This is an optimization exercise on Yosys and OpenROAD, whose aim is small area, a short achievable clock period and few clock cycles per item, not a production implementation.
In this exercise RTL edits were held to simulation tests only and were not proved equivalent to the original.
The series may have gaps, and a smaller design here may also do less where the tests do not look.

run_1/final_placement.png
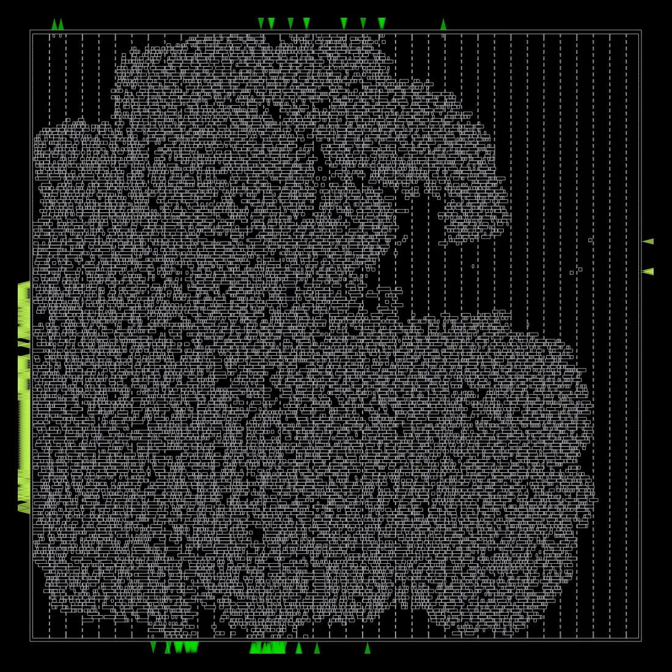
run_1/met2.png
Scale bar: 200 microns.
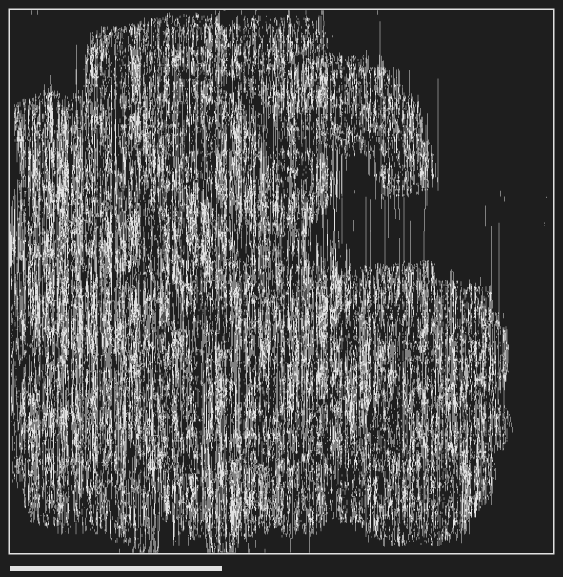
run_1/final_all.png
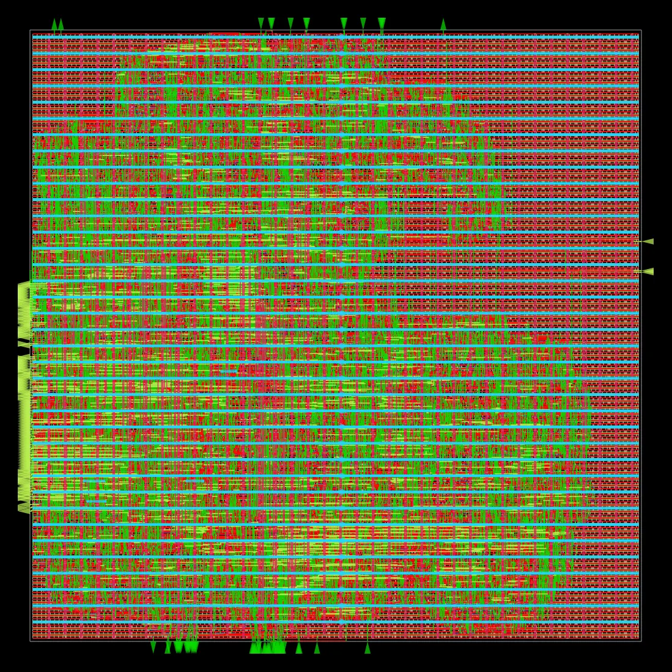
<file path="flow/run.sh">
#!/bin/bash
# synth_recipe.tcl (not shown) runs the flow's synth.tcl, then flattens the netlist and writes it again
# the make line also repeats each setting of config.mk as NAME=value (left out here)
make -C /OpenROAD-flow-scripts/flow DESIGN_CONFIG=/design/flow/config.mk WORK_HOME=/design/flow/orfs CLKGATE_MAP_FILE= SYNTH_SCRIPT=/design/flow/synth_recipe.tcl finish
</file>
<file path="flow/config.mk">
export PLATFORM = sky130hd
export DESIGN_NAME = fft1024
export DESIGN_NICKNAME = fft1024
export VERILOG_FILES = /design/flow/design.v
export SDC_FILE = /design/flow/constraint.sdc
export NUM_CORES = 4
export LEC_CHECK = 0
export CAP_MARGIN = 20
export CORE_MARGIN = 2
export CORE_UTILIZATION = 40
export SLEW_MARGIN = 20
</file>
<file path="flow/constraint.sdc">
create_clock -name core_clock -period 16.0 [get_ports {clk}]
set_input_delay 3.2000 -clock core_clock [delete_from_list [all_inputs] [get_ports {clk}]]
set_output_delay 3.2000 -clock core_clock [all_outputs]
set_load 0.01 [all_outputs]
</file>
<file path="flow/design.v">
module butterfly
(
    input [15:0] x0_re,
    input [15:0] x0_im,
    input [15:0] _x1_re,
    input [15:0] _x1_im,
    input [15:0] w_re,
    input w_re_sign,
    input [15:0] w_im,
    input w_im_sign,
    output [15:0] res_x0_re,
    output [15:0] res_x0_im,
    output [15:0] res_x1_re,
    output [15:0] res_x1_im
);
wire A, A0, A1, B, B0, B1, C, C0, C1, D, D0, D1;
wire [15:0] x1_re;
wire [15:0] x1_im;
wire [15:0] x1re_wre;
wire [15:0] x1im_wim;
wire [15:0] x1im_wre;
wire [15:0] x1re_wim;
wire [31:0] _x1re_wre;
wire [31:0] _x1im_wim;
wire [31:0] _x1im_wre;
wire [31:0] _x1re_wim;
assign A = _x1_re[15] ^ w_re_sign;
assign B = _x1_im[15] ^ w_im_sign;
assign C = _x1_im[15] ^ w_re_sign;
assign D = _x1_re[15] ^ w_im_sign;
assign A0 = A;
assign B0 = ~B;
assign C0 = C;
assign D0 = D;
assign A1 = ~A0;
assign B1 = ~B0;
assign C1 = ~C0;
assign D1 = ~D0;
assign x1_re = _x1_re[15] ? ~_x1_re + 16'd1 : _x1_re;
assign x1_im = _x1_im[15] ? ~_x1_im + 16'd1 : _x1_im;
assign _x1re_wre = x1_re * w_re;
assign _x1im_wim = x1_im * w_im;
assign _x1im_wre = x1_im * w_re;
assign _x1re_wim = x1_re * w_im;
assign x1re_wre = _x1re_wre[14] ? _x1re_wre[30:15] + 16'd1 : _x1re_wre[30:15];
assign x1im_wim = _x1im_wim[14] ? _x1im_wim[30:15] + 16'd1 : _x1im_wim[30:15];
assign x1im_wre = _x1im_wre[14] ? _x1im_wre[30:15] + 16'd1 : _x1im_wre[30:15];
assign x1re_wim = _x1re_wim[14] ? _x1re_wim[30:15] + 16'd1 : _x1re_wim[30:15];
function [15:0] calc;
input [15:0] x0;
input [15:0] x1w_0;
input [15:0] x1w_1;
input s0;
input s1;
case ({s0, s1})
    2'd0: calc = x0 + x1w_0 + x1w_1;
    2'd1: calc = x0 + x1w_0 + ~x1w_1 + 16'd1;
    2'd2: calc = x0 + ~x1w_0 + 16'd1 + x1w_1;
    2'd3: calc = x0 + ~x1w_0 + ~x1w_1 + 16'd2;
endcase
endfunction
assign res_x0_re = calc(x0_re, x1re_wre, x1im_wim, A0, B0);
assign res_x0_im = calc(x0_im, x1im_wre, x1re_wim, C0, D0);
assign res_x1_re = calc(x0_re, x1re_wre, x1im_wim, A1, B1);
assign res_x1_im = calc(x0_im, x1im_wre, x1re_wim, C1, D1);
endmodule
module fft1024_twindle_factor_index
(
    input [9:0] i,
    output [23:0] res
);
localparam N = 11'd1024;
localparam N4 = 11'd256;
localparam N4_2 = 11'd512;
localparam N4_3 = 11'd768;
function [23:0] calc;
    input [9:0] i;
    reg [10:0] _ad_re;
    reg [10:0] _ad_im;
    reg [10:0] ad_re;
    reg [10:0] ad_im;
    reg sign_re;
    reg sign_im;
    if (0 <= i && i <= N4) begin
        _ad_re = N4 - i;
        _ad_im = i;
        ad_re = _ad_re << 2;
        ad_im = _ad_im << 2;
        sign_re = 1'd0;
        sign_im = 1'd1;
        calc = {sign_re, ad_re, sign_im, ad_im};
    end
    else if(N4 < i && i <= N4_2) begin
        _ad_re = i - N4;
        _ad_im = N4_2 - i;
        ad_re = _ad_re << 2;
        ad_im = _ad_im << 2;
        sign_re = 1'd1;
        sign_im = 1'd1;
        calc = {sign_re, ad_re, sign_im, ad_im};
    end
    else if(N4_2 < i && i <= N4_3) begin
        _ad_re = N4_3 - i;
        _ad_im = i - N4_2;
        ad_re = _ad_re << 2;
        ad_im = _ad_im << 2;
        sign_re = 1'd1;
        sign_im = 1'd0;
        calc = {sign_re, ad_re, sign_im, ad_im};
    end
    else begin
        _ad_re = i - N4_3;
        _ad_im = i & (N4 - i);
        ad_re = _ad_re << 2;
        ad_im = _ad_im << 2;
        sign_re = 1'd0;
        sign_im = 1'd0;
        calc = {sign_re, ad_re, sign_im, ad_im};
    end
endfunction
assign res = calc(i);
endmodule
module fft1024
(
    input clk,
    input rst_n,
    input start,
    output reg finish,
    input clear,
    input [31:0] dout0,
    output reg oce0,
    output reg ce0,
    output reg wre0,
    output reg [10:0] ad0,
    output reg [31:0] din0,
    input [31:0] dout1,
    output reg oce1,
    output reg ce1,
    output reg wre1,
    output reg [10:0] ad1,
    output reg [31:0] din1,
    input [15:0] dout_w,
    output reg oce_w,
    output reg ce_w,
    output reg [10:0] ad_w
);
localparam N = 1024;
localparam N2 = N / 2;
localparam N4 = N / 4;
localparam N4_2 = N4 * 2;
localparam N4_3 = N4 * 3;
reg [15:0] w_re;
reg [15:0] x0_re;
reg [15:0] x0_im;
reg [15:0] x1_re;
reg [15:0] x1_im;
reg [9:0] step;
reg [9:0] half_step;
reg [9:0] index;
reg [9:0] i;
reg [9:0] j;
reg [9:0] k;
reg [10:0] prom_i_im;
reg w_re_sign;
reg w_im_sign;
reg [9:0] x_index;
reg [9:0] x_half_step_index;
localparam S_IDLE = 2'd0;
localparam S_BUTTERFLY2 = 2'd1;
localparam S_BUTTERFLY1 = 2'd2;
localparam S_FINISH = 2'd3;
reg [1:0] state;
reg [1:0] next_state;
reg [2:0] clk_cnt;
wire [63:0] butterfly0_res;
wire [63:0] butterfly1_res;
wire [31:0] butterfly_dout0;
wire [23:0] fft_twindle_factor_index_res;
assign butterfly_dout0 = (state == S_BUTTERFLY1) ? dout1 : dout0;
fft1024_twindle_factor_index fft_twindle_factor_index_instance
(
    i,
    fft_twindle_factor_index_res
);
butterfly butterfly0
(
    x0_re,
    x0_im,
    butterfly_dout0[31:16],
    butterfly_dout0[15:0],
    w_re,
    w_re_sign,
    dout_w,
    w_im_sign,
    butterfly0_res[63:48],
    butterfly0_res[47:32],
    butterfly0_res[31:16],
    butterfly0_res[15:0]
);
butterfly butterfly1
(
    x1_re,
    x1_im,
    dout1[31:16],
    dout1[15:0],
    w_re,
    w_re_sign,
    dout_w,
    w_im_sign,
    butterfly1_res[63:48],
    butterfly1_res[47:32],
    butterfly1_res[31:16],
    butterfly1_res[15:0]
);
always @(posedge clk or negedge rst_n) begin
    if (!rst_n) begin
        finish <= 1'd0;
        oce0 <= 1'd0;
        ce0 <= 1'd0;
        wre0 <= 1'd0;
        ad0 <= 11'd0;
        din0 <= 32'd0;
        oce1 <= 1'd0;
        ce1 <= 1'd0;
        wre1 <= 1'd0;
        ad1 <= 11'd0;
        din1 <= 32'd0;
        oce_w <= 1'd0;
        ce_w <= 1'd0;
        ad_w <= 11'd0;
        w_re <= 16'd0;
        x0_re <= 16'd0;
        x0_im <= 16'd0;
        x1_re <= 16'd0;
        x1_im <= 16'd0;
        step <= 10'd0;
        half_step <= 10'd0;
        index <= 10'd0;
        i <= 10'd0;
        j <= 10'd0;
        k <= 10'd0;
        prom_i_im <= 11'd0;
        w_re_sign <= 1'd0;
        w_im_sign <= 1'd0;
        x_index <= 10'd0;
        x_half_step_index <= 10'd0;
        state <= S_IDLE;
        next_state <= S_IDLE;
        clk_cnt <= 3'd0;
    end
    else begin
        if (clear == 1'd1 && state != S_FINISH) begin
            finish <= 1'd0;
        end
        case (state)
            S_IDLE: begin
                if (start == 1'd1) begin
                    ce_w <= 1'd1;
                    oce_w <= 1'd1;
                    ce0 <= 1'd1;
                    oce0 <= 1'd1;
                    wre0 <= 1'd0;
                    ad0 <= 11'd0;
                    ce1 <= 1'd1;
                    oce1 <= 1'd1;
                    wre1 <= 1'd0;
                    ad1 <= 11'd0;
                    half_step <= 10'd1;
                    step <= 10'd2;
                    index <= N2;
                    i <= 10'd0;
                    j <= 10'd0;
                    k <= 10'd0;
                    state <= S_BUTTERFLY2;
                    next_state <= S_BUTTERFLY2;
                    clk_cnt <= 3'd0;
                    w_re_sign <= fft_twindle_factor_index_res[23];
                    ad_w <= fft_twindle_factor_index_res[22:12];
                    w_im_sign <= fft_twindle_factor_index_res[11];
                    prom_i_im <= fft_twindle_factor_index_res[10:0];
                end
            end
            S_BUTTERFLY2: begin
                case (clk_cnt)
                    3'd0: begin
                        x_index <= k + j;
                        x_half_step_index <= k + j + half_step;
                        if (j == half_step - 1'd1) begin
                            j <= 10'd0;
                            i <= 10'd0;
                            if (k == N2 - step) begin
                                k <= 10'd0;
                                half_step <= step;
                                step <= step << 1;
                                index <= index >> 1;
                                next_state <= (step == N2) ? S_BUTTERFLY1 : S_BUTTERFLY2;
                            end
                            else begin
                                k <= k + step;
                            end
                        end
                        else begin
                            j <= j + 1'd1;
                            i <= i + index;
                        end
                        wre0 <= 1'd0;
                        wre1 <= 1'd0;
                        ad0 <= {1'd0, k + j};
                        ad1 <= {1'd0, k + j};
                        w_re_sign <= fft_twindle_factor_index_res[23];
                        ad_w <= fft_twindle_factor_index_res[22:12];
                        w_im_sign <= fft_twindle_factor_index_res[11];
                        prom_i_im <= fft_twindle_factor_index_res[10:0];
                        clk_cnt <= 3'd1;
                    end
                    3'd1: begin
                        ad0 <= {1'd0, x_half_step_index};
                        ad1 <= {1'd0, x_half_step_index};
                        ad_w <= prom_i_im;
                        clk_cnt <= 3'd2;
                    end
                    3'd2: begin
                        x0_re <= dout0[31:16];
                        x0_im <= dout0[15:0];
                        x1_re <= dout1[31:16];
                        x1_im <= dout1[15:0];
                        w_re <= dout_w;
                        clk_cnt <= 3'd3;
                    end
                    3'd3: begin
                        din0 <= butterfly0_res[63:32];
                        x0_re <= butterfly0_res[31:16];
                        x0_im <= butterfly0_res[15:0];
                        din1 <= butterfly1_res[63:32];
                        x1_re <= butterfly1_res[31:16];
                        x1_im <= butterfly1_res[15:0];
                        wre0 <= 1'd1;
                        wre1 <= 1'd1;
                        ad0 <= {1'd0, x_index};
                        ad1 <= {1'd0, x_index};
                        clk_cnt <= 3'd4;
                    end
                    3'd4: begin
                        ad0 <= {1'd0, x_half_step_index};
                        din0 <= {x0_re, x0_im};
                        ad1 <= {1'd0, x_half_step_index};
                        din1 <= {x1_re, x1_im};
                        state <= next_state;
                        if (next_state == S_BUTTERFLY1) begin
                            half_step <= N2;
                        end
                        clk_cnt <= 3'd0;
                    end
                endcase
            end
            S_BUTTERFLY1: begin
                case (clk_cnt)
                    3'd0: begin
                        x_index <= j;
                        x_half_step_index <= j + half_step;
                        if (j == half_step - 1'd1) begin
                            next_state <= S_FINISH;
                        end
                        else begin
                            j <= j + 1'd1;
                            i <= i + 1'd1;
                        end
                        wre0 <= 1'd0;
                        wre1 <= 1'd0;
                        ad0 <= {1'd0, j};
                        w_re_sign <= fft_twindle_factor_index_res[23];
                        ad_w <= fft_twindle_factor_index_res[22:12];
                        w_im_sign <= fft_twindle_factor_index_res[11];
                        prom_i_im <= fft_twindle_factor_index_res[10:0];
                        clk_cnt <= 3'd1;
                    end
                    3'd1: begin
                        ad1 <= {1'd0, x_index};
                        ad_w <= prom_i_im;
                        clk_cnt <= 3'd2;
                    end
                    3'd2: begin
                        x0_re <= dout0[31:16];
                        x0_im <= dout0[15:0];
                        w_re <= dout_w;
                        clk_cnt <= 3'd3;
                    end
                    3'd3: begin
                        din0 <= butterfly0_res[63:32];
                        x0_re <= butterfly0_res[31:16];
                        x0_im <= butterfly0_res[15:0];
                        wre0 <= 1'd1;
                        wre1 <= 1'd0;
                        ad0 <= {1'd0, x_index};
                        clk_cnt <= 3'd4;
                    end
                    3'd4: begin
                        wre0 <= 1'd0;
                        wre1 <= 1'd1;
                        ad1 <= {1'd0, x_index};
                        din1 <= {x0_re, x0_im};
                        state <= next_state;
                        clk_cnt <= 3'd0;
                    end
                endcase
            end
            S_FINISH: begin
                case (clk_cnt)
                    3'd0: begin
                        ce_w <= 1'd0;
                        oce_w <= 1'd0;
                        ad_w <= 11'd0;
                        ce0 <= 1'd0;
                        oce0 <= 1'd0;
                        wre0 <= 1'd0;
                        ad0 <= 11'd0;
                        ce1 <= 1'd0;
                        oce1 <= 1'd0;
                        wre1 <= 1'd0;
                        ad1 <= 11'd0;
                        clk_cnt <= 3'd1;
                        i <= 10'd0;
                    end
                    3'd1: begin
                        finish <= 1'd1;
                        state <= S_IDLE;
                        next_state <= S_IDLE;
                    end
                endcase
            end
        endcase
    end
end
endmodule
</file>
==> impl_metrics.py, run 1 <==
metrics = {
    "outcome": {
        "outcome": "no timing/DRC/antenna violations",
    },
    "layout": {
        "top_regs": "din0 (32), din1 (32)",
        "n_fill_cell": 25617,
        "area.growth.synth_to_final_pct": 11.1,
        "final_common_cell": "inv_1",
    },
    "setup_path": {
        "reg2reg_from": "state[0]",
        "worstSetupPathDepth": 51,
        "ff2ff_path_depth": 56,
        "critPathSlowestCell": "clkdlybuf4s50_1",
        "path_buf_inv": 7,
    },
    "sta": {
        "fin_skew_ns": 0.0363,
        "relSlewSlack_pct": 25.2,
        "fmaxAchievable_mhz": 65.3,
        "final-hold-violation-count": 0,
        "rsz0062_at_grt": "false",
    },
    "yosys": {
        "yosysWarnings": 3,
        "synth_top_family_by_area": "adder cells",
        "synth-compound-area-share_pct": 11.5,
        "synth_area_sq_mm": 0.103,
        "synth-simple-area-share_pct": 17.1,
        "synth_seq_area_share_pct": 6.40,
        "synth_xor_area_share_pct": 6.29,
    },
    "place": {
        "placed_area_sq_mm": 0.113,
    },
    "clock_tree": {
        "cts_buffers": 37,
        "cts_resized": 0,
        "clock-sinks": 264,
        "clk_pin_slew_ns": 0.06,
        "htree_num_levels": 2,
        "cts_buffer_depth": 3,
    },
    "global_routing": {
        "antenna_found_initial": 22,
        "grt_max_degree": 91,
    },
    "drt": {
        "wire_per_inst_microns": 20.7,
        "drc": 0,
        "first_pass_iters": 6,
    },
    "min_path": {
        "hold_path_depth": 2,
        "min-delay-start": "prom_i_im[7]",
        "whs_endpoint": "prom_i_im[7]",
    },
}
Testbench counts for the RTL of run 1, summed over its fixed seeds: cycles 168,996, ffts 12.
-- final_placement.png (at the start) --
core area: 0.257 sq mm
Rows: 186
Post-Layout Cell Count: 16187

-- met2.png (at the start) --
share of all routed wire	45%
longest straight run	147 microns

-- final_all.png (at the start) --
Vert. Die Dim: 512 microns
Die X: 512 microns
Ports: 190
Layout Cell Area excl Fill: 0.115 sq mm
Total Wirelength: 335 mm

[run 1: cells in the mapped netlist, types with 24 or more instances]
master / count / share of area (%)
inv_1: 2206 / 8.0
nand2_1: 1819 / 6.6
fa_1: 1563 / 30
ha_1: 1259 / 15
and2_1: 740 / 4.5
clkbuf_1: 624 / 2.3
a21oi_1: 535 / 2.6
o21ai_0: 498 / 2.4
xnor2_1: 494 / 4.2
nor2_1: 451 / 1.6
dfrtp_1: 264 / 6.4
xor2_1: 222 / 1.9
a21o_1: 174 / 1.3
nor3_1: 145 / 0.70
nor2b_1: 128 / 0.78
nand3_1: 107 / 0.52
o21bai_1: 92 / 0.67
a211oi_1: 71 / 0.52
nand2b_1: 70 / 0.42
mux2i_1: 64 / 0.62
mux4_2: 63 / 1.4
mux2_2: 59 / 0.64
and3_1: 54 / 0.33
o21a_1: 50 / 0.36
o31ai_1: 47 / 0.34
o211ai_1: 45 / 0.33
or3_1: 44 / 0.27
a22oi_1: 37 / 0.27
a31oi_1: 36 / 0.22
nand4_1: 36 / 0.22
nor3b_1: 32 / 0.23
or2_2: 28 / 0.17
a22o_1: 25 / 0.21
buf_1: 24 / 0.087
[run 1: stage by stage]
step                      util (%)  hold slack, ns
final                         44.7           0.466
after global routing          44.6           0.497
after CTS                     44.6           0.469
after detailed placement      44.1           0.457
after global placement        44.1           0.449
after floorplan                  -           0.439
[run 1: layout make-up]
cell class | count | area [sq um] | share of cell area (%)
clock inverter | 17 | 338 | 0.295
tap | 3384 | 4230 | 3.69
inverter | 2207 | 8280 | 7.23
clock buffer | 48 | 1050 | 0.914
multi-input combinational | 9345 | 86600 | 75.6
sequential | 264 | 6630 | 5.78
antenna | 9 | 22.5 | 0.0196
timing repair buffer | 913 | 7430 | 6.48
[run 1: metal layers]
layer | part of all wire, % | vias up | track usage, %
met5 | 0.017 | - | 0
met4 | 3.2 | 8 | 7.12
met3 | 7.9 | 335 | 4.32
met2 | 45 | 2658 | 40.8
met1 | 44 | 43155 | 35.9
li1 | - | 39895 | -
[run 1: logic make-up (layout without fill, tap and decap cells)]
family | Yosys count | count (layout)
AOI/OAI and AO/OA | 1865 | 1865
xor gates and xnor gates | 727 | 727
adders and majority gates | 2823 | 2823
buffers and inverters | 2877 | 3185
DFF | 264 | 264
muxes | 186 | 186
other | 1 | 13
and+or+nand+nor | 3740 | 3740
--- run 2 (changed files replaced; the others as in run 1) ---
==> flow/design.v <==
module bfly_mul
(
    input clk,
    input [15:0] x,
    input [14:0] t,
    output reg [15:0] s,
    output reg [15:0] c,
    output reg ci
);
wire signed [15:0] xs = x;
wire signed [16:0] ts = {2'b00, t};
wire signed [31:0] rc = 32'd16383 + {31'd0, ~x[15]};
wire signed [31:0] p = xs * ts + rc;
always @(posedge clk) begin
    s <= p[30:15];
    c <= 16'd0;
    ci <= 1'b0;
end
endmodule
module fft1024
(
    input clk,
    input rst_n,
    input start,
    output reg finish,
    input clear,
    input [31:0] dout0,
    output reg oce0,
    output reg ce0,
    output reg wre0,
    output reg [10:0] ad0,
    output reg [31:0] din0,
    input [31:0] dout1,
    output reg oce1,
    output reg ce1,
    output reg wre1,
    output reg [10:0] ad1,
    output reg [31:0] din1,
    input [15:0] dout_w,
    output reg oce_w,
    output reg ce_w,
    output reg [10:0] ad_w
);
reg run;             
reg ph;              
reg [3:0] s;         
reg [8:0] u;         
reg gap;             
wire        n_valid = (s <= 4'd9) && !gap;
wire        n_cross = (s == 4'd9) && !gap;
wire        n_bank  = u[0];
wire [7:0]  n_b     = u[8:1];
reg  [8:0]  n_mask;    
always @(*) begin
    case (s)
        4'd0: n_mask = 9'h000;
        4'd1: n_mask = 9'h001;
        4'd2: n_mask = 9'h003;
        4'd3: n_mask = 9'h007;
        4'd4: n_mask = 9'h00f;
        4'd5: n_mask = 9'h01f;
        4'd6: n_mask = 9'h03f;
        4'd7: n_mask = 9'h07f;
        default: n_mask = 9'h0ff;
    endcase
end
wire [8:0] n_bw  = {1'b0, n_b};
wire [8:0] n_ins = ((n_bw << 1) & ~{n_mask[7:0], 1'b1}) | (n_bw & n_mask);
wire [8:0] n_a0  = n_cross ? u : n_ins;
wire [8:0] n_a1  = n_cross ? u : (n_ins | (n_mask + 9'd1));
reg  [8:0] n_i;
always @(*) begin
    case (s)
        4'd0: n_i = 9'd0;
        4'd1: n_i = {n_b[0], 8'd0};
        4'd2: n_i = {n_b[1:0], 7'd0};
        4'd3: n_i = {n_b[2:0], 6'd0};
        4'd4: n_i = {n_b[3:0], 5'd0};
        4'd5: n_i = {n_b[4:0], 4'd0};
        4'd6: n_i = {n_b[5:0], 3'd0};
        4'd7: n_i = {n_b[6:0], 2'd0};
        4'd8: n_i = {n_b[7:0], 1'd0};
        default: n_i = u;
    endcase
end
reg       e0_v, e1_v, e2_v, e3_v;
reg       e0_x, e1_x, e2_x, e3_x;      
reg       e0_b, e1_b, e2_b, e3_b;      
reg [8:0] e0_a0, e1_a0, e2_a0;
reg [8:0] e0_a1, e1_a1, e2_a1, e3_a1;
reg [8:0] e0_i;
reg       e1_sr, e2_sr;
wire e0_sr = e0_i > 9'd256;
wire [10:0] e0_adre = e0_sr ? {e0_i - 9'd256, 2'b00} : {9'd256 - e0_i, 2'b00};
wire [10:0] e0_adim = e0_sr ? {9'd0 - e0_i, 2'b00} : {e0_i, 2'b00};
wire advance = run ? ph : start;
wire done = run && !ph && (s == 4'd10) && !e0_v && !e1_v && !e2_v && !(e3_v && !e3_x);
always @(posedge clk or negedge rst_n) begin
    if (!rst_n) begin
        run <= 1'b0;
        ph <= 1'b0;
        s <= 4'd0;
        u <= 9'd0;
        gap <= 1'b0;
        e0_v <= 1'b0;
        e1_v <= 1'b0;
        e2_v <= 1'b0;
        e3_v <= 1'b0;
        finish <= 1'b0;
    end
    else begin
        if (clear)
            finish <= 1'b0;
        if (!run) begin
            ph <= 1'b0;
            if (start)
                run <= 1'b1;
        end
        else begin
            ph <= ~ph;
            if (done) begin
                run <= 1'b0;
                finish <= 1'b1;
                s <= 4'd0;
                u <= 9'd0;
            end
        end
        if (advance) begin
            e0_v <= n_valid;
            e1_v <= e0_v;
            e2_v <= e1_v;
            e3_v <= e2_v;
            if (gap) begin
                gap <= 1'b0;
            end
            else if (s <= 4'd9) begin
                u <= u + 9'd1;
                if (u == 9'd511) begin
                    s <= s + 4'd1;
                    if (s == 4'd8)
                        gap <= 1'b1;
                end
            end
        end
    end
end
always @(posedge clk) begin
    if (advance) begin
        e0_x <= n_cross;  e1_x <= e0_x;  e2_x <= e1_x;  e3_x <= e2_x;
        e0_b <= n_bank;   e1_b <= e0_b;  e2_b <= e1_b;  e3_b <= e2_b;
        e0_a0 <= n_a0;    e1_a0 <= e0_a0; e2_a0 <= e1_a0;
        e0_a1 <= n_a1;    e1_a1 <= e0_a1; e2_a1 <= e1_a1; e3_a1 <= e2_a1;
        e0_i <= n_i;
        e1_sr <= e0_sr;   e2_sr <= e1_sr;
    end
end
wire r1_0 = e0_v && !e0_x && !e0_b;             
wire r1_1 = e0_v && (e0_x || e0_b);             
wire r0_0 = e1_v && (e1_x || !e1_b);            
wire r0_1 = e1_v && !e1_x && e1_b;              
wire w0_0 = e2_v && (e2_x || !e2_b);            
wire w0_1 = e2_v && !e2_x && e2_b;              
wire w1_0 = e3_v && !e3_x && !e3_b;             
wire w1_1 = (e3_v && !e3_x && e3_b) || (e2_v && e2_x);   
always @(posedge clk or negedge rst_n) begin
    if (!rst_n) begin
        ce0 <= 1'b0; oce0 <= 1'b0; wre0 <= 1'b0;
        ce1 <= 1'b0; oce1 <= 1'b0; wre1 <= 1'b0;
        ce_w <= 1'b0; oce_w <= 1'b0;
    end
    else if (run && !done) begin
        if (!ph) begin
            ce0 <= r1_0 || r0_0;  oce0 <= r1_0 || r0_0;  wre0 <= 1'b0;
            ce1 <= r1_1 || r0_1;  oce1 <= r1_1 || r0_1;  wre1 <= 1'b0;
        end
        else begin
            ce0 <= w0_0 || w1_0;  oce0 <= w0_0 || w1_0;  wre0 <= 1'b1;
            ce1 <= w0_1 || w1_1;  oce1 <= w0_1 || w1_1;  wre1 <= 1'b1;
        end
        ce_w <= 1'b1; oce_w <= 1'b1;
    end
    else begin
        ce0 <= 1'b0; oce0 <= 1'b0; wre0 <= 1'b0;
        ce1 <= 1'b0; oce1 <= 1'b0; wre1 <= 1'b0;
        ce_w <= 1'b0; oce_w <= 1'b0;
    end
end
always @(posedge clk) begin
    if (!ph) begin
        ad0 <= {2'b00, r1_0 ? e0_a1 : e1_a0};
        ad1 <= {2'b00, r1_1 ? e0_a1 : e1_a0};
        ad_w <= e0_adre;
    end
    else begin
        ad0 <= {2'b00, w0_0 ? e2_a0 : e3_a1};
        ad1 <= {2'b00, w0_1 ? e2_a0 : (e2_x ? e2_a1 : e3_a1)};
        ad_w <= e0_adim;
    end
end
reg [14:0] tw;                  
reg [31:0] x1;                  
reg [31:0] x0;                  
reg [15:0] rrr, rir;            
reg [31:0] hold;                
wire [15:0] ma_s, ma_c, mb_s, mb_c;
wire ma_ci, mb_ci;
bfly_mul mul_a (.clk(clk), .x(x1[31:16]), .t(tw), .s(ma_s), .c(ma_c), .ci(ma_ci));
bfly_mul mul_b (.clk(clk), .x(x1[15:0]),  .t(tw), .s(mb_s), .c(mb_c), .ci(mb_ci));
wire [15:0] ra = ma_s + ma_c + {15'd0, ma_ci};
wire [15:0] rb = mb_s + mb_c + {15'd0, mb_ci};
wire [15:0] pre = rrr + rb;     
wire [15:0] pim = rir - ra;     
wire [31:0] y0 = {x0[31:16] + pre, x0[15:0] + pim};
wire [31:0] y1 = {x0[31:16] - pre, x0[15:0] - pim};
always @(posedge clk) begin
    tw <= dout_w[14:0];
    x0 <= (e2_x || !e2_b) ? dout0 : dout1;           
    rrr <= e2_sr ? 16'd0 - ra : ra;                   
    rir <= e2_sr ? 16'd0 - rb : rb;                   
    din0 <= (e2_x || !e2_b) ? y0 : hold;              
    din1 <= e2_x ? y1 : (e2_b ? y0 : hold);           
    if (!ph)
        x1 <= (e1_x || e1_b) ? dout1 : dout0;
    else
        hold <= y1;
end
endmodule
run_2/met2.png
Scale bar: 100 microns.
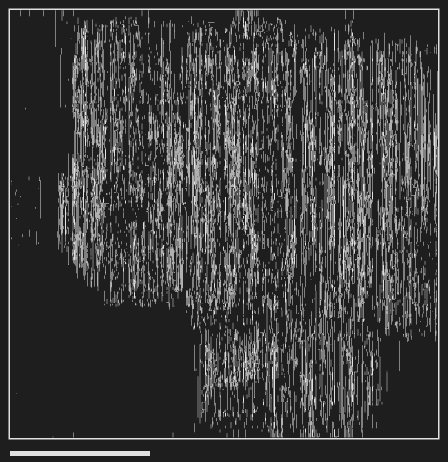
main direction	vertical
wire length on this layer	41.8 mm
Total Wirelength: 90.5 mm
DR vias: 25253
M2 GR Usage: 32.6%

run_2/pins.png
Scale bar: 100 microns. Pins as bars across the die edge, other pins in grey.
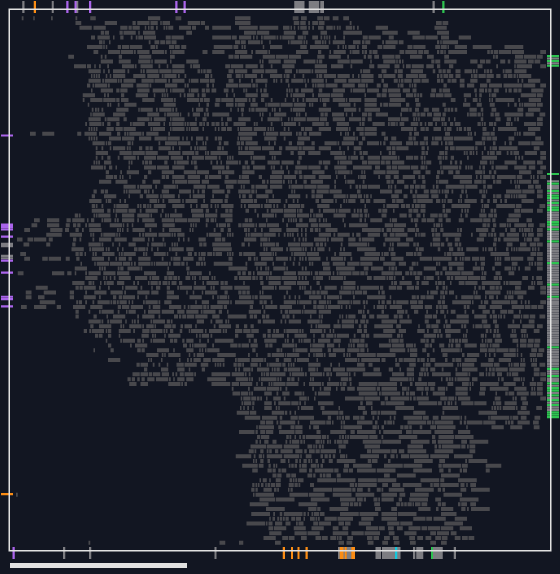
colour	port	pins	direction	edge
purple	`dout_w`	16	input	10 left, 5 top, 1 bottom
green	`din0`	32	output	30 right, 1 top, 1 bottom
cyan	`ce_w`	1	output	bottom
orange	`ad_w`	11	output	9 bottom, 1 left, 1 top
all pins by edge	105 right, 45 bottom, 25 top, 15 left
Die X: 305 microns
PortBufs: 182
Vert. Die Dim: 305 microns

==> run 2 against run 1 <==
  * Wire length decreased by 73%
  * Synthesized cell count down 70%
  * Worst hold slack worse by 0.068 ns
  * Clock skew fell by 0.0061 ns
  * Via count fell by 71%
  * Cell area shrank 64%
  * Critical endpoint is now mul_a.s[15]
  * Largest cell class unchanged
==> impl_metrics.py, run 2 <==
metrics = {
    "outcome": {
        "outcome": "no timing/DRC/antenna violations",
    },
    "drt": {
        "drc": 0,
        "ant_nets": 0,
        "wire_per_inst_microns": 17.7,
        "first_pass_iters": 5,
    },
    "sta": {
        "slew_viol_final": 0,
        "fmaxAchievable_mhz": 146,
        "final-hold-violation-count": 0,
        "hold_slack_ns": 0.398,
        "relSlewSlack_pct": 32.1,
        "setup_viol": 0,
        "fin_skew_ns": 0.0302,
        "fin_ws_ns": 9.16,
        "rsz0062_at_grt": "false",
    },
    "clock_tree": {
        "clock-sinks": 373,
        "cts_buffer_depth": 3,
        "clk_pin_slew_ns": 0.07,
        "cts_buffers": 45,
        "post-cts-setup-buffer-count": 0,
        "htree_num_levels": 2,
        "cts_resized": 0,
    },
    "yosys": {
        "yosysWarnings": 2,
        "ys.flop_type": "dfxtp_1",
        "synth_seq_area_share_pct": 24.9,
        "netlist_top_cells_area": "fa_1 28%, edfxtp_1 12%, dfxtp_1 11%",
        "yosysMostFrequentCell": "inv_1",
        "synth_area_sq_mm": 0.0363,
        "synth-seq-cells": 373,
        "synth_top_area_share_pct": 28.2,
        "synth_commonest_cells": "733 x inv_1, 512 x fa_1, 500 x nand2_1",
        "synthArstFlopShare_pct": 6.70,
        "synth_cells": 3782,
        "yosys.area.top_type": "fa_1",
    },
    "global_routing": {
        "antenna_found_initial": 3,
        "gr-total-overflow": 0,
        "grt_max_degree": 78,
    },
    "floorplanning": {
        "start_util_pct": 40.3,
        "core_area_sq_mm": 0.0900,
        "io_pins": 190,
    },
    "layout": {
        "final_common_cell": "inv_1",
        "n_fill_cell": 8673,
        "area.growth.synth_to_final_pct": 12.5,
        "finalInstanceArea_sq_mm": 0.0408,
    },
    "setup_path": {
        "ff2ff_path_depth": 18,
        "reg2reg_from": "x1[31]",
        "setup.reg_to_reg.worst_slack_ns": 9.16,
    },
    "place": {
        "placed_area_sq_mm": 0.0392,
    },
}
Testbench counts for the RTL of run 2, summed over its fixed seeds: cycles 122,976, ffts 12.
run_2/gate_families.png
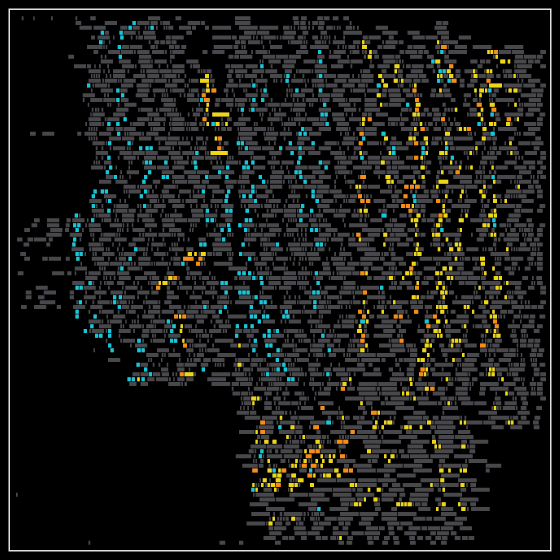
colour	family	cells	most used
cyan	AND and OR gates	280	and2_1
orange	AND-OR and OR-AND gates	90	a21o_1
yellow	inverting AOI/OAI gates	365	a21oi_1

run_2/final_all.png
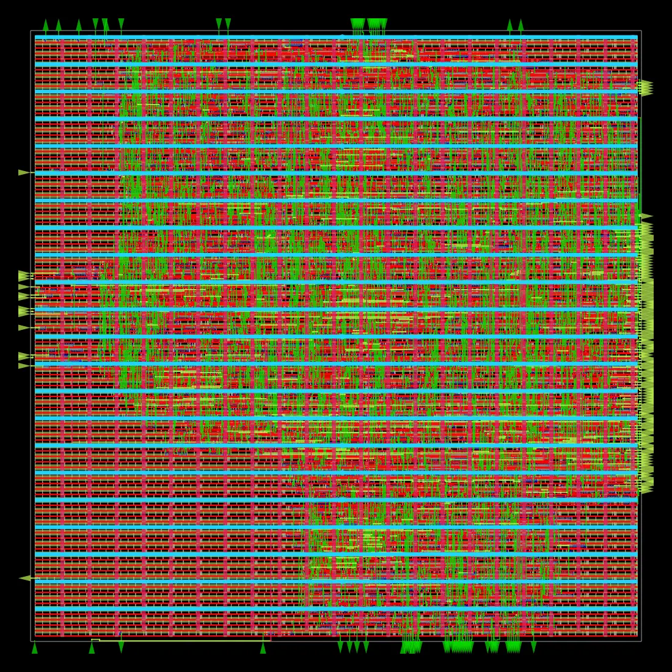
die area: 0.0931 sq mm
fin util: 45.3%
Rows: 110
Post-Layout Cell Count: 5103

-- run 2: changes by cell type after synthesis, moves of 423 or more --
cell	before	now
o21ai_0	498	75
and2_1	740	239
inv_1	2206	733
ha_1	1259	274
fa_1	1563	512
clkbuf_1	624	138
nand2_1	1819	500
-- run 2: cell families after synthesis --
family / share of synthesized area (%)
DFF: 24.9
muxes: 2.25
buffers and inverters: 9.42
AOI/OAI and AO/OA: 8.28
adders and majority gates: 37.7
xor gates and xnor gates: 4.22
other: 0.0103
and+or+nand+nor: 13.2
-- run 2: worst min path at each step --
stage	startpoint	endpoint	slack, ns	cells past startpoint
2_1_floorplan	mul_b.s[0]	rir[0]	0.36	0
3_3_place_gp	e0_i[0]	ad_w[2]	0.40	0
3_5_place_dp	e0_i[0]	ad_w[2]	0.39	0
4_1_cts	e0_i[0]	ad_w[2]	0.40	0
5_1_grt	e0_a0[5]	e1_a0[5]	0.42	0
6_report	e0_i[0]	ad_w[2]	0.40	0
-- run 2: metal layers --
metal | vias up | routed length, microns | global-route usage [%]
li1 | 11992 | - | -
met1 | 12585 | 41700 | 27.3
met2 | 556 | 41800 | 32.6
met3 | 120 | 5000 | 2.94
met4 | 0 | 1990 | 4.79
met5 | - | 0 | 0
-- run 2: layout make-up --
cell class	count	area [sq um]	area share, %
multi-input combinational	2515	23900	58.5
timing repair buffer	213	2050	5.03
tap	1176	1470	3.61
sequential	373	9050	22.2
antenna	4	10.0	0.0245
clock buffer	69	1420	3.48
inverter	738	2770	6.79
clock inverter	15	168	0.411
-- run 2: critical path: stages, from the launching register on --
cell       delay (ns)
edfxtp_1         0.85
nand2_1          0.28
fa_1             0.56
fa_1             0.53
fa_1             0.52
inv_1            0.07
fa_1             0.50
fa_1             0.49
inv_1            0.05
fa_1             0.47
inv_1            0.04
ha_1             0.41
nand4_1          0.12
o32ai_1          0.72
o211a_1          0.33
a31oi_1          0.18
o2111ai_1        0.30
a21oi_1          0.12
xnor2_1          0.14
## Run 3: large edit since run 2, in outline
flow/design.v: 227 -> 1562 lines; modules unchanged: 0
  bfly_mul: edited, 19 -> 1338 lines
  fft1024: edited, 208 -> 224 lines
==> module fft1024 as of run 3 <==
module fft1024
(
    input clk,
    input rst_n,
    input start,
    output reg finish,
    input clear,
    input [31:0] dout0,
    output reg oce0,
    output reg ce0,
    output reg wre0,
    output reg [10:0] ad0,
    output reg [31:0] din0,
    input [31:0] dout1,
    output reg oce1,
    output reg ce1,
    output reg wre1,
    output reg [10:0] ad1,
    output reg [31:0] din1,
    input [15:0] dout_w,
    output reg oce_w,
    output reg ce_w,
    output reg [10:0] ad_w
);
reg run;             
reg ph;              
reg [3:0] s;         
reg [8:0] u;         
reg gap;             
wire        n_valid = (s <= 4'd9) && !gap;
wire        n_cross = (s == 4'd9) && !gap;
wire        n_bank  = u[0];
wire [7:0]  n_b     = u[8:1];
reg  [8:0]  n_mask;    
always @(*) begin
    case (s)
        4'd0: n_mask = 9'h000;
        4'd1: n_mask = 9'h001;
        4'd2: n_mask = 9'h003;
        4'd3: n_mask = 9'h007;
        4'd4: n_mask = 9'h00f;
        4'd5: n_mask = 9'h01f;
        4'd6: n_mask = 9'h03f;
        4'd7: n_mask = 9'h07f;
        default: n_mask = 9'h0ff;
    endcase
end
wire [8:0] n_bw  = {1'b0, n_b};
wire [8:0] n_ins = ((n_bw << 1) & ~{n_mask[7:0], 1'b1}) | (n_bw & n_mask);
wire [8:0] n_a0  = n_cross ? u : n_ins;
wire [8:0] n_a1  = n_cross ? u : (n_ins | (n_mask + 9'd1));
reg  [8:0] n_i;
always @(*) begin
    case (s)
        4'd0: n_i = 9'd0;
        4'd1: n_i = {n_b[0], 8'd0};
        4'd2: n_i = {n_b[1:0], 7'd0};
        4'd3: n_i = {n_b[2:0], 6'd0};
        4'd4: n_i = {n_b[3:0], 5'd0};
        4'd5: n_i = {n_b[4:0], 4'd0};
        4'd6: n_i = {n_b[5:0], 3'd0};
        4'd7: n_i = {n_b[6:0], 2'd0};
        4'd8: n_i = {n_b[7:0], 1'd0};
        default: n_i = u;
    endcase
end
reg       e0_v, e1_v, e2_v, e3_v;
reg       e0_x, e1_x, e2_x, e3_x;      
reg       e0_b, e1_b, e2_b, e3_b;      
reg [8:0] e0_a0, e1_a0, e2_a0;
reg [8:0] e0_a1, e1_a1, e2_a1, e3_a1;
reg [8:0] e0_i;
reg       e1_sr, e2_sr;
wire e0_sr = e0_i > 9'd256;
wire [10:0] e0_adre = e0_sr ? {e0_i - 9'd256, 2'b00} : {9'd256 - e0_i, 2'b00};
wire [10:0] e0_adim = e0_sr ? {9'd0 - e0_i, 2'b00} : {e0_i, 2'b00};
wire advance = !run || ph;
wire done = run && !ph && (s == 4'd10) && !e0_v && !e1_v && !e2_v && !(e3_v && !e3_x);
always @(posedge clk or negedge rst_n) begin
    if (!rst_n) begin
        run <= 1'b0;
        ph <= 1'b0;
        s <= 4'd0;
        u <= 9'd0;
        gap <= 1'b0;
        e0_v <= 1'b0;
        e1_v <= 1'b0;
        e2_v <= 1'b0;
        e3_v <= 1'b0;
        finish <= 1'b0;
    end
    else begin
        if (clear)
            finish <= 1'b0;
        if (!run) begin
            ph <= 1'b0;
            if (start)
                run <= 1'b1;
        end
        else begin
            ph <= ~ph;
            if (done) begin
                run <= 1'b0;
                finish <= 1'b1;
                s <= 4'd0;
                u <= 9'd0;
            end
        end
        if (!run) begin
            e0_v <= start;
            e1_v <= 1'b0;
            e2_v <= 1'b0;
            e3_v <= 1'b0;
            if (start)
                u <= 9'd1;
        end
        else if (advance) begin
            e0_v <= n_valid;
            e1_v <= e0_v;
            e2_v <= e1_v;
            e3_v <= e2_v;
            if (gap) begin
                gap <= 1'b0;
            end
            else if (s <= 4'd9) begin
                u <= u + 9'd1;
                if (u == 9'd511) begin
                    s <= s + 4'd1;
                    if (s == 4'd8)
                        gap <= 1'b1;
                end
            end
        end
    end
end
always @(posedge clk) begin
    if (advance) begin
        e0_x <= n_cross;  e1_x <= e0_x;  e2_x <= e1_x;  e3_x <= e2_x;
        e0_b <= n_bank;   e1_b <= e0_b;  e2_b <= e1_b;  e3_b <= e2_b;
        e0_a0 <= n_a0;    e1_a0 <= e0_a0; e2_a0 <= e1_a0;
        e0_a1 <= n_a1;    e1_a1 <= e0_a1; e2_a1 <= e1_a1; e3_a1 <= e2_a1;
        e0_i <= n_i;
        e1_sr <= e0_sr;   e2_sr <= e1_sr;
    end
end
wire r1_0 = e0_v && !e0_x && !e0_b;             
wire r1_1 = e0_v && (e0_x || e0_b);             
wire r0_0 = e1_v && (e1_x || !e1_b);            
wire r0_1 = e1_v && !e1_x && e1_b;              
wire w0_0 = e2_v && (e2_x || !e2_b);            
wire w0_1 = e2_v && !e2_x && e2_b;              
wire w1_0 = e3_v && !e3_x && !e3_b;             
wire w1_1 = (e3_v && !e3_x && e3_b) || (e2_v && e2_x);   
always @(posedge clk or negedge rst_n) begin
    if (!rst_n) begin
        ce0 <= 1'b0; oce0 <= 1'b0; wre0 <= 1'b0;
        ce1 <= 1'b0; oce1 <= 1'b0; wre1 <= 1'b0;
        ce_w <= 1'b0; oce_w <= 1'b0;
    end
    else if (run && !done) begin
        if (!ph) begin
            ce0 <= r1_0 || r0_0;  oce0 <= r1_0 || r0_0;  wre0 <= 1'b0;
            ce1 <= r1_1 || r0_1;  oce1 <= r1_1 || r0_1;  wre1 <= 1'b0;
        end
        else begin
            ce0 <= w0_0 || w1_0;  oce0 <= w0_0 || w1_0;  wre0 <= 1'b1;
            ce1 <= w0_1 || w1_1;  oce1 <= w0_1 || w1_1;  wre1 <= 1'b1;
        end
        ce_w <= 1'b1; oce_w <= 1'b1;
    end
    else begin
        ce0 <= 1'b0; oce0 <= 1'b0; wre0 <= 1'b0;
        ce1 <= 1'b0; oce1 <= 1'b0; wre1 <= 1'b0;
        ce_w <= 1'b0; oce_w <= 1'b0;
    end
end
always @(posedge clk) begin
    if (!ph) begin
        ad0 <= {2'b00, r1_0 ? e0_a1 : e1_a0};
        ad1 <= {2'b00, r1_1 ? e0_a1 : e1_a0};
        ad_w <= e0_adre;
    end
    else begin
        ad0 <= {2'b00, w0_0 ? e2_a0 : e3_a1};
        ad1 <= {2'b00, w0_1 ? e2_a0 : (e2_x ? e2_a1 : e3_a1)};
        ad_w <= e0_adim;
    end
end
reg [14:0] tw;                  
reg [31:0] x1;                  
reg [31:0] x0;                  
reg [15:0] rrr, rir;            
reg [31:0] hold;                
localparam MK = 8;                  
wire [30-MK:0] ma_s, ma_c, mb_s, mb_c;
wire ma_ci, mb_ci;
bfly_mul mul_a (.clk(clk), .x(x1[31:16]), .t(tw), .s(ma_s), .c(ma_c), .ci(ma_ci));
bfly_mul mul_b (.clk(clk), .x(x1[15:0]),  .t(tw), .s(mb_s), .c(mb_c), .ci(mb_ci));
wire [15-MK:0] la = {1'b0, ma_s[14-MK:0]} + {1'b0, ma_c[14-MK:0]} + {{(15-MK){1'b0}}, ma_ci};
wire [15-MK:0] lb = {1'b0, mb_s[14-MK:0]} + {1'b0, mb_c[14-MK:0]} + {{(15-MK){1'b0}}, mb_ci};
wire lca = la[15-MK];
wire lcb = lb[15-MK];
wire [15:0] sah = ma_s[30-MK:15-MK], cah = ma_c[30-MK:15-MK];
wire [15:0] sbh = mb_s[30-MK:15-MK], cbh = mb_c[30-MK:15-MK];
wire [15:0] e2_m = {16{e2_sr}};
wire [15:0] rrr_n = (sah ^ e2_m) + (cah ^ e2_m) + {14'd0, e2_sr & ~lca, lca};
wire [15:0] rir_n = (sbh ^ e2_m) + (cbh ^ e2_m) + {14'd0, e2_sr & ~lcb, lcb};
wire [31:0] y0 = {x0[31:16] + rrr + sbh + cbh + {15'd0, lcb},
                  x0[15:0] + rir - sah - cah - {15'd0, lca}};
wire [31:0] y1 = {x0[31:16] - rrr - sbh - cbh - {15'd0, lcb},
                  x0[15:0] - rir + sah + cah + {15'd0, lca}};
always @(posedge clk) begin
    tw <= dout_w[14:0];
    x0 <= (e2_x || !e2_b) ? dout0 : dout1;           
    rrr <= rrr_n;                                     
    rir <= rir_n;                                     
    din0 <= (e2_x || !e2_b) ? y0 : hold;              
    din1 <= e2_x ? y1 : (e2_b ? y0 : hold);           
    if (!ph)
        x1 <= (e1_x || e1_b) ? dout1 : dout0;
    else
        hold <= y1;
end
endmodule
run_3/wire_density.png
Scale bar: 100 microns. The die is cut into 30 by 30 equal tiles; white is low, dark blue is high, scaled to the fullest tile. Values are wire area over tile area, all layers added.
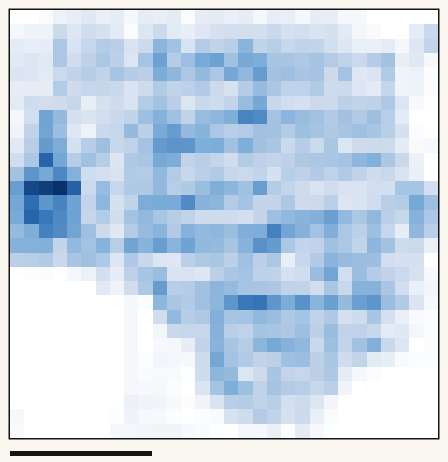
mean over tiles	0.16
tiles over half the peak	7.0%
nearly empty tiles	16%
fullest tile	0.67
emptiest ninth of the die	bottom left
Total Routing Usage GR: 20.5%
DR vias: 24146

run_3/met2.png
Scale bar: 100 microns.
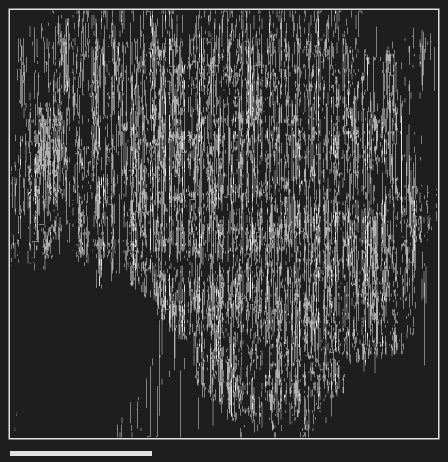
longest straight run	135 microns
share of all routed wire	48%
nets with wire on the layer	3694
wire length on this layer	43.6 mm
Total Wirelength: 89.9 mm
M2 GR Usage: 35.5%

==> run 3 against run 2 <==
  * First-iteration DRC count shrank 29%
  * Global-route usage grew 0.72 points
  * Worst hold slack gained 0.021 ns
  * Cell area shrank 1.6%
  * Critical endpoint is now din1[14]
  * Synthesized cell count shrank 6.7%
  * Flip-flop and latch count grew 58
  * Die area shrank 2.6%
  * Still clean
  * Wire length shrank 0.62%
  * Worst setup slack gained 1.3 ns
==> impl_metrics.py, run 3 <==
metrics = {
    "outcome": {
        "outcome": "no timing/DRC/antenna violations",
    },
    "layout": {
        "final_common_cell": "inv_1",
        "nNetsFinal": 4428,
        "layout_common_cells": "621 x inv_1, 498 x fa_1, 392 x and2_1, 387 x nand2_1, 253 x dfxtp_1",
        "diodes": 0,
        "finalInstanceArea_sq_mm": 0.0402,
        "drive_gt1_share_pct": 4.85,
        "area.growth.synth_to_final_pct": 13.6,
    },
    "floorplanning": {
        "dieArea_sq_mm": 0.0908,
        "core_area_sq_mm": 0.0880,
        "dieHeight_microns": 301,
        "io_pins": 190,
        "fp.dieW_microns": 301,
        "start_util_pct": 40.2,
    },
    "job": {
        "drv_cap": 0,
    },
    "clock_tree": {
        "htree_num_levels": 2,
        "post-cts-setup-buffer-count": 0,
        "clk_pin_slew_ns": 0.06,
        "cts_tree": "done",
        "cts_hold_buf": 0,
        "clk_latency_ns": 0.63,
        "cts_resized": 0,
        "clock-sinks": 431,
        "cts_buffer_depth": 3,
        "cts_buffers": 50,
        "cts_root_buffer": "clkbuf_16",
    },
    "setup_path": {
        "ff2ff_path_depth": 20,
        "reg2reg_from": "mul_a.s[0]",
        "end_kind": "flop",
        "crit_type": "reg -> reg",
        "cp_max_fo": 4,
        "setup.reg_to_reg.worst_slack_ns": 10.46,
        "r2r_end": "din1[14]",
        "worstPathRequired_ns": 16.51,
        "crit_path_start_kind": "flop",
        "worstPathArrival_ns": 6.05,
    },
    "yosys": {
        "synth_edf_count": 146,
        "synth_area_sq_mm": 0.0353,
        "ys_types": 83,
        "ys.flop_type": "dfxtp_1",
        "yosys.area.top_type": "fa_1",
        "yosysWarnings": 2,
        "synth_commonest_cells": "622 x inv_1, 498 x fa_1, 392 x and2_1",
        "netlist_top_cells_area": "fa_1 28%, dfxtp_1 15%, edfxtp_1 12%",
        "synthArstFlopShare_pct": 5.80,
        "synth-seq-cells": 431,
        "synth_top_area_share_pct": 28.2,
        "yosysMostFrequentCell": "inv_1",
        "synth_cells": 3530,
        "synth_seq_area_share_pct": 28.9,
        "syn-mean-instance-area_sq_um": 10.0,
    },
    "min_path": {
        "worstHoldPathType": "reg -> reg",
        "hold_path_depth": 0,
        "min-delay-start": "e1_a1[5]",
        "whs_endpoint": "e2_a1[5]",
    },
    "sta": {
        "final-hold-violation-count": 0,
        "fin_skew_ns": 0.0311,
        "slew_viol_final": 0,
        "worst-slew-pin-transition_ns": 1.01,
        "relSlewSlack_pct": 32.7,
        "hold_slack_ns": 0.418,
        "min_period_ns": 5.54,
        "rsz0062_at_grt": "false",
        "setup_tns_ns": 0,
        "layout_worst_path_cycle_share_pct": 34.6,
        "fmaxAchievable_mhz": 181,
        "setup_viol": 0,
    },
    "global_routing": {
        "gr-total-overflow": 0,
        "antenna_found_initial": 15,
        "grt_pass1_vias": 25646,
        "grt_max_degree": 84,
        "grt_pass1_wl_mm": 143,
    },
    "drt": {
        "viasPerCell": 4.97,
        "first_pass_iters": 7,
        "drc": 0,
        "ant_nets": 0,
        "dr.first_iter.drc_count": 1182,
        "wire_per_inst_microns": 18.5,
    },
    "place": {
        "gp_congestion": 0.867,
        "place.detailed.hpwl_mm": 66.6,
        "placed_area_sq_mm": 0.0383,
        "io_buffers": 182,
    },
}
Testbench counts for the RTL of run 3, summed over its fixed seeds: cycles 122,976, ffts 12.
run_3/gate_families.png
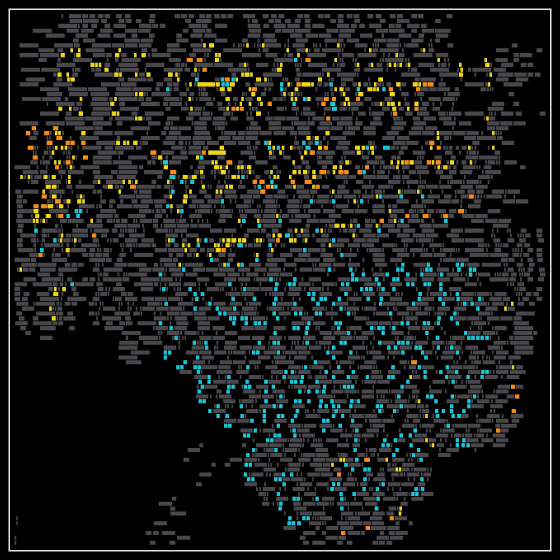
colour	family	cells	most used
yellow	inverting AOI/OAI gates	328	o21ai_0
orange	AND-OR and OR-AND gates	84	a21o_1
cyan	AND and OR gates	457	and2_1

run_3/final_placement.png
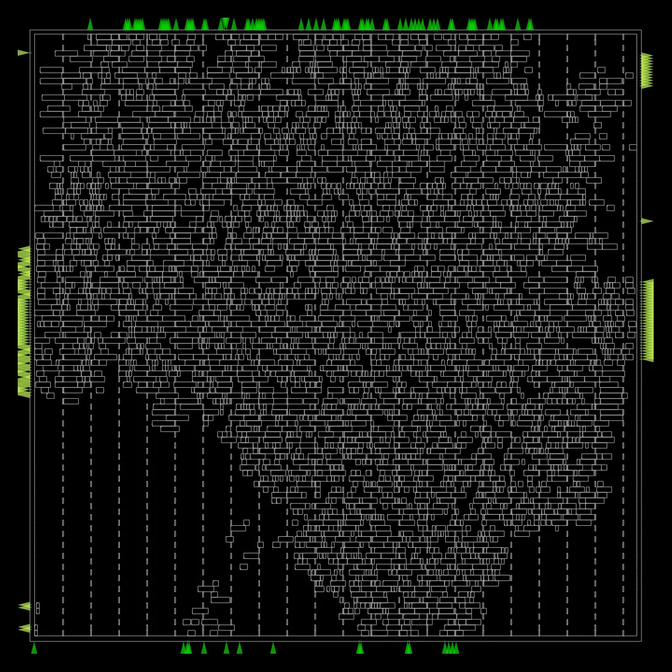
fin util: 45.7%
Post-Layout Cell Count: 4857
Rows: 109

[run 3: worst max path at each step]
stage	to	startpoint	slack [ns]	depth (start not counted)
finish	din1[14]	mul_a.s[0]	10.46	20
global route	din1[14]	mul_a.s[0]	10.19	20
CTS	din1[14]	mul_a.s[0]	10.43	20
detailed placement	din1[14]	mul_a.s[0]	10.51	20
global placement	din1[14]	mul_a.s[0]	10.51	20
floorplan	u[2]	ph	11.16	9
[run 3: metrics by stage]
stage / utilization [%] / std cells / setup WS (ns)
after global routing: 45.7 / 4857 / 10.19
final: 45.7 / 4857 / 10.46
after floorplan: - / 3535 / 11.16
after CTS: 45.6 / 4856 / 10.43
after detailed placement: 43.5 / 4762 / 10.51
after global placement: 43.5 / 4762 / 10.51
[run 3: area by class of cell]
| class | count | area [sq um] |
|---|---|---|
| tap | 1165 | 1460 |
| timing repair buffer | 209 | 2040 |
| multi-input combinational | 2333 | 22300 |
| clock inverter | 21 | 294 |
| sequential | 431 | 10200 |
| fill | 8339 | 47800 |
| clock buffer | 73 | 1550 |
| inverter | 625 | 2350 |
[run 3: cell families after synthesis]
logic type | synth area share, %
DFF | 28.9
and+or+nand+nor | 14.8
muxes | 2.56
buffers and inverters | 8.30
adders and majority gates | 35.1
xor gates and xnor gates | 2.68
AOI/OAI and AO/OA | 7.64
other | 0.0106
[run 3: routing by layer]
layer	part of all wire [%]	vias to the layer above	GRT usage, %
li1	-	11314	-
met1	43	12128	25.8
met2	48	532	35.5
met3	6.0	146	4.07
met4	2.8	26	5.83
met5	0.18	-	0
[run 3: critical path: stages (launching register included)]
cell and delay [ns]:
dfxtp_1 0.30, ha_1 0.27, a21o_1 0.19, a21o_1 0.18, a21o_1 0.17, a21o_1 0.17
a21oi_1 0.18, o21ai_0 0.35, fa_1 0.63, fa_1 0.41, inv_1 0.07, ha_1 0.17
inv_1 0.06, fa_1 0.40, nor2b_1 0.20, o31a_1 0.25, a41oi_1 0.24, a21oi_1 0.39
a31oi_1 0.25, and3_1 0.25, o32a_1 0.33
==> run 4, diff against run 3 <==
--- a/flow/design.v
+++ b/flow/design.v
@@ -3,8 +3,8 @@
     input clk,
     input [15:0] x,
     input [14:0] t,
-    output reg [22:0] s,
-    output reg [22:0] c,
+    output reg [18:0] s,
+    output reg [18:0] c,
     output reg ci
 );
 wire pp1;
@@ -1329,11 +1329,11 @@
 assign c659 = (c551 & s602) | (c601 & (c551 ^ s602));
 assign s660 = pp225 ^ pp239 ^ c603;
 assign c661 = (pp225 & pp239) | (c603 & (pp225 ^ pp239));
-wire [8:0] lo = {1'b0, {s618, s616, s614, s612, s610, s608, s606, pp1}} + {1'b0, {c617, c615, c613, c611, c609, c607, c605, s604}};
+wire [12:0] lo = {1'b0, {s626, s624, s622, s620, s618, s616, s614, s612, s610, s608, s606, pp1}} + {1'b0, {c625, c623, c621, c619, c617, c615, c613, c611, c609, c607, c605, s604}};
 always @(posedge clk) begin
-    s <= {1'b1, pp240, s660, s658, s656, s654, s652, s650, s648, s646, s644, s642, s640, s638, s636, s634, s632, s630, s628, s626, s624, s622, s620};
-    c <= {1'b0, c661, c659, c657, c655, c653, c651, c649, c647, c645, c643, c641, c639, c637, c635, c633, c631, c629, c627, c625, c623, c621, c619};
-    ci <= lo[8];
+    s <= {1'b1, pp240, s660, s658, s656, s654, s652, s650, s648, s646, s644, s642, s640, s638, s636, s634, s632, s630, s628};
+    c <= {1'b0, c661, c659, c657, c655, c653, c651, c649, c647, c645, c643, c641, c639, c637, c635, c633, c631, c629, c627};
+    ci <= lo[12];
 end
 endmodule
 module fft1024
@@ -1529,24 +1529,29 @@
 reg [31:0] x0;                  
 reg [15:0] rrr, rir;            
 reg [31:0] hold;                
-localparam MK = 8;                  
+localparam MK = 12;                  
 wire [30-MK:0] ma_s, ma_c, mb_s, mb_c;
 wire ma_ci, mb_ci;
 bfly_mul mul_a (.clk(clk), .x(x1[31:16]), .t(tw), .s(ma_s), .c(ma_c), .ci(ma_ci));
 bfly_mul mul_b (.clk(clk), .x(x1[15:0]),  .t(tw), .s(mb_s), .c(mb_c), .ci(mb_ci));
-wire [15-MK:0] la = {1'b0, ma_s[14-MK:0]} + {1'b0, ma_c[14-MK:0]} + {{(15-MK){1'b0}}, ma_ci};
-wire [15-MK:0] lb = {1'b0, mb_s[14-MK:0]} + {1'b0, mb_c[14-MK:0]} + {{(15-MK){1'b0}}, mb_ci};
-wire lca = la[15-MK];
-wire lcb = lb[15-MK];
-wire [15:0] sah = ma_s[30-MK:15-MK], cah = ma_c[30-MK:15-MK];
-wire [15:0] sbh = mb_s[30-MK:15-MK], cbh = mb_c[30-MK:15-MK];
-wire [15:0] e2_m = {16{e2_sr}};
-wire [15:0] rrr_n = (sah ^ e2_m) + (cah ^ e2_m) + {14'd0, e2_sr & ~lca, lca};
-wire [15:0] rir_n = (sbh ^ e2_m) + (cbh ^ e2_m) + {14'd0, e2_sr & ~lcb, lcb};
-wire [31:0] y0 = {x0[31:16] + rrr + sbh + cbh + {15'd0, lcb},
-                  x0[15:0] + rir - sah - cah - {15'd0, lca}};
-wire [31:0] y1 = {x0[31:16] - rrr - sbh - cbh - {15'd0, lcb},
-                  x0[15:0] - rir + sah + cah + {15'd0, lca}};
+localparam SH = 15 - MK;
+localparam WW = 31 - MK;
+wire [WW-1:0] ci_a = {{(WW-1){1'b0}}, ma_ci};
+wire [WW-1:0] ci_b = {{(WW-1){1'b0}}, mb_ci};
+wire [WW-1:0] e2_m = {WW{e2_sr}};
+wire [WW-1:0] e2_ka = {{(WW-SH-1){1'b0}}, e2_sr, {(SH-1){1'b0}}, e2_sr ^ ma_ci};
+wire [WW-1:0] e2_kb = {{(WW-SH-1){1'b0}}, e2_sr, {(SH-1){1'b0}}, e2_sr ^ mb_ci};
+wire [WW-1:0] rrr_w = (ma_s ^ e2_m) + (ma_c ^ e2_m) + e2_ka;
+wire [WW-1:0] rir_w = (mb_s ^ e2_m) + (mb_c ^ e2_m) + e2_kb;
+wire [15:0] rrr_n = rrr_w[WW-1:SH];
+wire [15:0] rir_n = rir_w[WW-1:SH];
+wire [WW-1:0] rnd = {{(WW-SH){1'b0}}, {SH{1'b1}}};
+wire [WW-1:0] t0re = {x0[31:16], {SH{1'b0}}} + {rrr, {SH{1'b0}}} + mb_s + mb_c + ci_b;
+wire [WW-1:0] t1re = {x0[31:16], {SH{1'b0}}} - {rrr, {SH{1'b0}}} - mb_s - mb_c - ci_b + rnd;
+wire [WW-1:0] t0im = {x0[15:0], {SH{1'b0}}} + {rir, {SH{1'b0}}} - ma_s - ma_c - ci_a + rnd;
+wire [WW-1:0] t1im = {x0[15:0], {SH{1'b0}}} - {rir, {SH{1'b0}}} + ma_s + ma_c + ci_a;
+wire [31:0] y0 = {t0re[WW-1:SH], t0im[WW-1:SH]};
+wire [31:0] y1 = {t1re[WW-1:SH], t1im[WW-1:SH]};
 always @(posedge clk) begin
     tw <= dout_w[14:0];
     x0 <= (e2_x || !e2_b) ? dout0 : dout1;           
run_4/gate_families.png
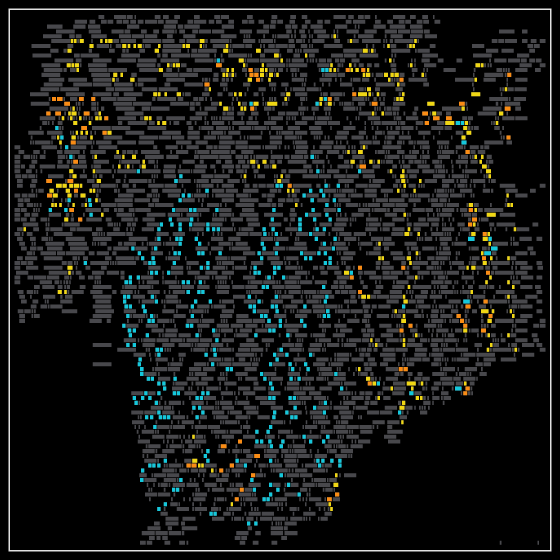
colour	family	cells	most used
cyan	AND and OR gates	329	and2_1
orange	AND-OR and OR-AND gates	79	a21o_1
yellow	inverting AOI/OAI gates	293	o21ai_0
multi-input combinational area share: 55.7%
Post-Layout Cell Count: 5061
commonest non-fill, non-tap cell in the layout: inv_1

run_4/pins.png
Scale bar: 100 microns. Pins as bars across the die edge, other pins in grey.
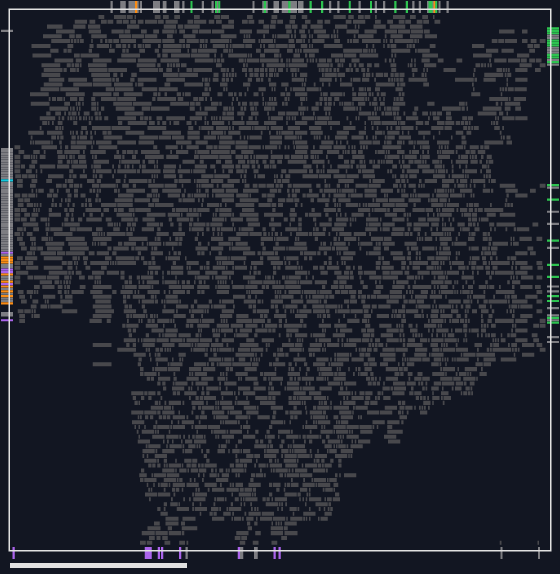
colour	port	pins	direction	edge
orange	`ad_w`	11	output	9 left, 2 top
purple	`dout_w`	16	input	11 bottom, 5 left
cyan	`ce_w`	1	output	left
green	`din0`	32	output	18 right, 14 top
all pins by edge	69 left, 67 top, 36 right, 18 bottom
Die X: 305 microns
Vert. Die Dim: 305 microns

==> run 4 against run 3 <==
  * Utilization fell by 0.14 points
  * Flip-flop and latch count down 16
  * Still clean
  * Clock-buffer cell count decreased by 4
  * Cell count is 4.2% higher
  * Critical path type is now reg -> out
  * Register-to-register slack improved by 1.1 ns
  * Critical path depth fell by 19
  * Synthesized cell count up 5.3%
==> impl_metrics.py, run 4 <==
metrics = {
    "outcome": {
        "outcome": "no timing/DRC/antenna violations",
    },
    "sta": {
        "fmaxAchievable_mhz": 208,
        "fin_skew_ns": 0.0458,
        "slew_viol_final": 0,
        "setup_tns_ns": 0,
        "relSlewSlack_pct": 34.3,
        "setup_viol": 0,
        "final-hold-violation-count": 0,
        "worst-slew-pin-transition_ns": 0.986,
        "rsz0062_at_grt": "false",
        "layout_worst_path_cycle_share_pct": 30.1,
        "min_period_ns": 4.81,
    },
    "setup_path": {
        "crit_family": "buffers and inverters",
        "crit_path_start_kind": "flop",
        "crit_type": "reg -> out",
        "worstPathRequired_ns": 12.80,
        "cp_cell_sequence": "clkdlybuf4s50_1",
        "startpoint": "wre1",
        "path_buf_inv": 1,
        "end_kind": "output pin",
        "reg2reg_from": "mul_b.c[4]",
        "worstPathArrival_ns": 1.61,
        "critPathMaxStageDelay_ns": 0.56,
        "cp_max_fo": 2,
        "critPathSlowestCell": "clkdlybuf4s50_1",
    },
    "yosys": {
        "synth-compound-area-share_pct": 6.85,
        "ys_types": 85,
        "ys.flop_type": "dfxtp_1",
        "yosys.area.top_type": "fa_1",
        "synth_edf_count": 146,
        "synth_top_family_by_area": "adder cells",
        "yosysWarnings": 2,
        "synth_seq_area_share_pct": 27.4,
        "synth_mux_area_share_pct": 2.41,
        "synth_area_sq_mm": 0.0361,
        "synth_xor_area_share_pct": 3.49,
        "synth-seq-cells": 415,
        "synth_top_area_share_pct": 28.3,
        "yosysMostFrequentCell": "inv_1",
        "synthArstFlopShare_pct": 6.02,
        "synth-simple-area-share_pct": 13.6,
        "yosys.area_share.adder_pct": 36.4,
        "synth_cells": 3718,
        "synth_commonest_cells": "780 x inv_1, 510 x fa_1, 506 x nand2_1",
        "syn-mean-instance-area_sq_um": 9.71,
        "netlist_top_cells_area": "fa_1 28%, dfxtp_1 14%, edfxtp_1 12%",
    },
    "clock_tree": {
        "post-cts-setup-buffer-count": 0,
        "cts_root_buffer": "clkbuf_16",
        "cts_hold_buf": 0,
        "clk_pin_slew_ns": 0.06,
        "cts_tree": "done",
        "clock-sinks": 415,
        "htree_num_levels": 2,
        "clk_latency_ns": 0.65,
        "cts_resized": 0,
        "cts_buffers": 50,
    },
    "drt": {
        "viasPerCell": 4.88,
        "first_pass_iters": 5,
        "wire_per_inst_microns": 18.7,
        "dr.first_iter.drc_count": 1320,
        "ant_nets": 0,
        "drc": 0,
    },
    "layout": {
        "area.growth.synth_to_final_pct": 13.1,
        "layout_common_cells": "779 x inv_1, 510 x fa_1, 504 x nand2_1, 303 x and2_1, 238 x dfxtp_1",
        "drive_gt1_share_pct": 4.84,
        "nNetsFinal": 4672,
        "n_fill_cell": 8540,
        "final_util_pct": 45.5,
    },
    "floorplanning": {
        "start_util_pct": 40.3,
        "core_area_sq_mm": 0.0897,
        "row_count": 110,
        "io_pins": 190,
        "dieArea_sq_mm": 0.0927,
    },
    "place": {
        "dpl.cell_count": 4966,
        "gp_congestion": 0.882,
        "place.detailed.hpwl_mm": 71.3,
        "io_buffers": 182,
    },
    "min_path": {
        "worstHoldPathType": "reg -> reg",
        "min-delay-start": "e0_a0[2]",
    },
    "global_routing": {
        "antenna_found_initial": 5,
        "grt_max_degree": 84,
        "grt_usage_pct": 20.8,
        "gr-total-overflow": 0,
        "grt_pass1_vias": 26060,
    },
    "job": {
        "drv_cap": 0,
    },
}
Testbench counts for the RTL of run 4, summed over its fixed seeds: cycles 122,976, ffts 12.
run_4/met2.png
Scale bar: 100 microns.
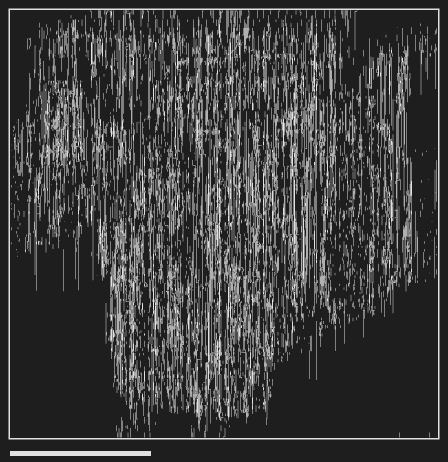
wire length on this layer	43.7 mm
longest straight run	157 microns
nets with wire on the layer	3795
Total Wirelength: 94.5 mm
DR vias: 24681
M2 GR Usage: 34.4%

run_4/wire_density.png
Scale bar: 100 microns. The die is cut into 30 by 30 equal tiles; white is low, dark blue is high, scaled to the fullest tile. Values are wire area over tile area, all layers added.
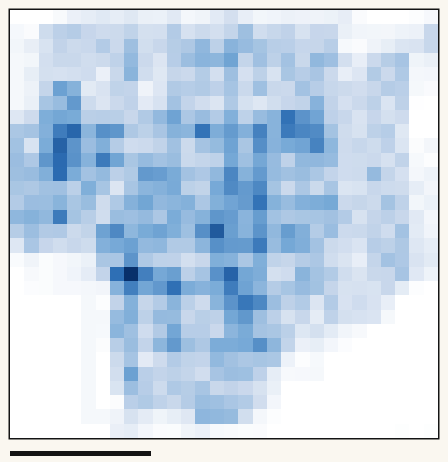
tiles over half the peak	9.9%
fullest tile	0.67
emptiest ninth of the die	bottom right

[run 4: cell count changes in the layout (fill, tap and decap cells not counted), sizes merged, moves of 24 or more]
cell | before | now
and2 | 395 | 304
o21ai | 120 | 96
ha | 196 | 236
nand2 | 389 | 506
or3 | 31 | 7
inv | 624 | 786
[run 4: layout make-up]
| class | count | area [sq um] | area share (%) |
|---|---|---|---|
| clock buffer | 69 | 1450 | 3.56 |
| tap | 1176 | 1470 | 3.60 |
| multi-input combinational | 2379 | 22800 | 55.7 |
| clock inverter | 25 | 265 | 0.649 |
| inverter | 783 | 2940 | 7.20 |
| timing repair buffer | 213 | 2050 | 5.03 |
| sequential | 415 | 9910 | 24.3 |
| antenna | 1 | 2.50 | 0.00613 |
[run 4: final timing paths]
check	depth (start not counted)	endpoint	slack [ns]
worst max-delay path	1	wre0	11.19
worst min-delay path	0	e1_a0[2]	0.41
worst max register to register	15	din1[27]	11.53
worst min register to register	0	e1_a0[2]	0.41
max in group asynchronous	2	ph	12.79
min in group asynchronous	2	ce0	2.92
[run 4: metal layers]
layer / up-vias / share of wire (%) / global-route usage (%)
li1: 11646 / - / -
met1: 12185 / 43 / 26.7
met2: 704 / 46 / 34.4
met3: 140 / 8.2 / 5.58
met4: 6 / 2.6 / 5.92
met5: - / 0.043 / 0
[run 4: stage by stage]
| step | hold WS [ns] | setup slack (ns) | cell area (sq um) |
|---|---|---|---|
| floorplan | 0.372 | 11.11 | 36100 |
| CTS | 0.417 | 11.13 | 40800 |
| global route | 0.422 | 11.14 | 40800 |
| detailed placement | 0.405 | 11.48 | 39100 |
| finish | 0.413 | 11.19 | 40800 |
| global placement | 0.401 | 11.47 | 39100 |
[run 4: cell families after synthesis]
group	count (synthesis)
buf+inv	929
mux	83
other cells	1
fa+ha+maj	746
simple gates	1028
flops	415
xor+xnor	144
compound gates	372
==> run 5, diff against run 4 <==
--- a/flow/design.v
+++ b/flow/design.v
@@ -1365,55 +1365,53 @@
 reg [3:0] s;         
 reg [8:0] u;         
 reg gap;             
-wire        n_valid = (s <= 4'd9) && !gap;
-wire        n_cross = (s == 4'd9) && !gap;
-wire        n_bank  = u[0];
-wire [7:0]  n_b     = u[8:1];
-reg  [8:0]  n_mask;    
+wire        e0_v = run && (s <= 4'd9) && !gap;
+wire        e0_x = (s == 4'd9) && !gap;
+wire        e0_b = u[0];
+wire [7:0]  e0_bi = u[8:1];
+reg  [8:0]  e0_mask;    
 always @(*) begin
     case (s)
-        4'd0: n_mask = 9'h000;
-        4'd1: n_mask = 9'h001;
-        4'd2: n_mask = 9'h003;
-        4'd3: n_mask = 9'h007;
-        4'd4: n_mask = 9'h00f;
-        4'd5: n_mask = 9'h01f;
-        4'd6: n_mask = 9'h03f;
-        4'd7: n_mask = 9'h07f;
-        default: n_mask = 9'h0ff;
+        4'd0: e0_mask = 9'h000;
+        4'd1: e0_mask = 9'h001;
+        4'd2: e0_mask = 9'h003;
+        4'd3: e0_mask = 9'h007;
+        4'd4: e0_mask = 9'h00f;
+        4'd5: e0_mask = 9'h01f;
+        4'd6: e0_mask = 9'h03f;
+        4'd7: e0_mask = 9'h07f;
+        default: e0_mask = 9'h0ff;
     endcase
 end
-wire [8:0] n_bw  = {1'b0, n_b};
-wire [8:0] n_ins = ((n_bw << 1) & ~{n_mask[7:0], 1'b1}) | (n_bw & n_mask);
-wire [8:0] n_a0  = n_cross ? u : n_ins;
-wire [8:0] n_a1  = n_cross ? u : (n_ins | (n_mask + 9'd1));
-reg  [8:0] n_i;
+wire [8:0] e0_bw  = {1'b0, e0_bi};
+wire [8:0] e0_ins = ((e0_bw << 1) & ~{e0_mask[7:0], 1'b1}) | (e0_bw & e0_mask);
+wire [8:0] e0_a0  = e0_x ? u : e0_ins;
+wire [8:0] e0_a1  = e0_x ? u : (e0_ins | (e0_mask + 9'd1));
+reg  [8:0] e0_i;
 always @(*) begin
     case (s)
-        4'd0: n_i = 9'd0;
-        4'd1: n_i = {n_b[0], 8'd0};
-        4'd2: n_i = {n_b[1:0], 7'd0};
-        4'd3: n_i = {n_b[2:0], 6'd0};
-        4'd4: n_i = {n_b[3:0], 5'd0};
-        4'd5: n_i = {n_b[4:0], 4'd0};
-        4'd6: n_i = {n_b[5:0], 3'd0};
-        4'd7: n_i = {n_b[6:0], 2'd0};
-        4'd8: n_i = {n_b[7:0], 1'd0};
-        default: n_i = u;
+        4'd0: e0_i = 9'd0;
+        4'd1: e0_i = {e0_bi[0], 8'd0};
+        4'd2: e0_i = {e0_bi[1:0], 7'd0};
+        4'd3: e0_i = {e0_bi[2:0], 6'd0};
+        4'd4: e0_i = {e0_bi[3:0], 5'd0};
+        4'd5: e0_i = {e0_bi[4:0], 4'd0};
+        4'd6: e0_i = {e0_bi[5:0], 3'd0};
+        4'd7: e0_i = {e0_bi[6:0], 2'd0};
+        4'd8: e0_i = {e0_bi[7:0], 1'd0};
+        default: e0_i = u;
     endcase
 end
-reg       e0_v, e1_v, e2_v, e3_v;
-reg       e0_x, e1_x, e2_x, e3_x;      
-reg       e0_b, e1_b, e2_b, e3_b;      
-reg [8:0] e0_a0, e1_a0, e2_a0;
-reg [8:0] e0_a1, e1_a1, e2_a1, e3_a1;
-reg [8:0] e0_i;
-reg       e1_sr, e2_sr;
 wire e0_sr = e0_i > 9'd256;
 wire [10:0] e0_adre = e0_sr ? {e0_i - 9'd256, 2'b00} : {9'd256 - e0_i, 2'b00};
 wire [10:0] e0_adim = e0_sr ? {9'd0 - e0_i, 2'b00} : {e0_i, 2'b00};
-wire advance = !run || ph;
-wire done = run && !ph && (s == 4'd10) && !e0_v && !e1_v && !e2_v && !(e3_v && !e3_x);
+reg       e1_v, e2_v, e3_v;
+reg       e1_x, e2_x, e3_x;      
+reg       e1_b, e2_b, e3_b;      
+reg [8:0] e1_a0, e2_a0;
+reg [8:0] e1_a1, e2_a1, e3_a1;
+reg       e1_sr, e2_sr;
+wire done = run && !ph && (s == 4'd10) && !e1_v && !e2_v && !(e3_v && !e3_x);
 always @(posedge clk or negedge rst_n) begin
     if (!rst_n) begin
         run <= 1'b0;
@@ -1421,7 +1419,6 @@
         s <= 4'd0;
         u <= 9'd0;
         gap <= 1'b0;
-        e0_v <= 1'b0;
         e1_v <= 1'b0;
         e2_v <= 1'b0;
         e3_v <= 1'b0;
@@ -1432,6 +1429,9 @@
             finish <= 1'b0;
         if (!run) begin
             ph <= 1'b0;
+            e1_v <= 1'b0;
+            e2_v <= 1'b0;
+            e3_v <= 1'b0;
             if (start)
                 run <= 1'b1;
         end
@@ -1443,42 +1443,32 @@
                 s <= 4'd0;
                 u <= 9'd0;
             end
-        end
-        if (!run) begin
-            e0_v <= start;
-            e1_v <= 1'b0;
-            e2_v <= 1'b0;
-            e3_v <= 1'b0;
-            if (start)
-                u <= 9'd1;
-        end
-        else if (advance) begin
-            e0_v <= n_valid;
-            e1_v <= e0_v;
-            e2_v <= e1_v;
-            e3_v <= e2_v;
-            if (gap) begin
-                gap <= 1'b0;
-            end
-            else if (s <= 4'd9) begin
-                u <= u + 9'd1;
-                if (u == 9'd511) begin
-                    s <= s + 4'd1;
-                    if (s == 4'd8)
-                        gap <= 1'b1;
+            else if (ph) begin
+                e1_v <= e0_v;
+                e2_v <= e1_v;
+                e3_v <= e2_v;
+                if (gap) begin
+                    gap <= 1'b0;
+                end
+                else if (s <= 4'd9) begin
+                    u <= u + 9'd1;
+                    if (u == 9'd511) begin
+                        s <= s + 4'd1;
+                        if (s == 4'd8)
+                            gap <= 1'b1;
+                    end
                 end
             end
         end
     end
 end
 always @(posedge clk) begin
-    if (advance) begin
-        e0_x <= n_cross;  e1_x <= e0_x;  e2_x <= e1_x;  e3_x <= e2_x;
-        e0_b <= n_bank;   e1_b <= e0_b;  e2_b <= e1_b;  e3_b <= e2_b;
-        e0_a0 <= n_a0;    e1_a0 <= e0_a0; e2_a0 <= e1_a0;
-        e0_a1 <= n_a1;    e1_a1 <= e0_a1; e2_a1 <= e1_a1; e3_a1 <= e2_a1;
-        e0_i <= n_i;
-        e1_sr <= e0_sr;   e2_sr <= e1_sr;
+    if (ph) begin
+        e1_x <= e0_x;   e2_x <= e1_x;   e3_x <= e2_x;
+        e1_b <= e0_b;   e2_b <= e1_b;   e3_b <= e2_b;
+        e1_a0 <= e0_a0; e2_a0 <= e1_a0;
+        e1_a1 <= e0_a1; e2_a1 <= e1_a1; e3_a1 <= e2_a1;
+        e1_sr <= e0_sr; e2_sr <= e1_sr;
     end
 end
 wire r1_0 = e0_v && !e0_x && !e0_b;             
--- a/flow/config.mk
+++ b/flow/config.mk
@@ -7,5 +7,6 @@
 export LEC_CHECK = 0
 export CAP_MARGIN = 20
 export CORE_MARGIN = 2
-export CORE_UTILIZATION = 40
+export CORE_UTILIZATION = 70
+export PLACE_DENSITY = 0.75
 export SLEW_MARGIN = 20
run_5/final_placement.png
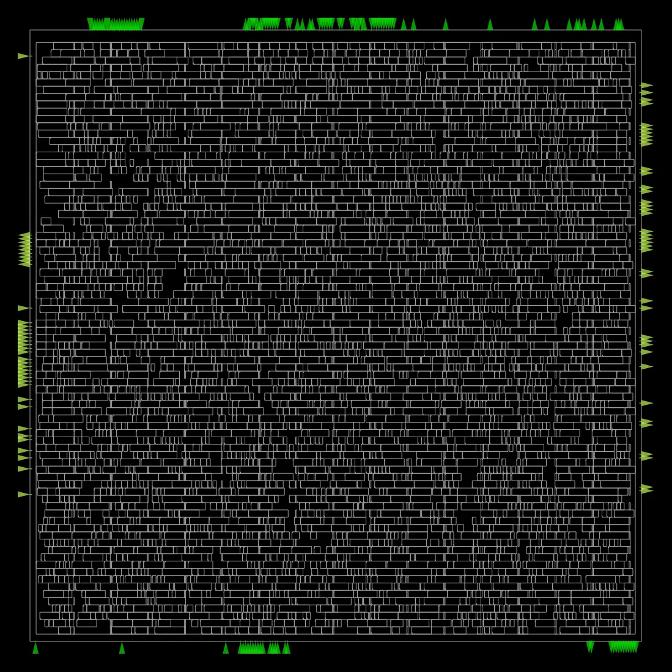
core area: 0.0492 sq mm
fin util: 79.2%

run_5/gate_families.png
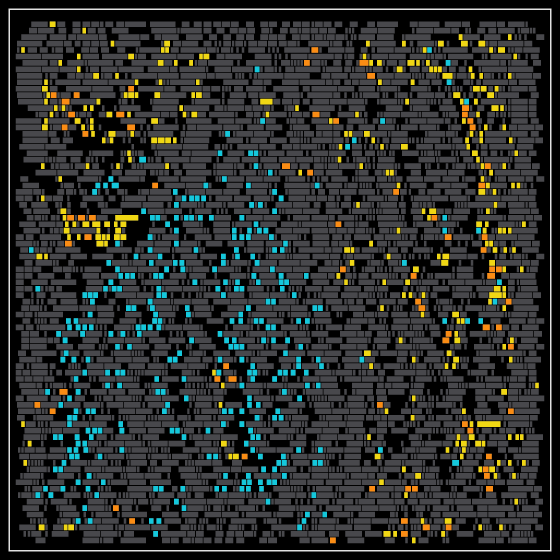
colour	family	cells	most used
cyan	AND and OR gates	325	and2_1
yellow	inverting AOI/OAI gates	284	o21ai_0
orange	AND-OR and OR-AND gates	73	a21o_1
Post-Layout Cell Count: 4487
multi-input combinational area share: 57.9%

==> run 5 against run 4 <==
  * Still clean
  * Area after synthesis fell by 3.0%
  * Worst setup slack improved by 0.016 ns
  * Via count rose by 3.2%
  * Sequential share of layout area fell by 1.1 points
  * Flip-flop and latch count fell by 30
  * Global-route usage rose by 15 points
  * Fmax rose by 0.33%
  * Clock-buffer cell count fell by 13
  * First-iteration DRC count rose by 41%
==> impl_metrics.py, run 5 <==
metrics = {
    "setup_path": {
        "end_kind": "flop",
        "cp_cell_sequence": "inv_1, fa_1, inv_1, fa_1, fa_1, inv_1, ha_1, nand2_1, o31ai_1, a41o_1, o21ai_1, o21ai_0, and2_1, mux2i_1, nand2_1, a221oi_1",
        "worstPathArrival_ns": 5.28,
        "worstPathRequired_ns": 16.48,
        "crit_family": "adder cells",
    },
    "yosys": {
        "synth_area_sq_mm": 0.0350,
        "netlist_top_cells_area": "fa_1 29%, dfxtp_1 14%, edfxtp_1 10%",
        "ys_types": 68,
        "synth_edf_count": 117,
        "synth_cells": 3672,
        "yosysMostFrequentCell": "inv_1",
        "ys.flop_type": "dfxtp_1",
        "synth-compound-area-share_pct": 6.58,
        "yosysWarnings": 2,
        "synth-simple-area-share_pct": 14.0,
        "synth_top_family_by_area": "adder cells",
        "synth-seq-cells": 385,
        "synth_seq_area_share_pct": 25.7,
        "synth_top_area_share_pct": 29.2,
    },
    "sta": {
        "hold_slack_ns": 0.422,
        "final-hold-violation-count": 0,
        "rsz0062_at_grt": "false",
        "slew_viol_final": 0,
        "setup_viol": 0,
        "fin_skew_ns": 0.0351,
        "fmaxAchievable_mhz": 209,
        "worst-slew-pin-transition_ns": 0.959,
        "setup_tns_ns": 0,
        "layout_worst_path_cycle_share_pct": 30.0,
        "min_period_ns": 4.79,
    },
    "clock_tree": {
        "cts_tree": "done",
        "cts_root_buffer": "clkbuf_16",
        "htree_num_levels": 2,
        "cts_resized": 0,
        "cts_buffers": 44,
        "clock-sinks": 385,
        "post-cts-setup-buffer-count": 0,
        "clk_pin_slew_ns": 0.06,
        "cts_hold_buf": 0,
        "clk_latency_ns": 0.60,
    },
    "global_routing": {
        "top_usage_layer": "met2",
        "grt_pass1_vias": 27337,
        "antenna_found_initial": 2,
        "gr-total-overflow": 0,
        "use_met3_pct": 7.33,
        "grt_max_degree": 84,
    },
    "drt": {
        "drc": 0,
        "viasPerCell": 5.68,
        "first_pass_iters": 6,
    },
    "layout": {
        "area.growth.synth_to_final_pct": 11.1,
        "drive_gt1_share_pct": 4.08,
    },
    "outcome": {
        "outcome": "no timing/DRC/antenna violations",
    },
    "floorplanning": {
        "start_util_pct": 71.2,
        "dieHeight_microns": 228,
        "dieArea_sq_mm": 0.0518,
        "io_pins": 190,
    },
    "job": {
        "drv_cap": 0,
    },
    "place": {
        "gp_congestion": 0.906,
    },
}
Testbench counts for the RTL of run 5, summed over its fixed seeds: cycles 122,976, ffts 12.
run_5/met2.png
Scale bar: 50 microns.
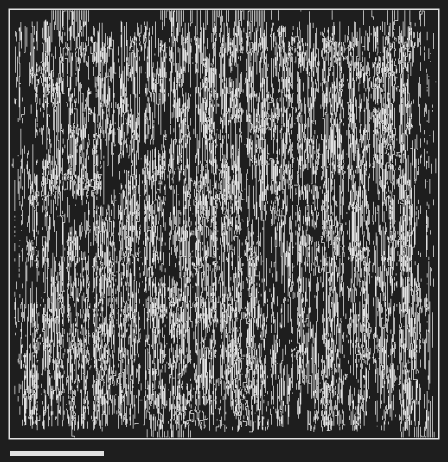
share of all routed wire	49%
wire length on this layer	42.7 mm
main direction	vertical
nets with wire on the layer	3973
longest straight run	55.9 microns
M2 GR Usage: 60.6%
Total Wirelength: 87.8 mm
DR vias: 25483

run_5/wire_density.png
Scale bar: 50 microns. The die is cut into 23 by 23 equal tiles; white is low, dark blue is high, scaled to the fullest tile. Values are wire area over tile area, all layers added.
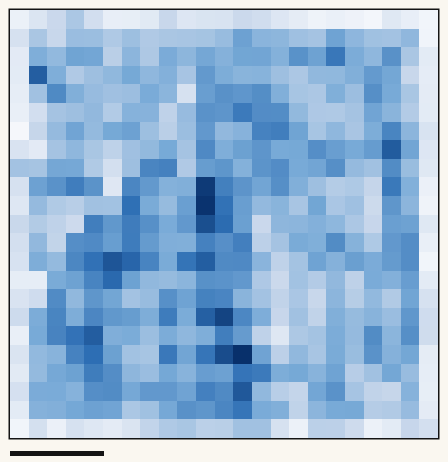
mean over tiles	0.28
fullest tile	0.66
tiles over half the peak	36%
wire per inst: 19.6 microns
Total Routing Usage GR: 35.5%

==> run 5: changes by cell type in the layout (fill, tap and decap cells not counted), moves of 7 or more <==
cell,change
clkbuf_8,-8
a211oi_1,-9
clkbuf_16,-7
edfxtp_1,-29
o21ai_0,+22
nand2_1,+7
nor2_1,+8
mux2_2,+8
==> run 5: stage by stage <==
step                std cells  utilization (%)  worst slack [ns]
finish                   4487             79.2             11.21
global route             4487             79.2             11.00
CTS                      4486             79.1             11.22
detailed placement       4404             75.9             11.36
global placement         4404             75.9             11.42
floorplan                3677                -             11.97
==> run 5: final cells by class <==
cell class	count	area, sq um
clock buffer	56	1180
clock inverter	26	390
fill	3207	10200
inverter	776	2910
multi-input combinational	2369	22500
sequential	385	9000
tap	664	831
timing repair buffer	211	2060
==> run 5: routing by layer <==
layer / vias up / share of wire (%)
li1: 11393 / -
met1: 12685 / 38
met2: 1127 / 49
met3: 274 / 9.0
met4: 4 / 4.0
met5: - / 0.026
==> run 5: cell families (layout without fill, tap and decap cells) <==
logic type | Yosys count | in the layout
simple gates | 1032 | 1032
xor+xnor | 141 | 141
buf+inv | 923 | 1069
flops | 385 | 385
other cells | 1 | 6
fa+ha+maj | 745 | 745
compound gates | 357 | 357
mux | 88 | 88
==> run 5: worst paths after layout <==
kind	slack, ns	cells after the start	start	end
max	11.21	16	mul_b.s[4]	din1[30]
min	0.42	0	e1_a1[7]	e2_a1[7]
max reg2reg	11.21	16	mul_b.s[4]	din1[30]
min reg2reg	0.42	0	e1_a1[7]	e2_a1[7]
max in group asynchronous	12.73	2	rst_n	ph
min in group asynchronous	2.98	2	rst_n	finish
==> run 6, diff against run 5 <==
--- a/flow/config.mk
+++ b/flow/config.mk
@@ -7,6 +7,5 @@
 export LEC_CHECK = 0
 export CAP_MARGIN = 20
 export CORE_MARGIN = 2
-export CORE_UTILIZATION = 70
-export PLACE_DENSITY = 0.75
+export CORE_UTILIZATION = 40
 export SLEW_MARGIN = 20
run_6/met2.png
Scale bar: 100 microns.
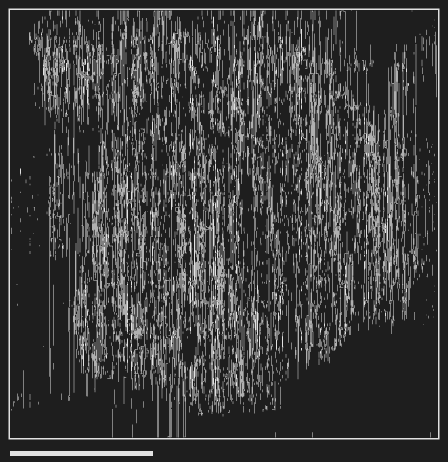
share of all routed wire	44%
main direction	vertical
wire length on this layer	40.5 mm
nets with wire on the layer	3737
Total Wirelength: 91.1 mm
M2 GR Usage: 32.8%
DR vias: 24105

run_6/wire_density.png
Scale bar: 100 microns. The die is cut into 30 by 30 equal tiles; white is low, dark blue is high, scaled to the fullest tile. Values are wire area over tile area, all layers added.
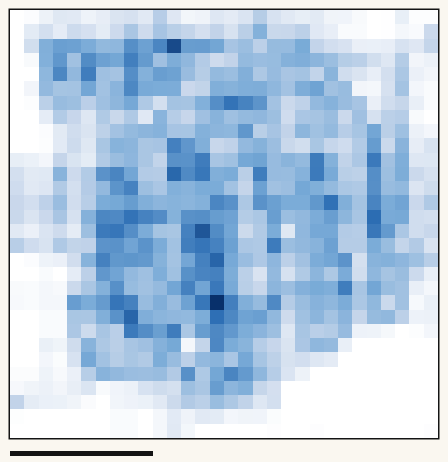
fullest tile	0.54
mean over tiles	0.16
nearly empty tiles	15%
emptiest ninth of the die	bottom right

==> run 6 against run 5 <==
  * Utilization is 34 points lower
  * Area after synthesis stayed put
  * Cell area grew 1.8%
  * Clock skew fell by 0.0046 ns
  * Sequential share of layout area down 0.39 points
==> impl_metrics.py, run 6 <==
metrics = {
    "layout": {
        "area.growth.synth_to_final_pct": 13.2,
        "diodes": 0,
        "register_area_sq_mm": 0.00901,
        "layout_common_cells": "774 x inv_1, 511 x nand2_1, 510 x fa_1, 304 x and2_1, 237 x dfxtp_1",
        "final_util_pct": 45.7,
        "multiInputGateArea_sq_mm": 0.0226,
        "drive_gt1_share_pct": 4.29,
        "n_fill_cell": 8407,
        "final_common_cell": "inv_1",
        "nNetsFinal": 4611,
    },
    "yosys": {
        "yosys.area.top_type": "fa_1",
        "syn-mean-instance-area_sq_um": 9.54,
        "synth_cells": 3672,
        "synth_seq_area_share_pct": 25.7,
        "synthArstFlopShare_pct": 6.23,
        "synth-seq-cells": 385,
        "synth_commonest_cells": "775 x inv_1, 512 x nand2_1, 510 x fa_1",
        "synth_top_area_share_pct": 29.2,
        "yosysMostFrequentCell": "inv_1",
        "netlist_top_cells_area": "fa_1 29%, dfxtp_1 14%, edfxtp_1 10%",
        "ys_types": 68,
        "synth_area_sq_mm": 0.0350,
        "yosysWarnings": 2,
        "ys.flop_type": "dfxtp_1",
        "synth_edf_count": 117,
    },
    "sta": {
        "fin_skew_ns": 0.0304,
        "fmaxAchievable_mhz": 210,
        "rsz0062_at_grt": "false",
        "layout_worst_path_cycle_share_pct": 29.7,
        "final-hold-violation-count": 0,
        "worst-slew-pin-transition_ns": 1.00,
        "setup_viol": 0,
        "min_period_ns": 4.76,
        "slew_viol_final": 0,
        "relSlewSlack_pct": 33.0,
        "setup_tns_ns": 0,
    },
    "setup_path": {
        "worstPathRequired_ns": 12.80,
        "critPathSlowestCell": "clkdlybuf4s50_1",
        "path_buf_inv": 1,
        "crit_family": "buffers and inverters",
        "critPathMaxStageDelay_ns": 0.55,
        "cp_max_fo": 2,
        "end_kind": "output pin",
        "crit_path_start_kind": "flop",
        "worstPathArrival_ns": 1.56,
        "crit_type": "reg -> out",
        "cp_cell_sequence": "clkdlybuf4s50_1",
    },
    "drt": {
        "ant_nets": 0,
        "highest_layer": "met5",
        "wire_per_inst_microns": 18.3,
        "drc": 0,
        "first_pass_iters": 6,
        "wl_met1_mm": 42.9,
        "viasPerCell": 4.85,
        "dr_wl_met2_mm": 40.5,
        "wl_met3_mm": 6.13,
        "dr.first_iter.drc_count": 1328,
    },
    "clock_tree": {
        "clock-sinks": 385,
        "cts_root_buffer": "clkbuf_16",
        "cts_resized": 0,
        "cts_tree": "done",
        "cts_buffers": 46,
        "post-cts-setup-buffer-count": 0,
        "cts_hold_buf": 0,
        "htree_num_levels": 2,
        "clk_pin_slew_ns": 0.06,
        "clk_latency_ns": 0.62,
        "cts_buffer_depth": 3,
    },
    "global_routing": {
        "grt_pass1_wl_mm": 145,
        "use_met1_pct": 29.5,
        "antenna_found_initial": 4,
        "top_usage_layer": "met2",
        "gr-total-overflow": 0,
        "use_met3_pct": 4.54,
        "grt_max_degree": 77,
        "grt_pass1_vias": 25330,
        "grt_usage_pct": 20.8,
    },
    "place": {
        "io_buffers": 182,
        "place.detailed.hpwl_mm": 69.1,
        "gp_congestion": 0.859,
    },
    "floorplanning": {
        "row_count": 108,
        "start_util_pct": 40.4,
        "core_area_sq_mm": 0.0868,
        "dieArea_sq_mm": 0.0899,
        "io_pins": 190,
    },
    "job": {
        "drv_cap": 0,
    },
    "outcome": {
        "outcome": "no timing/DRC/antenna violations",
    },
    "min_path": {
        "worstHoldPathType": "reg -> reg",
    },
}
run_6/pins.png
Scale bar: 100 microns. Pins as bars across the die edge, other pins in grey.
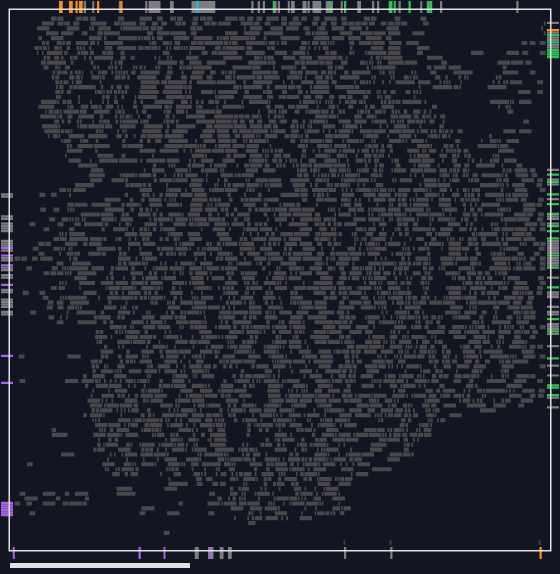
colour	port	pins	direction	edge
cyan	`ce_w`	1	output	top
orange	`ad_w`	11	output	9 top, 1 bottom, 1 right
green	`din0`	32	output	23 right, 9 top
purple	`dout_w`	16	input	12 left, 4 bottom
all pins by edge	74 top, 63 right, 38 left, 15 bottom
Die X: 300 microns
Vert. Die Dim: 300 microns

run_6/gate_families.png
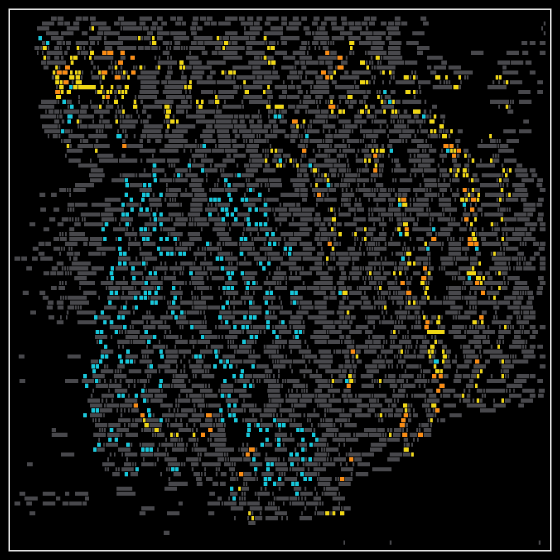
colour	family	cells	most used
yellow	inverting AOI/OAI gates	284	o21ai_0
orange	AND-OR and OR-AND gates	73	a21o_1
cyan	AND and OR gates	325	and2_1

==> run 6: cell types whose count changed in the layout (fill, tap and decap cells not counted), sizes merged <==
cell / change
buf: -7
clkinvlp: +2
bufinv: +1
clkinv: +1
inv: -1
==> run 6: path summary, 6_finish.rpt <==
kind                             from  slack (ns)  depth (start not counted)        to
min reg2reg                  e1_a1[3]        0.42                          0  e2_a1[3]
max in group asynchronous       rst_n       12.76                          2        ph
min                          e1_a1[3]        0.42                          0  e2_a1[3]
max                              ce_w       11.24                          1      ce_w
max reg2reg                mul_b.s[4]       11.25                         16  din1[30]
min in group asynchronous       rst_n        2.95                          2       ce0
==> run 6: layout make-up <==
cell class / instances / area share, %
Sequential cell: 385 / 22.7
Timing Repair Buffer: 204 / 5.01
Tap cell: 1155 / 3.65
Inverter: 776 / 7.35
Multi-Input combinational cell: 2369 / 56.9
Clock buffer: 56 / 3.21
Clock inverter: 29 / 1.11
==> run 6: metrics by stage <==
| stage | std cells | setup slack, ns | area (sq um) | hold slack [ns] |
|---|---|---|---|---|
| after floorplan | 3677 | 11.97 | 35000 | 0.400 |
| after global placement | 4889 | 11.29 | 37900 | 0.401 |
| after detailed placement | 4889 | 11.30 | 37900 | 0.405 |
| after CTS | 4974 | 11.19 | 39600 | 0.419 |
| after global routing | 4974 | 10.98 | 39600 | 0.424 |
| final | 4974 | 11.24 | 39600 | 0.420 |
==> run 6: cell families (layout without fill, tap and decap cells) <==
kind of cell / after synthesis / count (layout) / share of synthesized area [%]
and+or+nand+nor: 1032 / 1032 / 14.0
buffers and inverters: 923 / 1065 / 10.0
adders and majority gates: 745 / 745 / 37.6
DFF: 385 / 385 / 25.7
AOI/OAI and AO/OA: 357 / 357 / 6.58
xor gates and xnor gates: 141 / 141 / 3.53
muxes: 88 / 88 / 2.66
other: 1 / 6 / 0.0107

[separate check: timing with driven ports]
How much do the figures lean on ideal ports? The routed layouts below were timed once more, with nothing changed but the port constraints.
Step 1: set_driving_cell puts a clkbuf_16 on clk and a buf_2 on each other input, an assumption about the parent block.
Step 2 also shifts input and output timing later by t, the mid clock arrival at the registers, as if the neighbouring blocks saw the same clock.
Three values: ideal ports, drivers, drivers and shift; two values: the first two.
run | shift t [ns] | setup slack, ns | worst setup path after step 2 | worst data-port slew with drivers (ns)
run 1 | 0.673 | 0.681 / 0.690 / 0.017 | input to register | 0.18
run 2 | 0.682 | 9.161 / 9.161 / 9.161 | register to register | 0.07
run 3 | 0.679 | 10.464 / 10.464 / 10.464 | register to register | 0.14
run 4 | 0.696 | 11.192 / 11.121 / 11.468 | input to register | 0.09
run 5 | 0.646 | 11.208 / 11.178 / 11.208 | register to register | 0.04
run 6 | 0.674 | 11.242 / 11.172 / 11.245 | register to register | 0.05
After both steps every run listed still meets setup and hold. The setup slack of run 1, which loses most, moves by +0.009 ns with the drivers and by -0.664 ns with both steps.
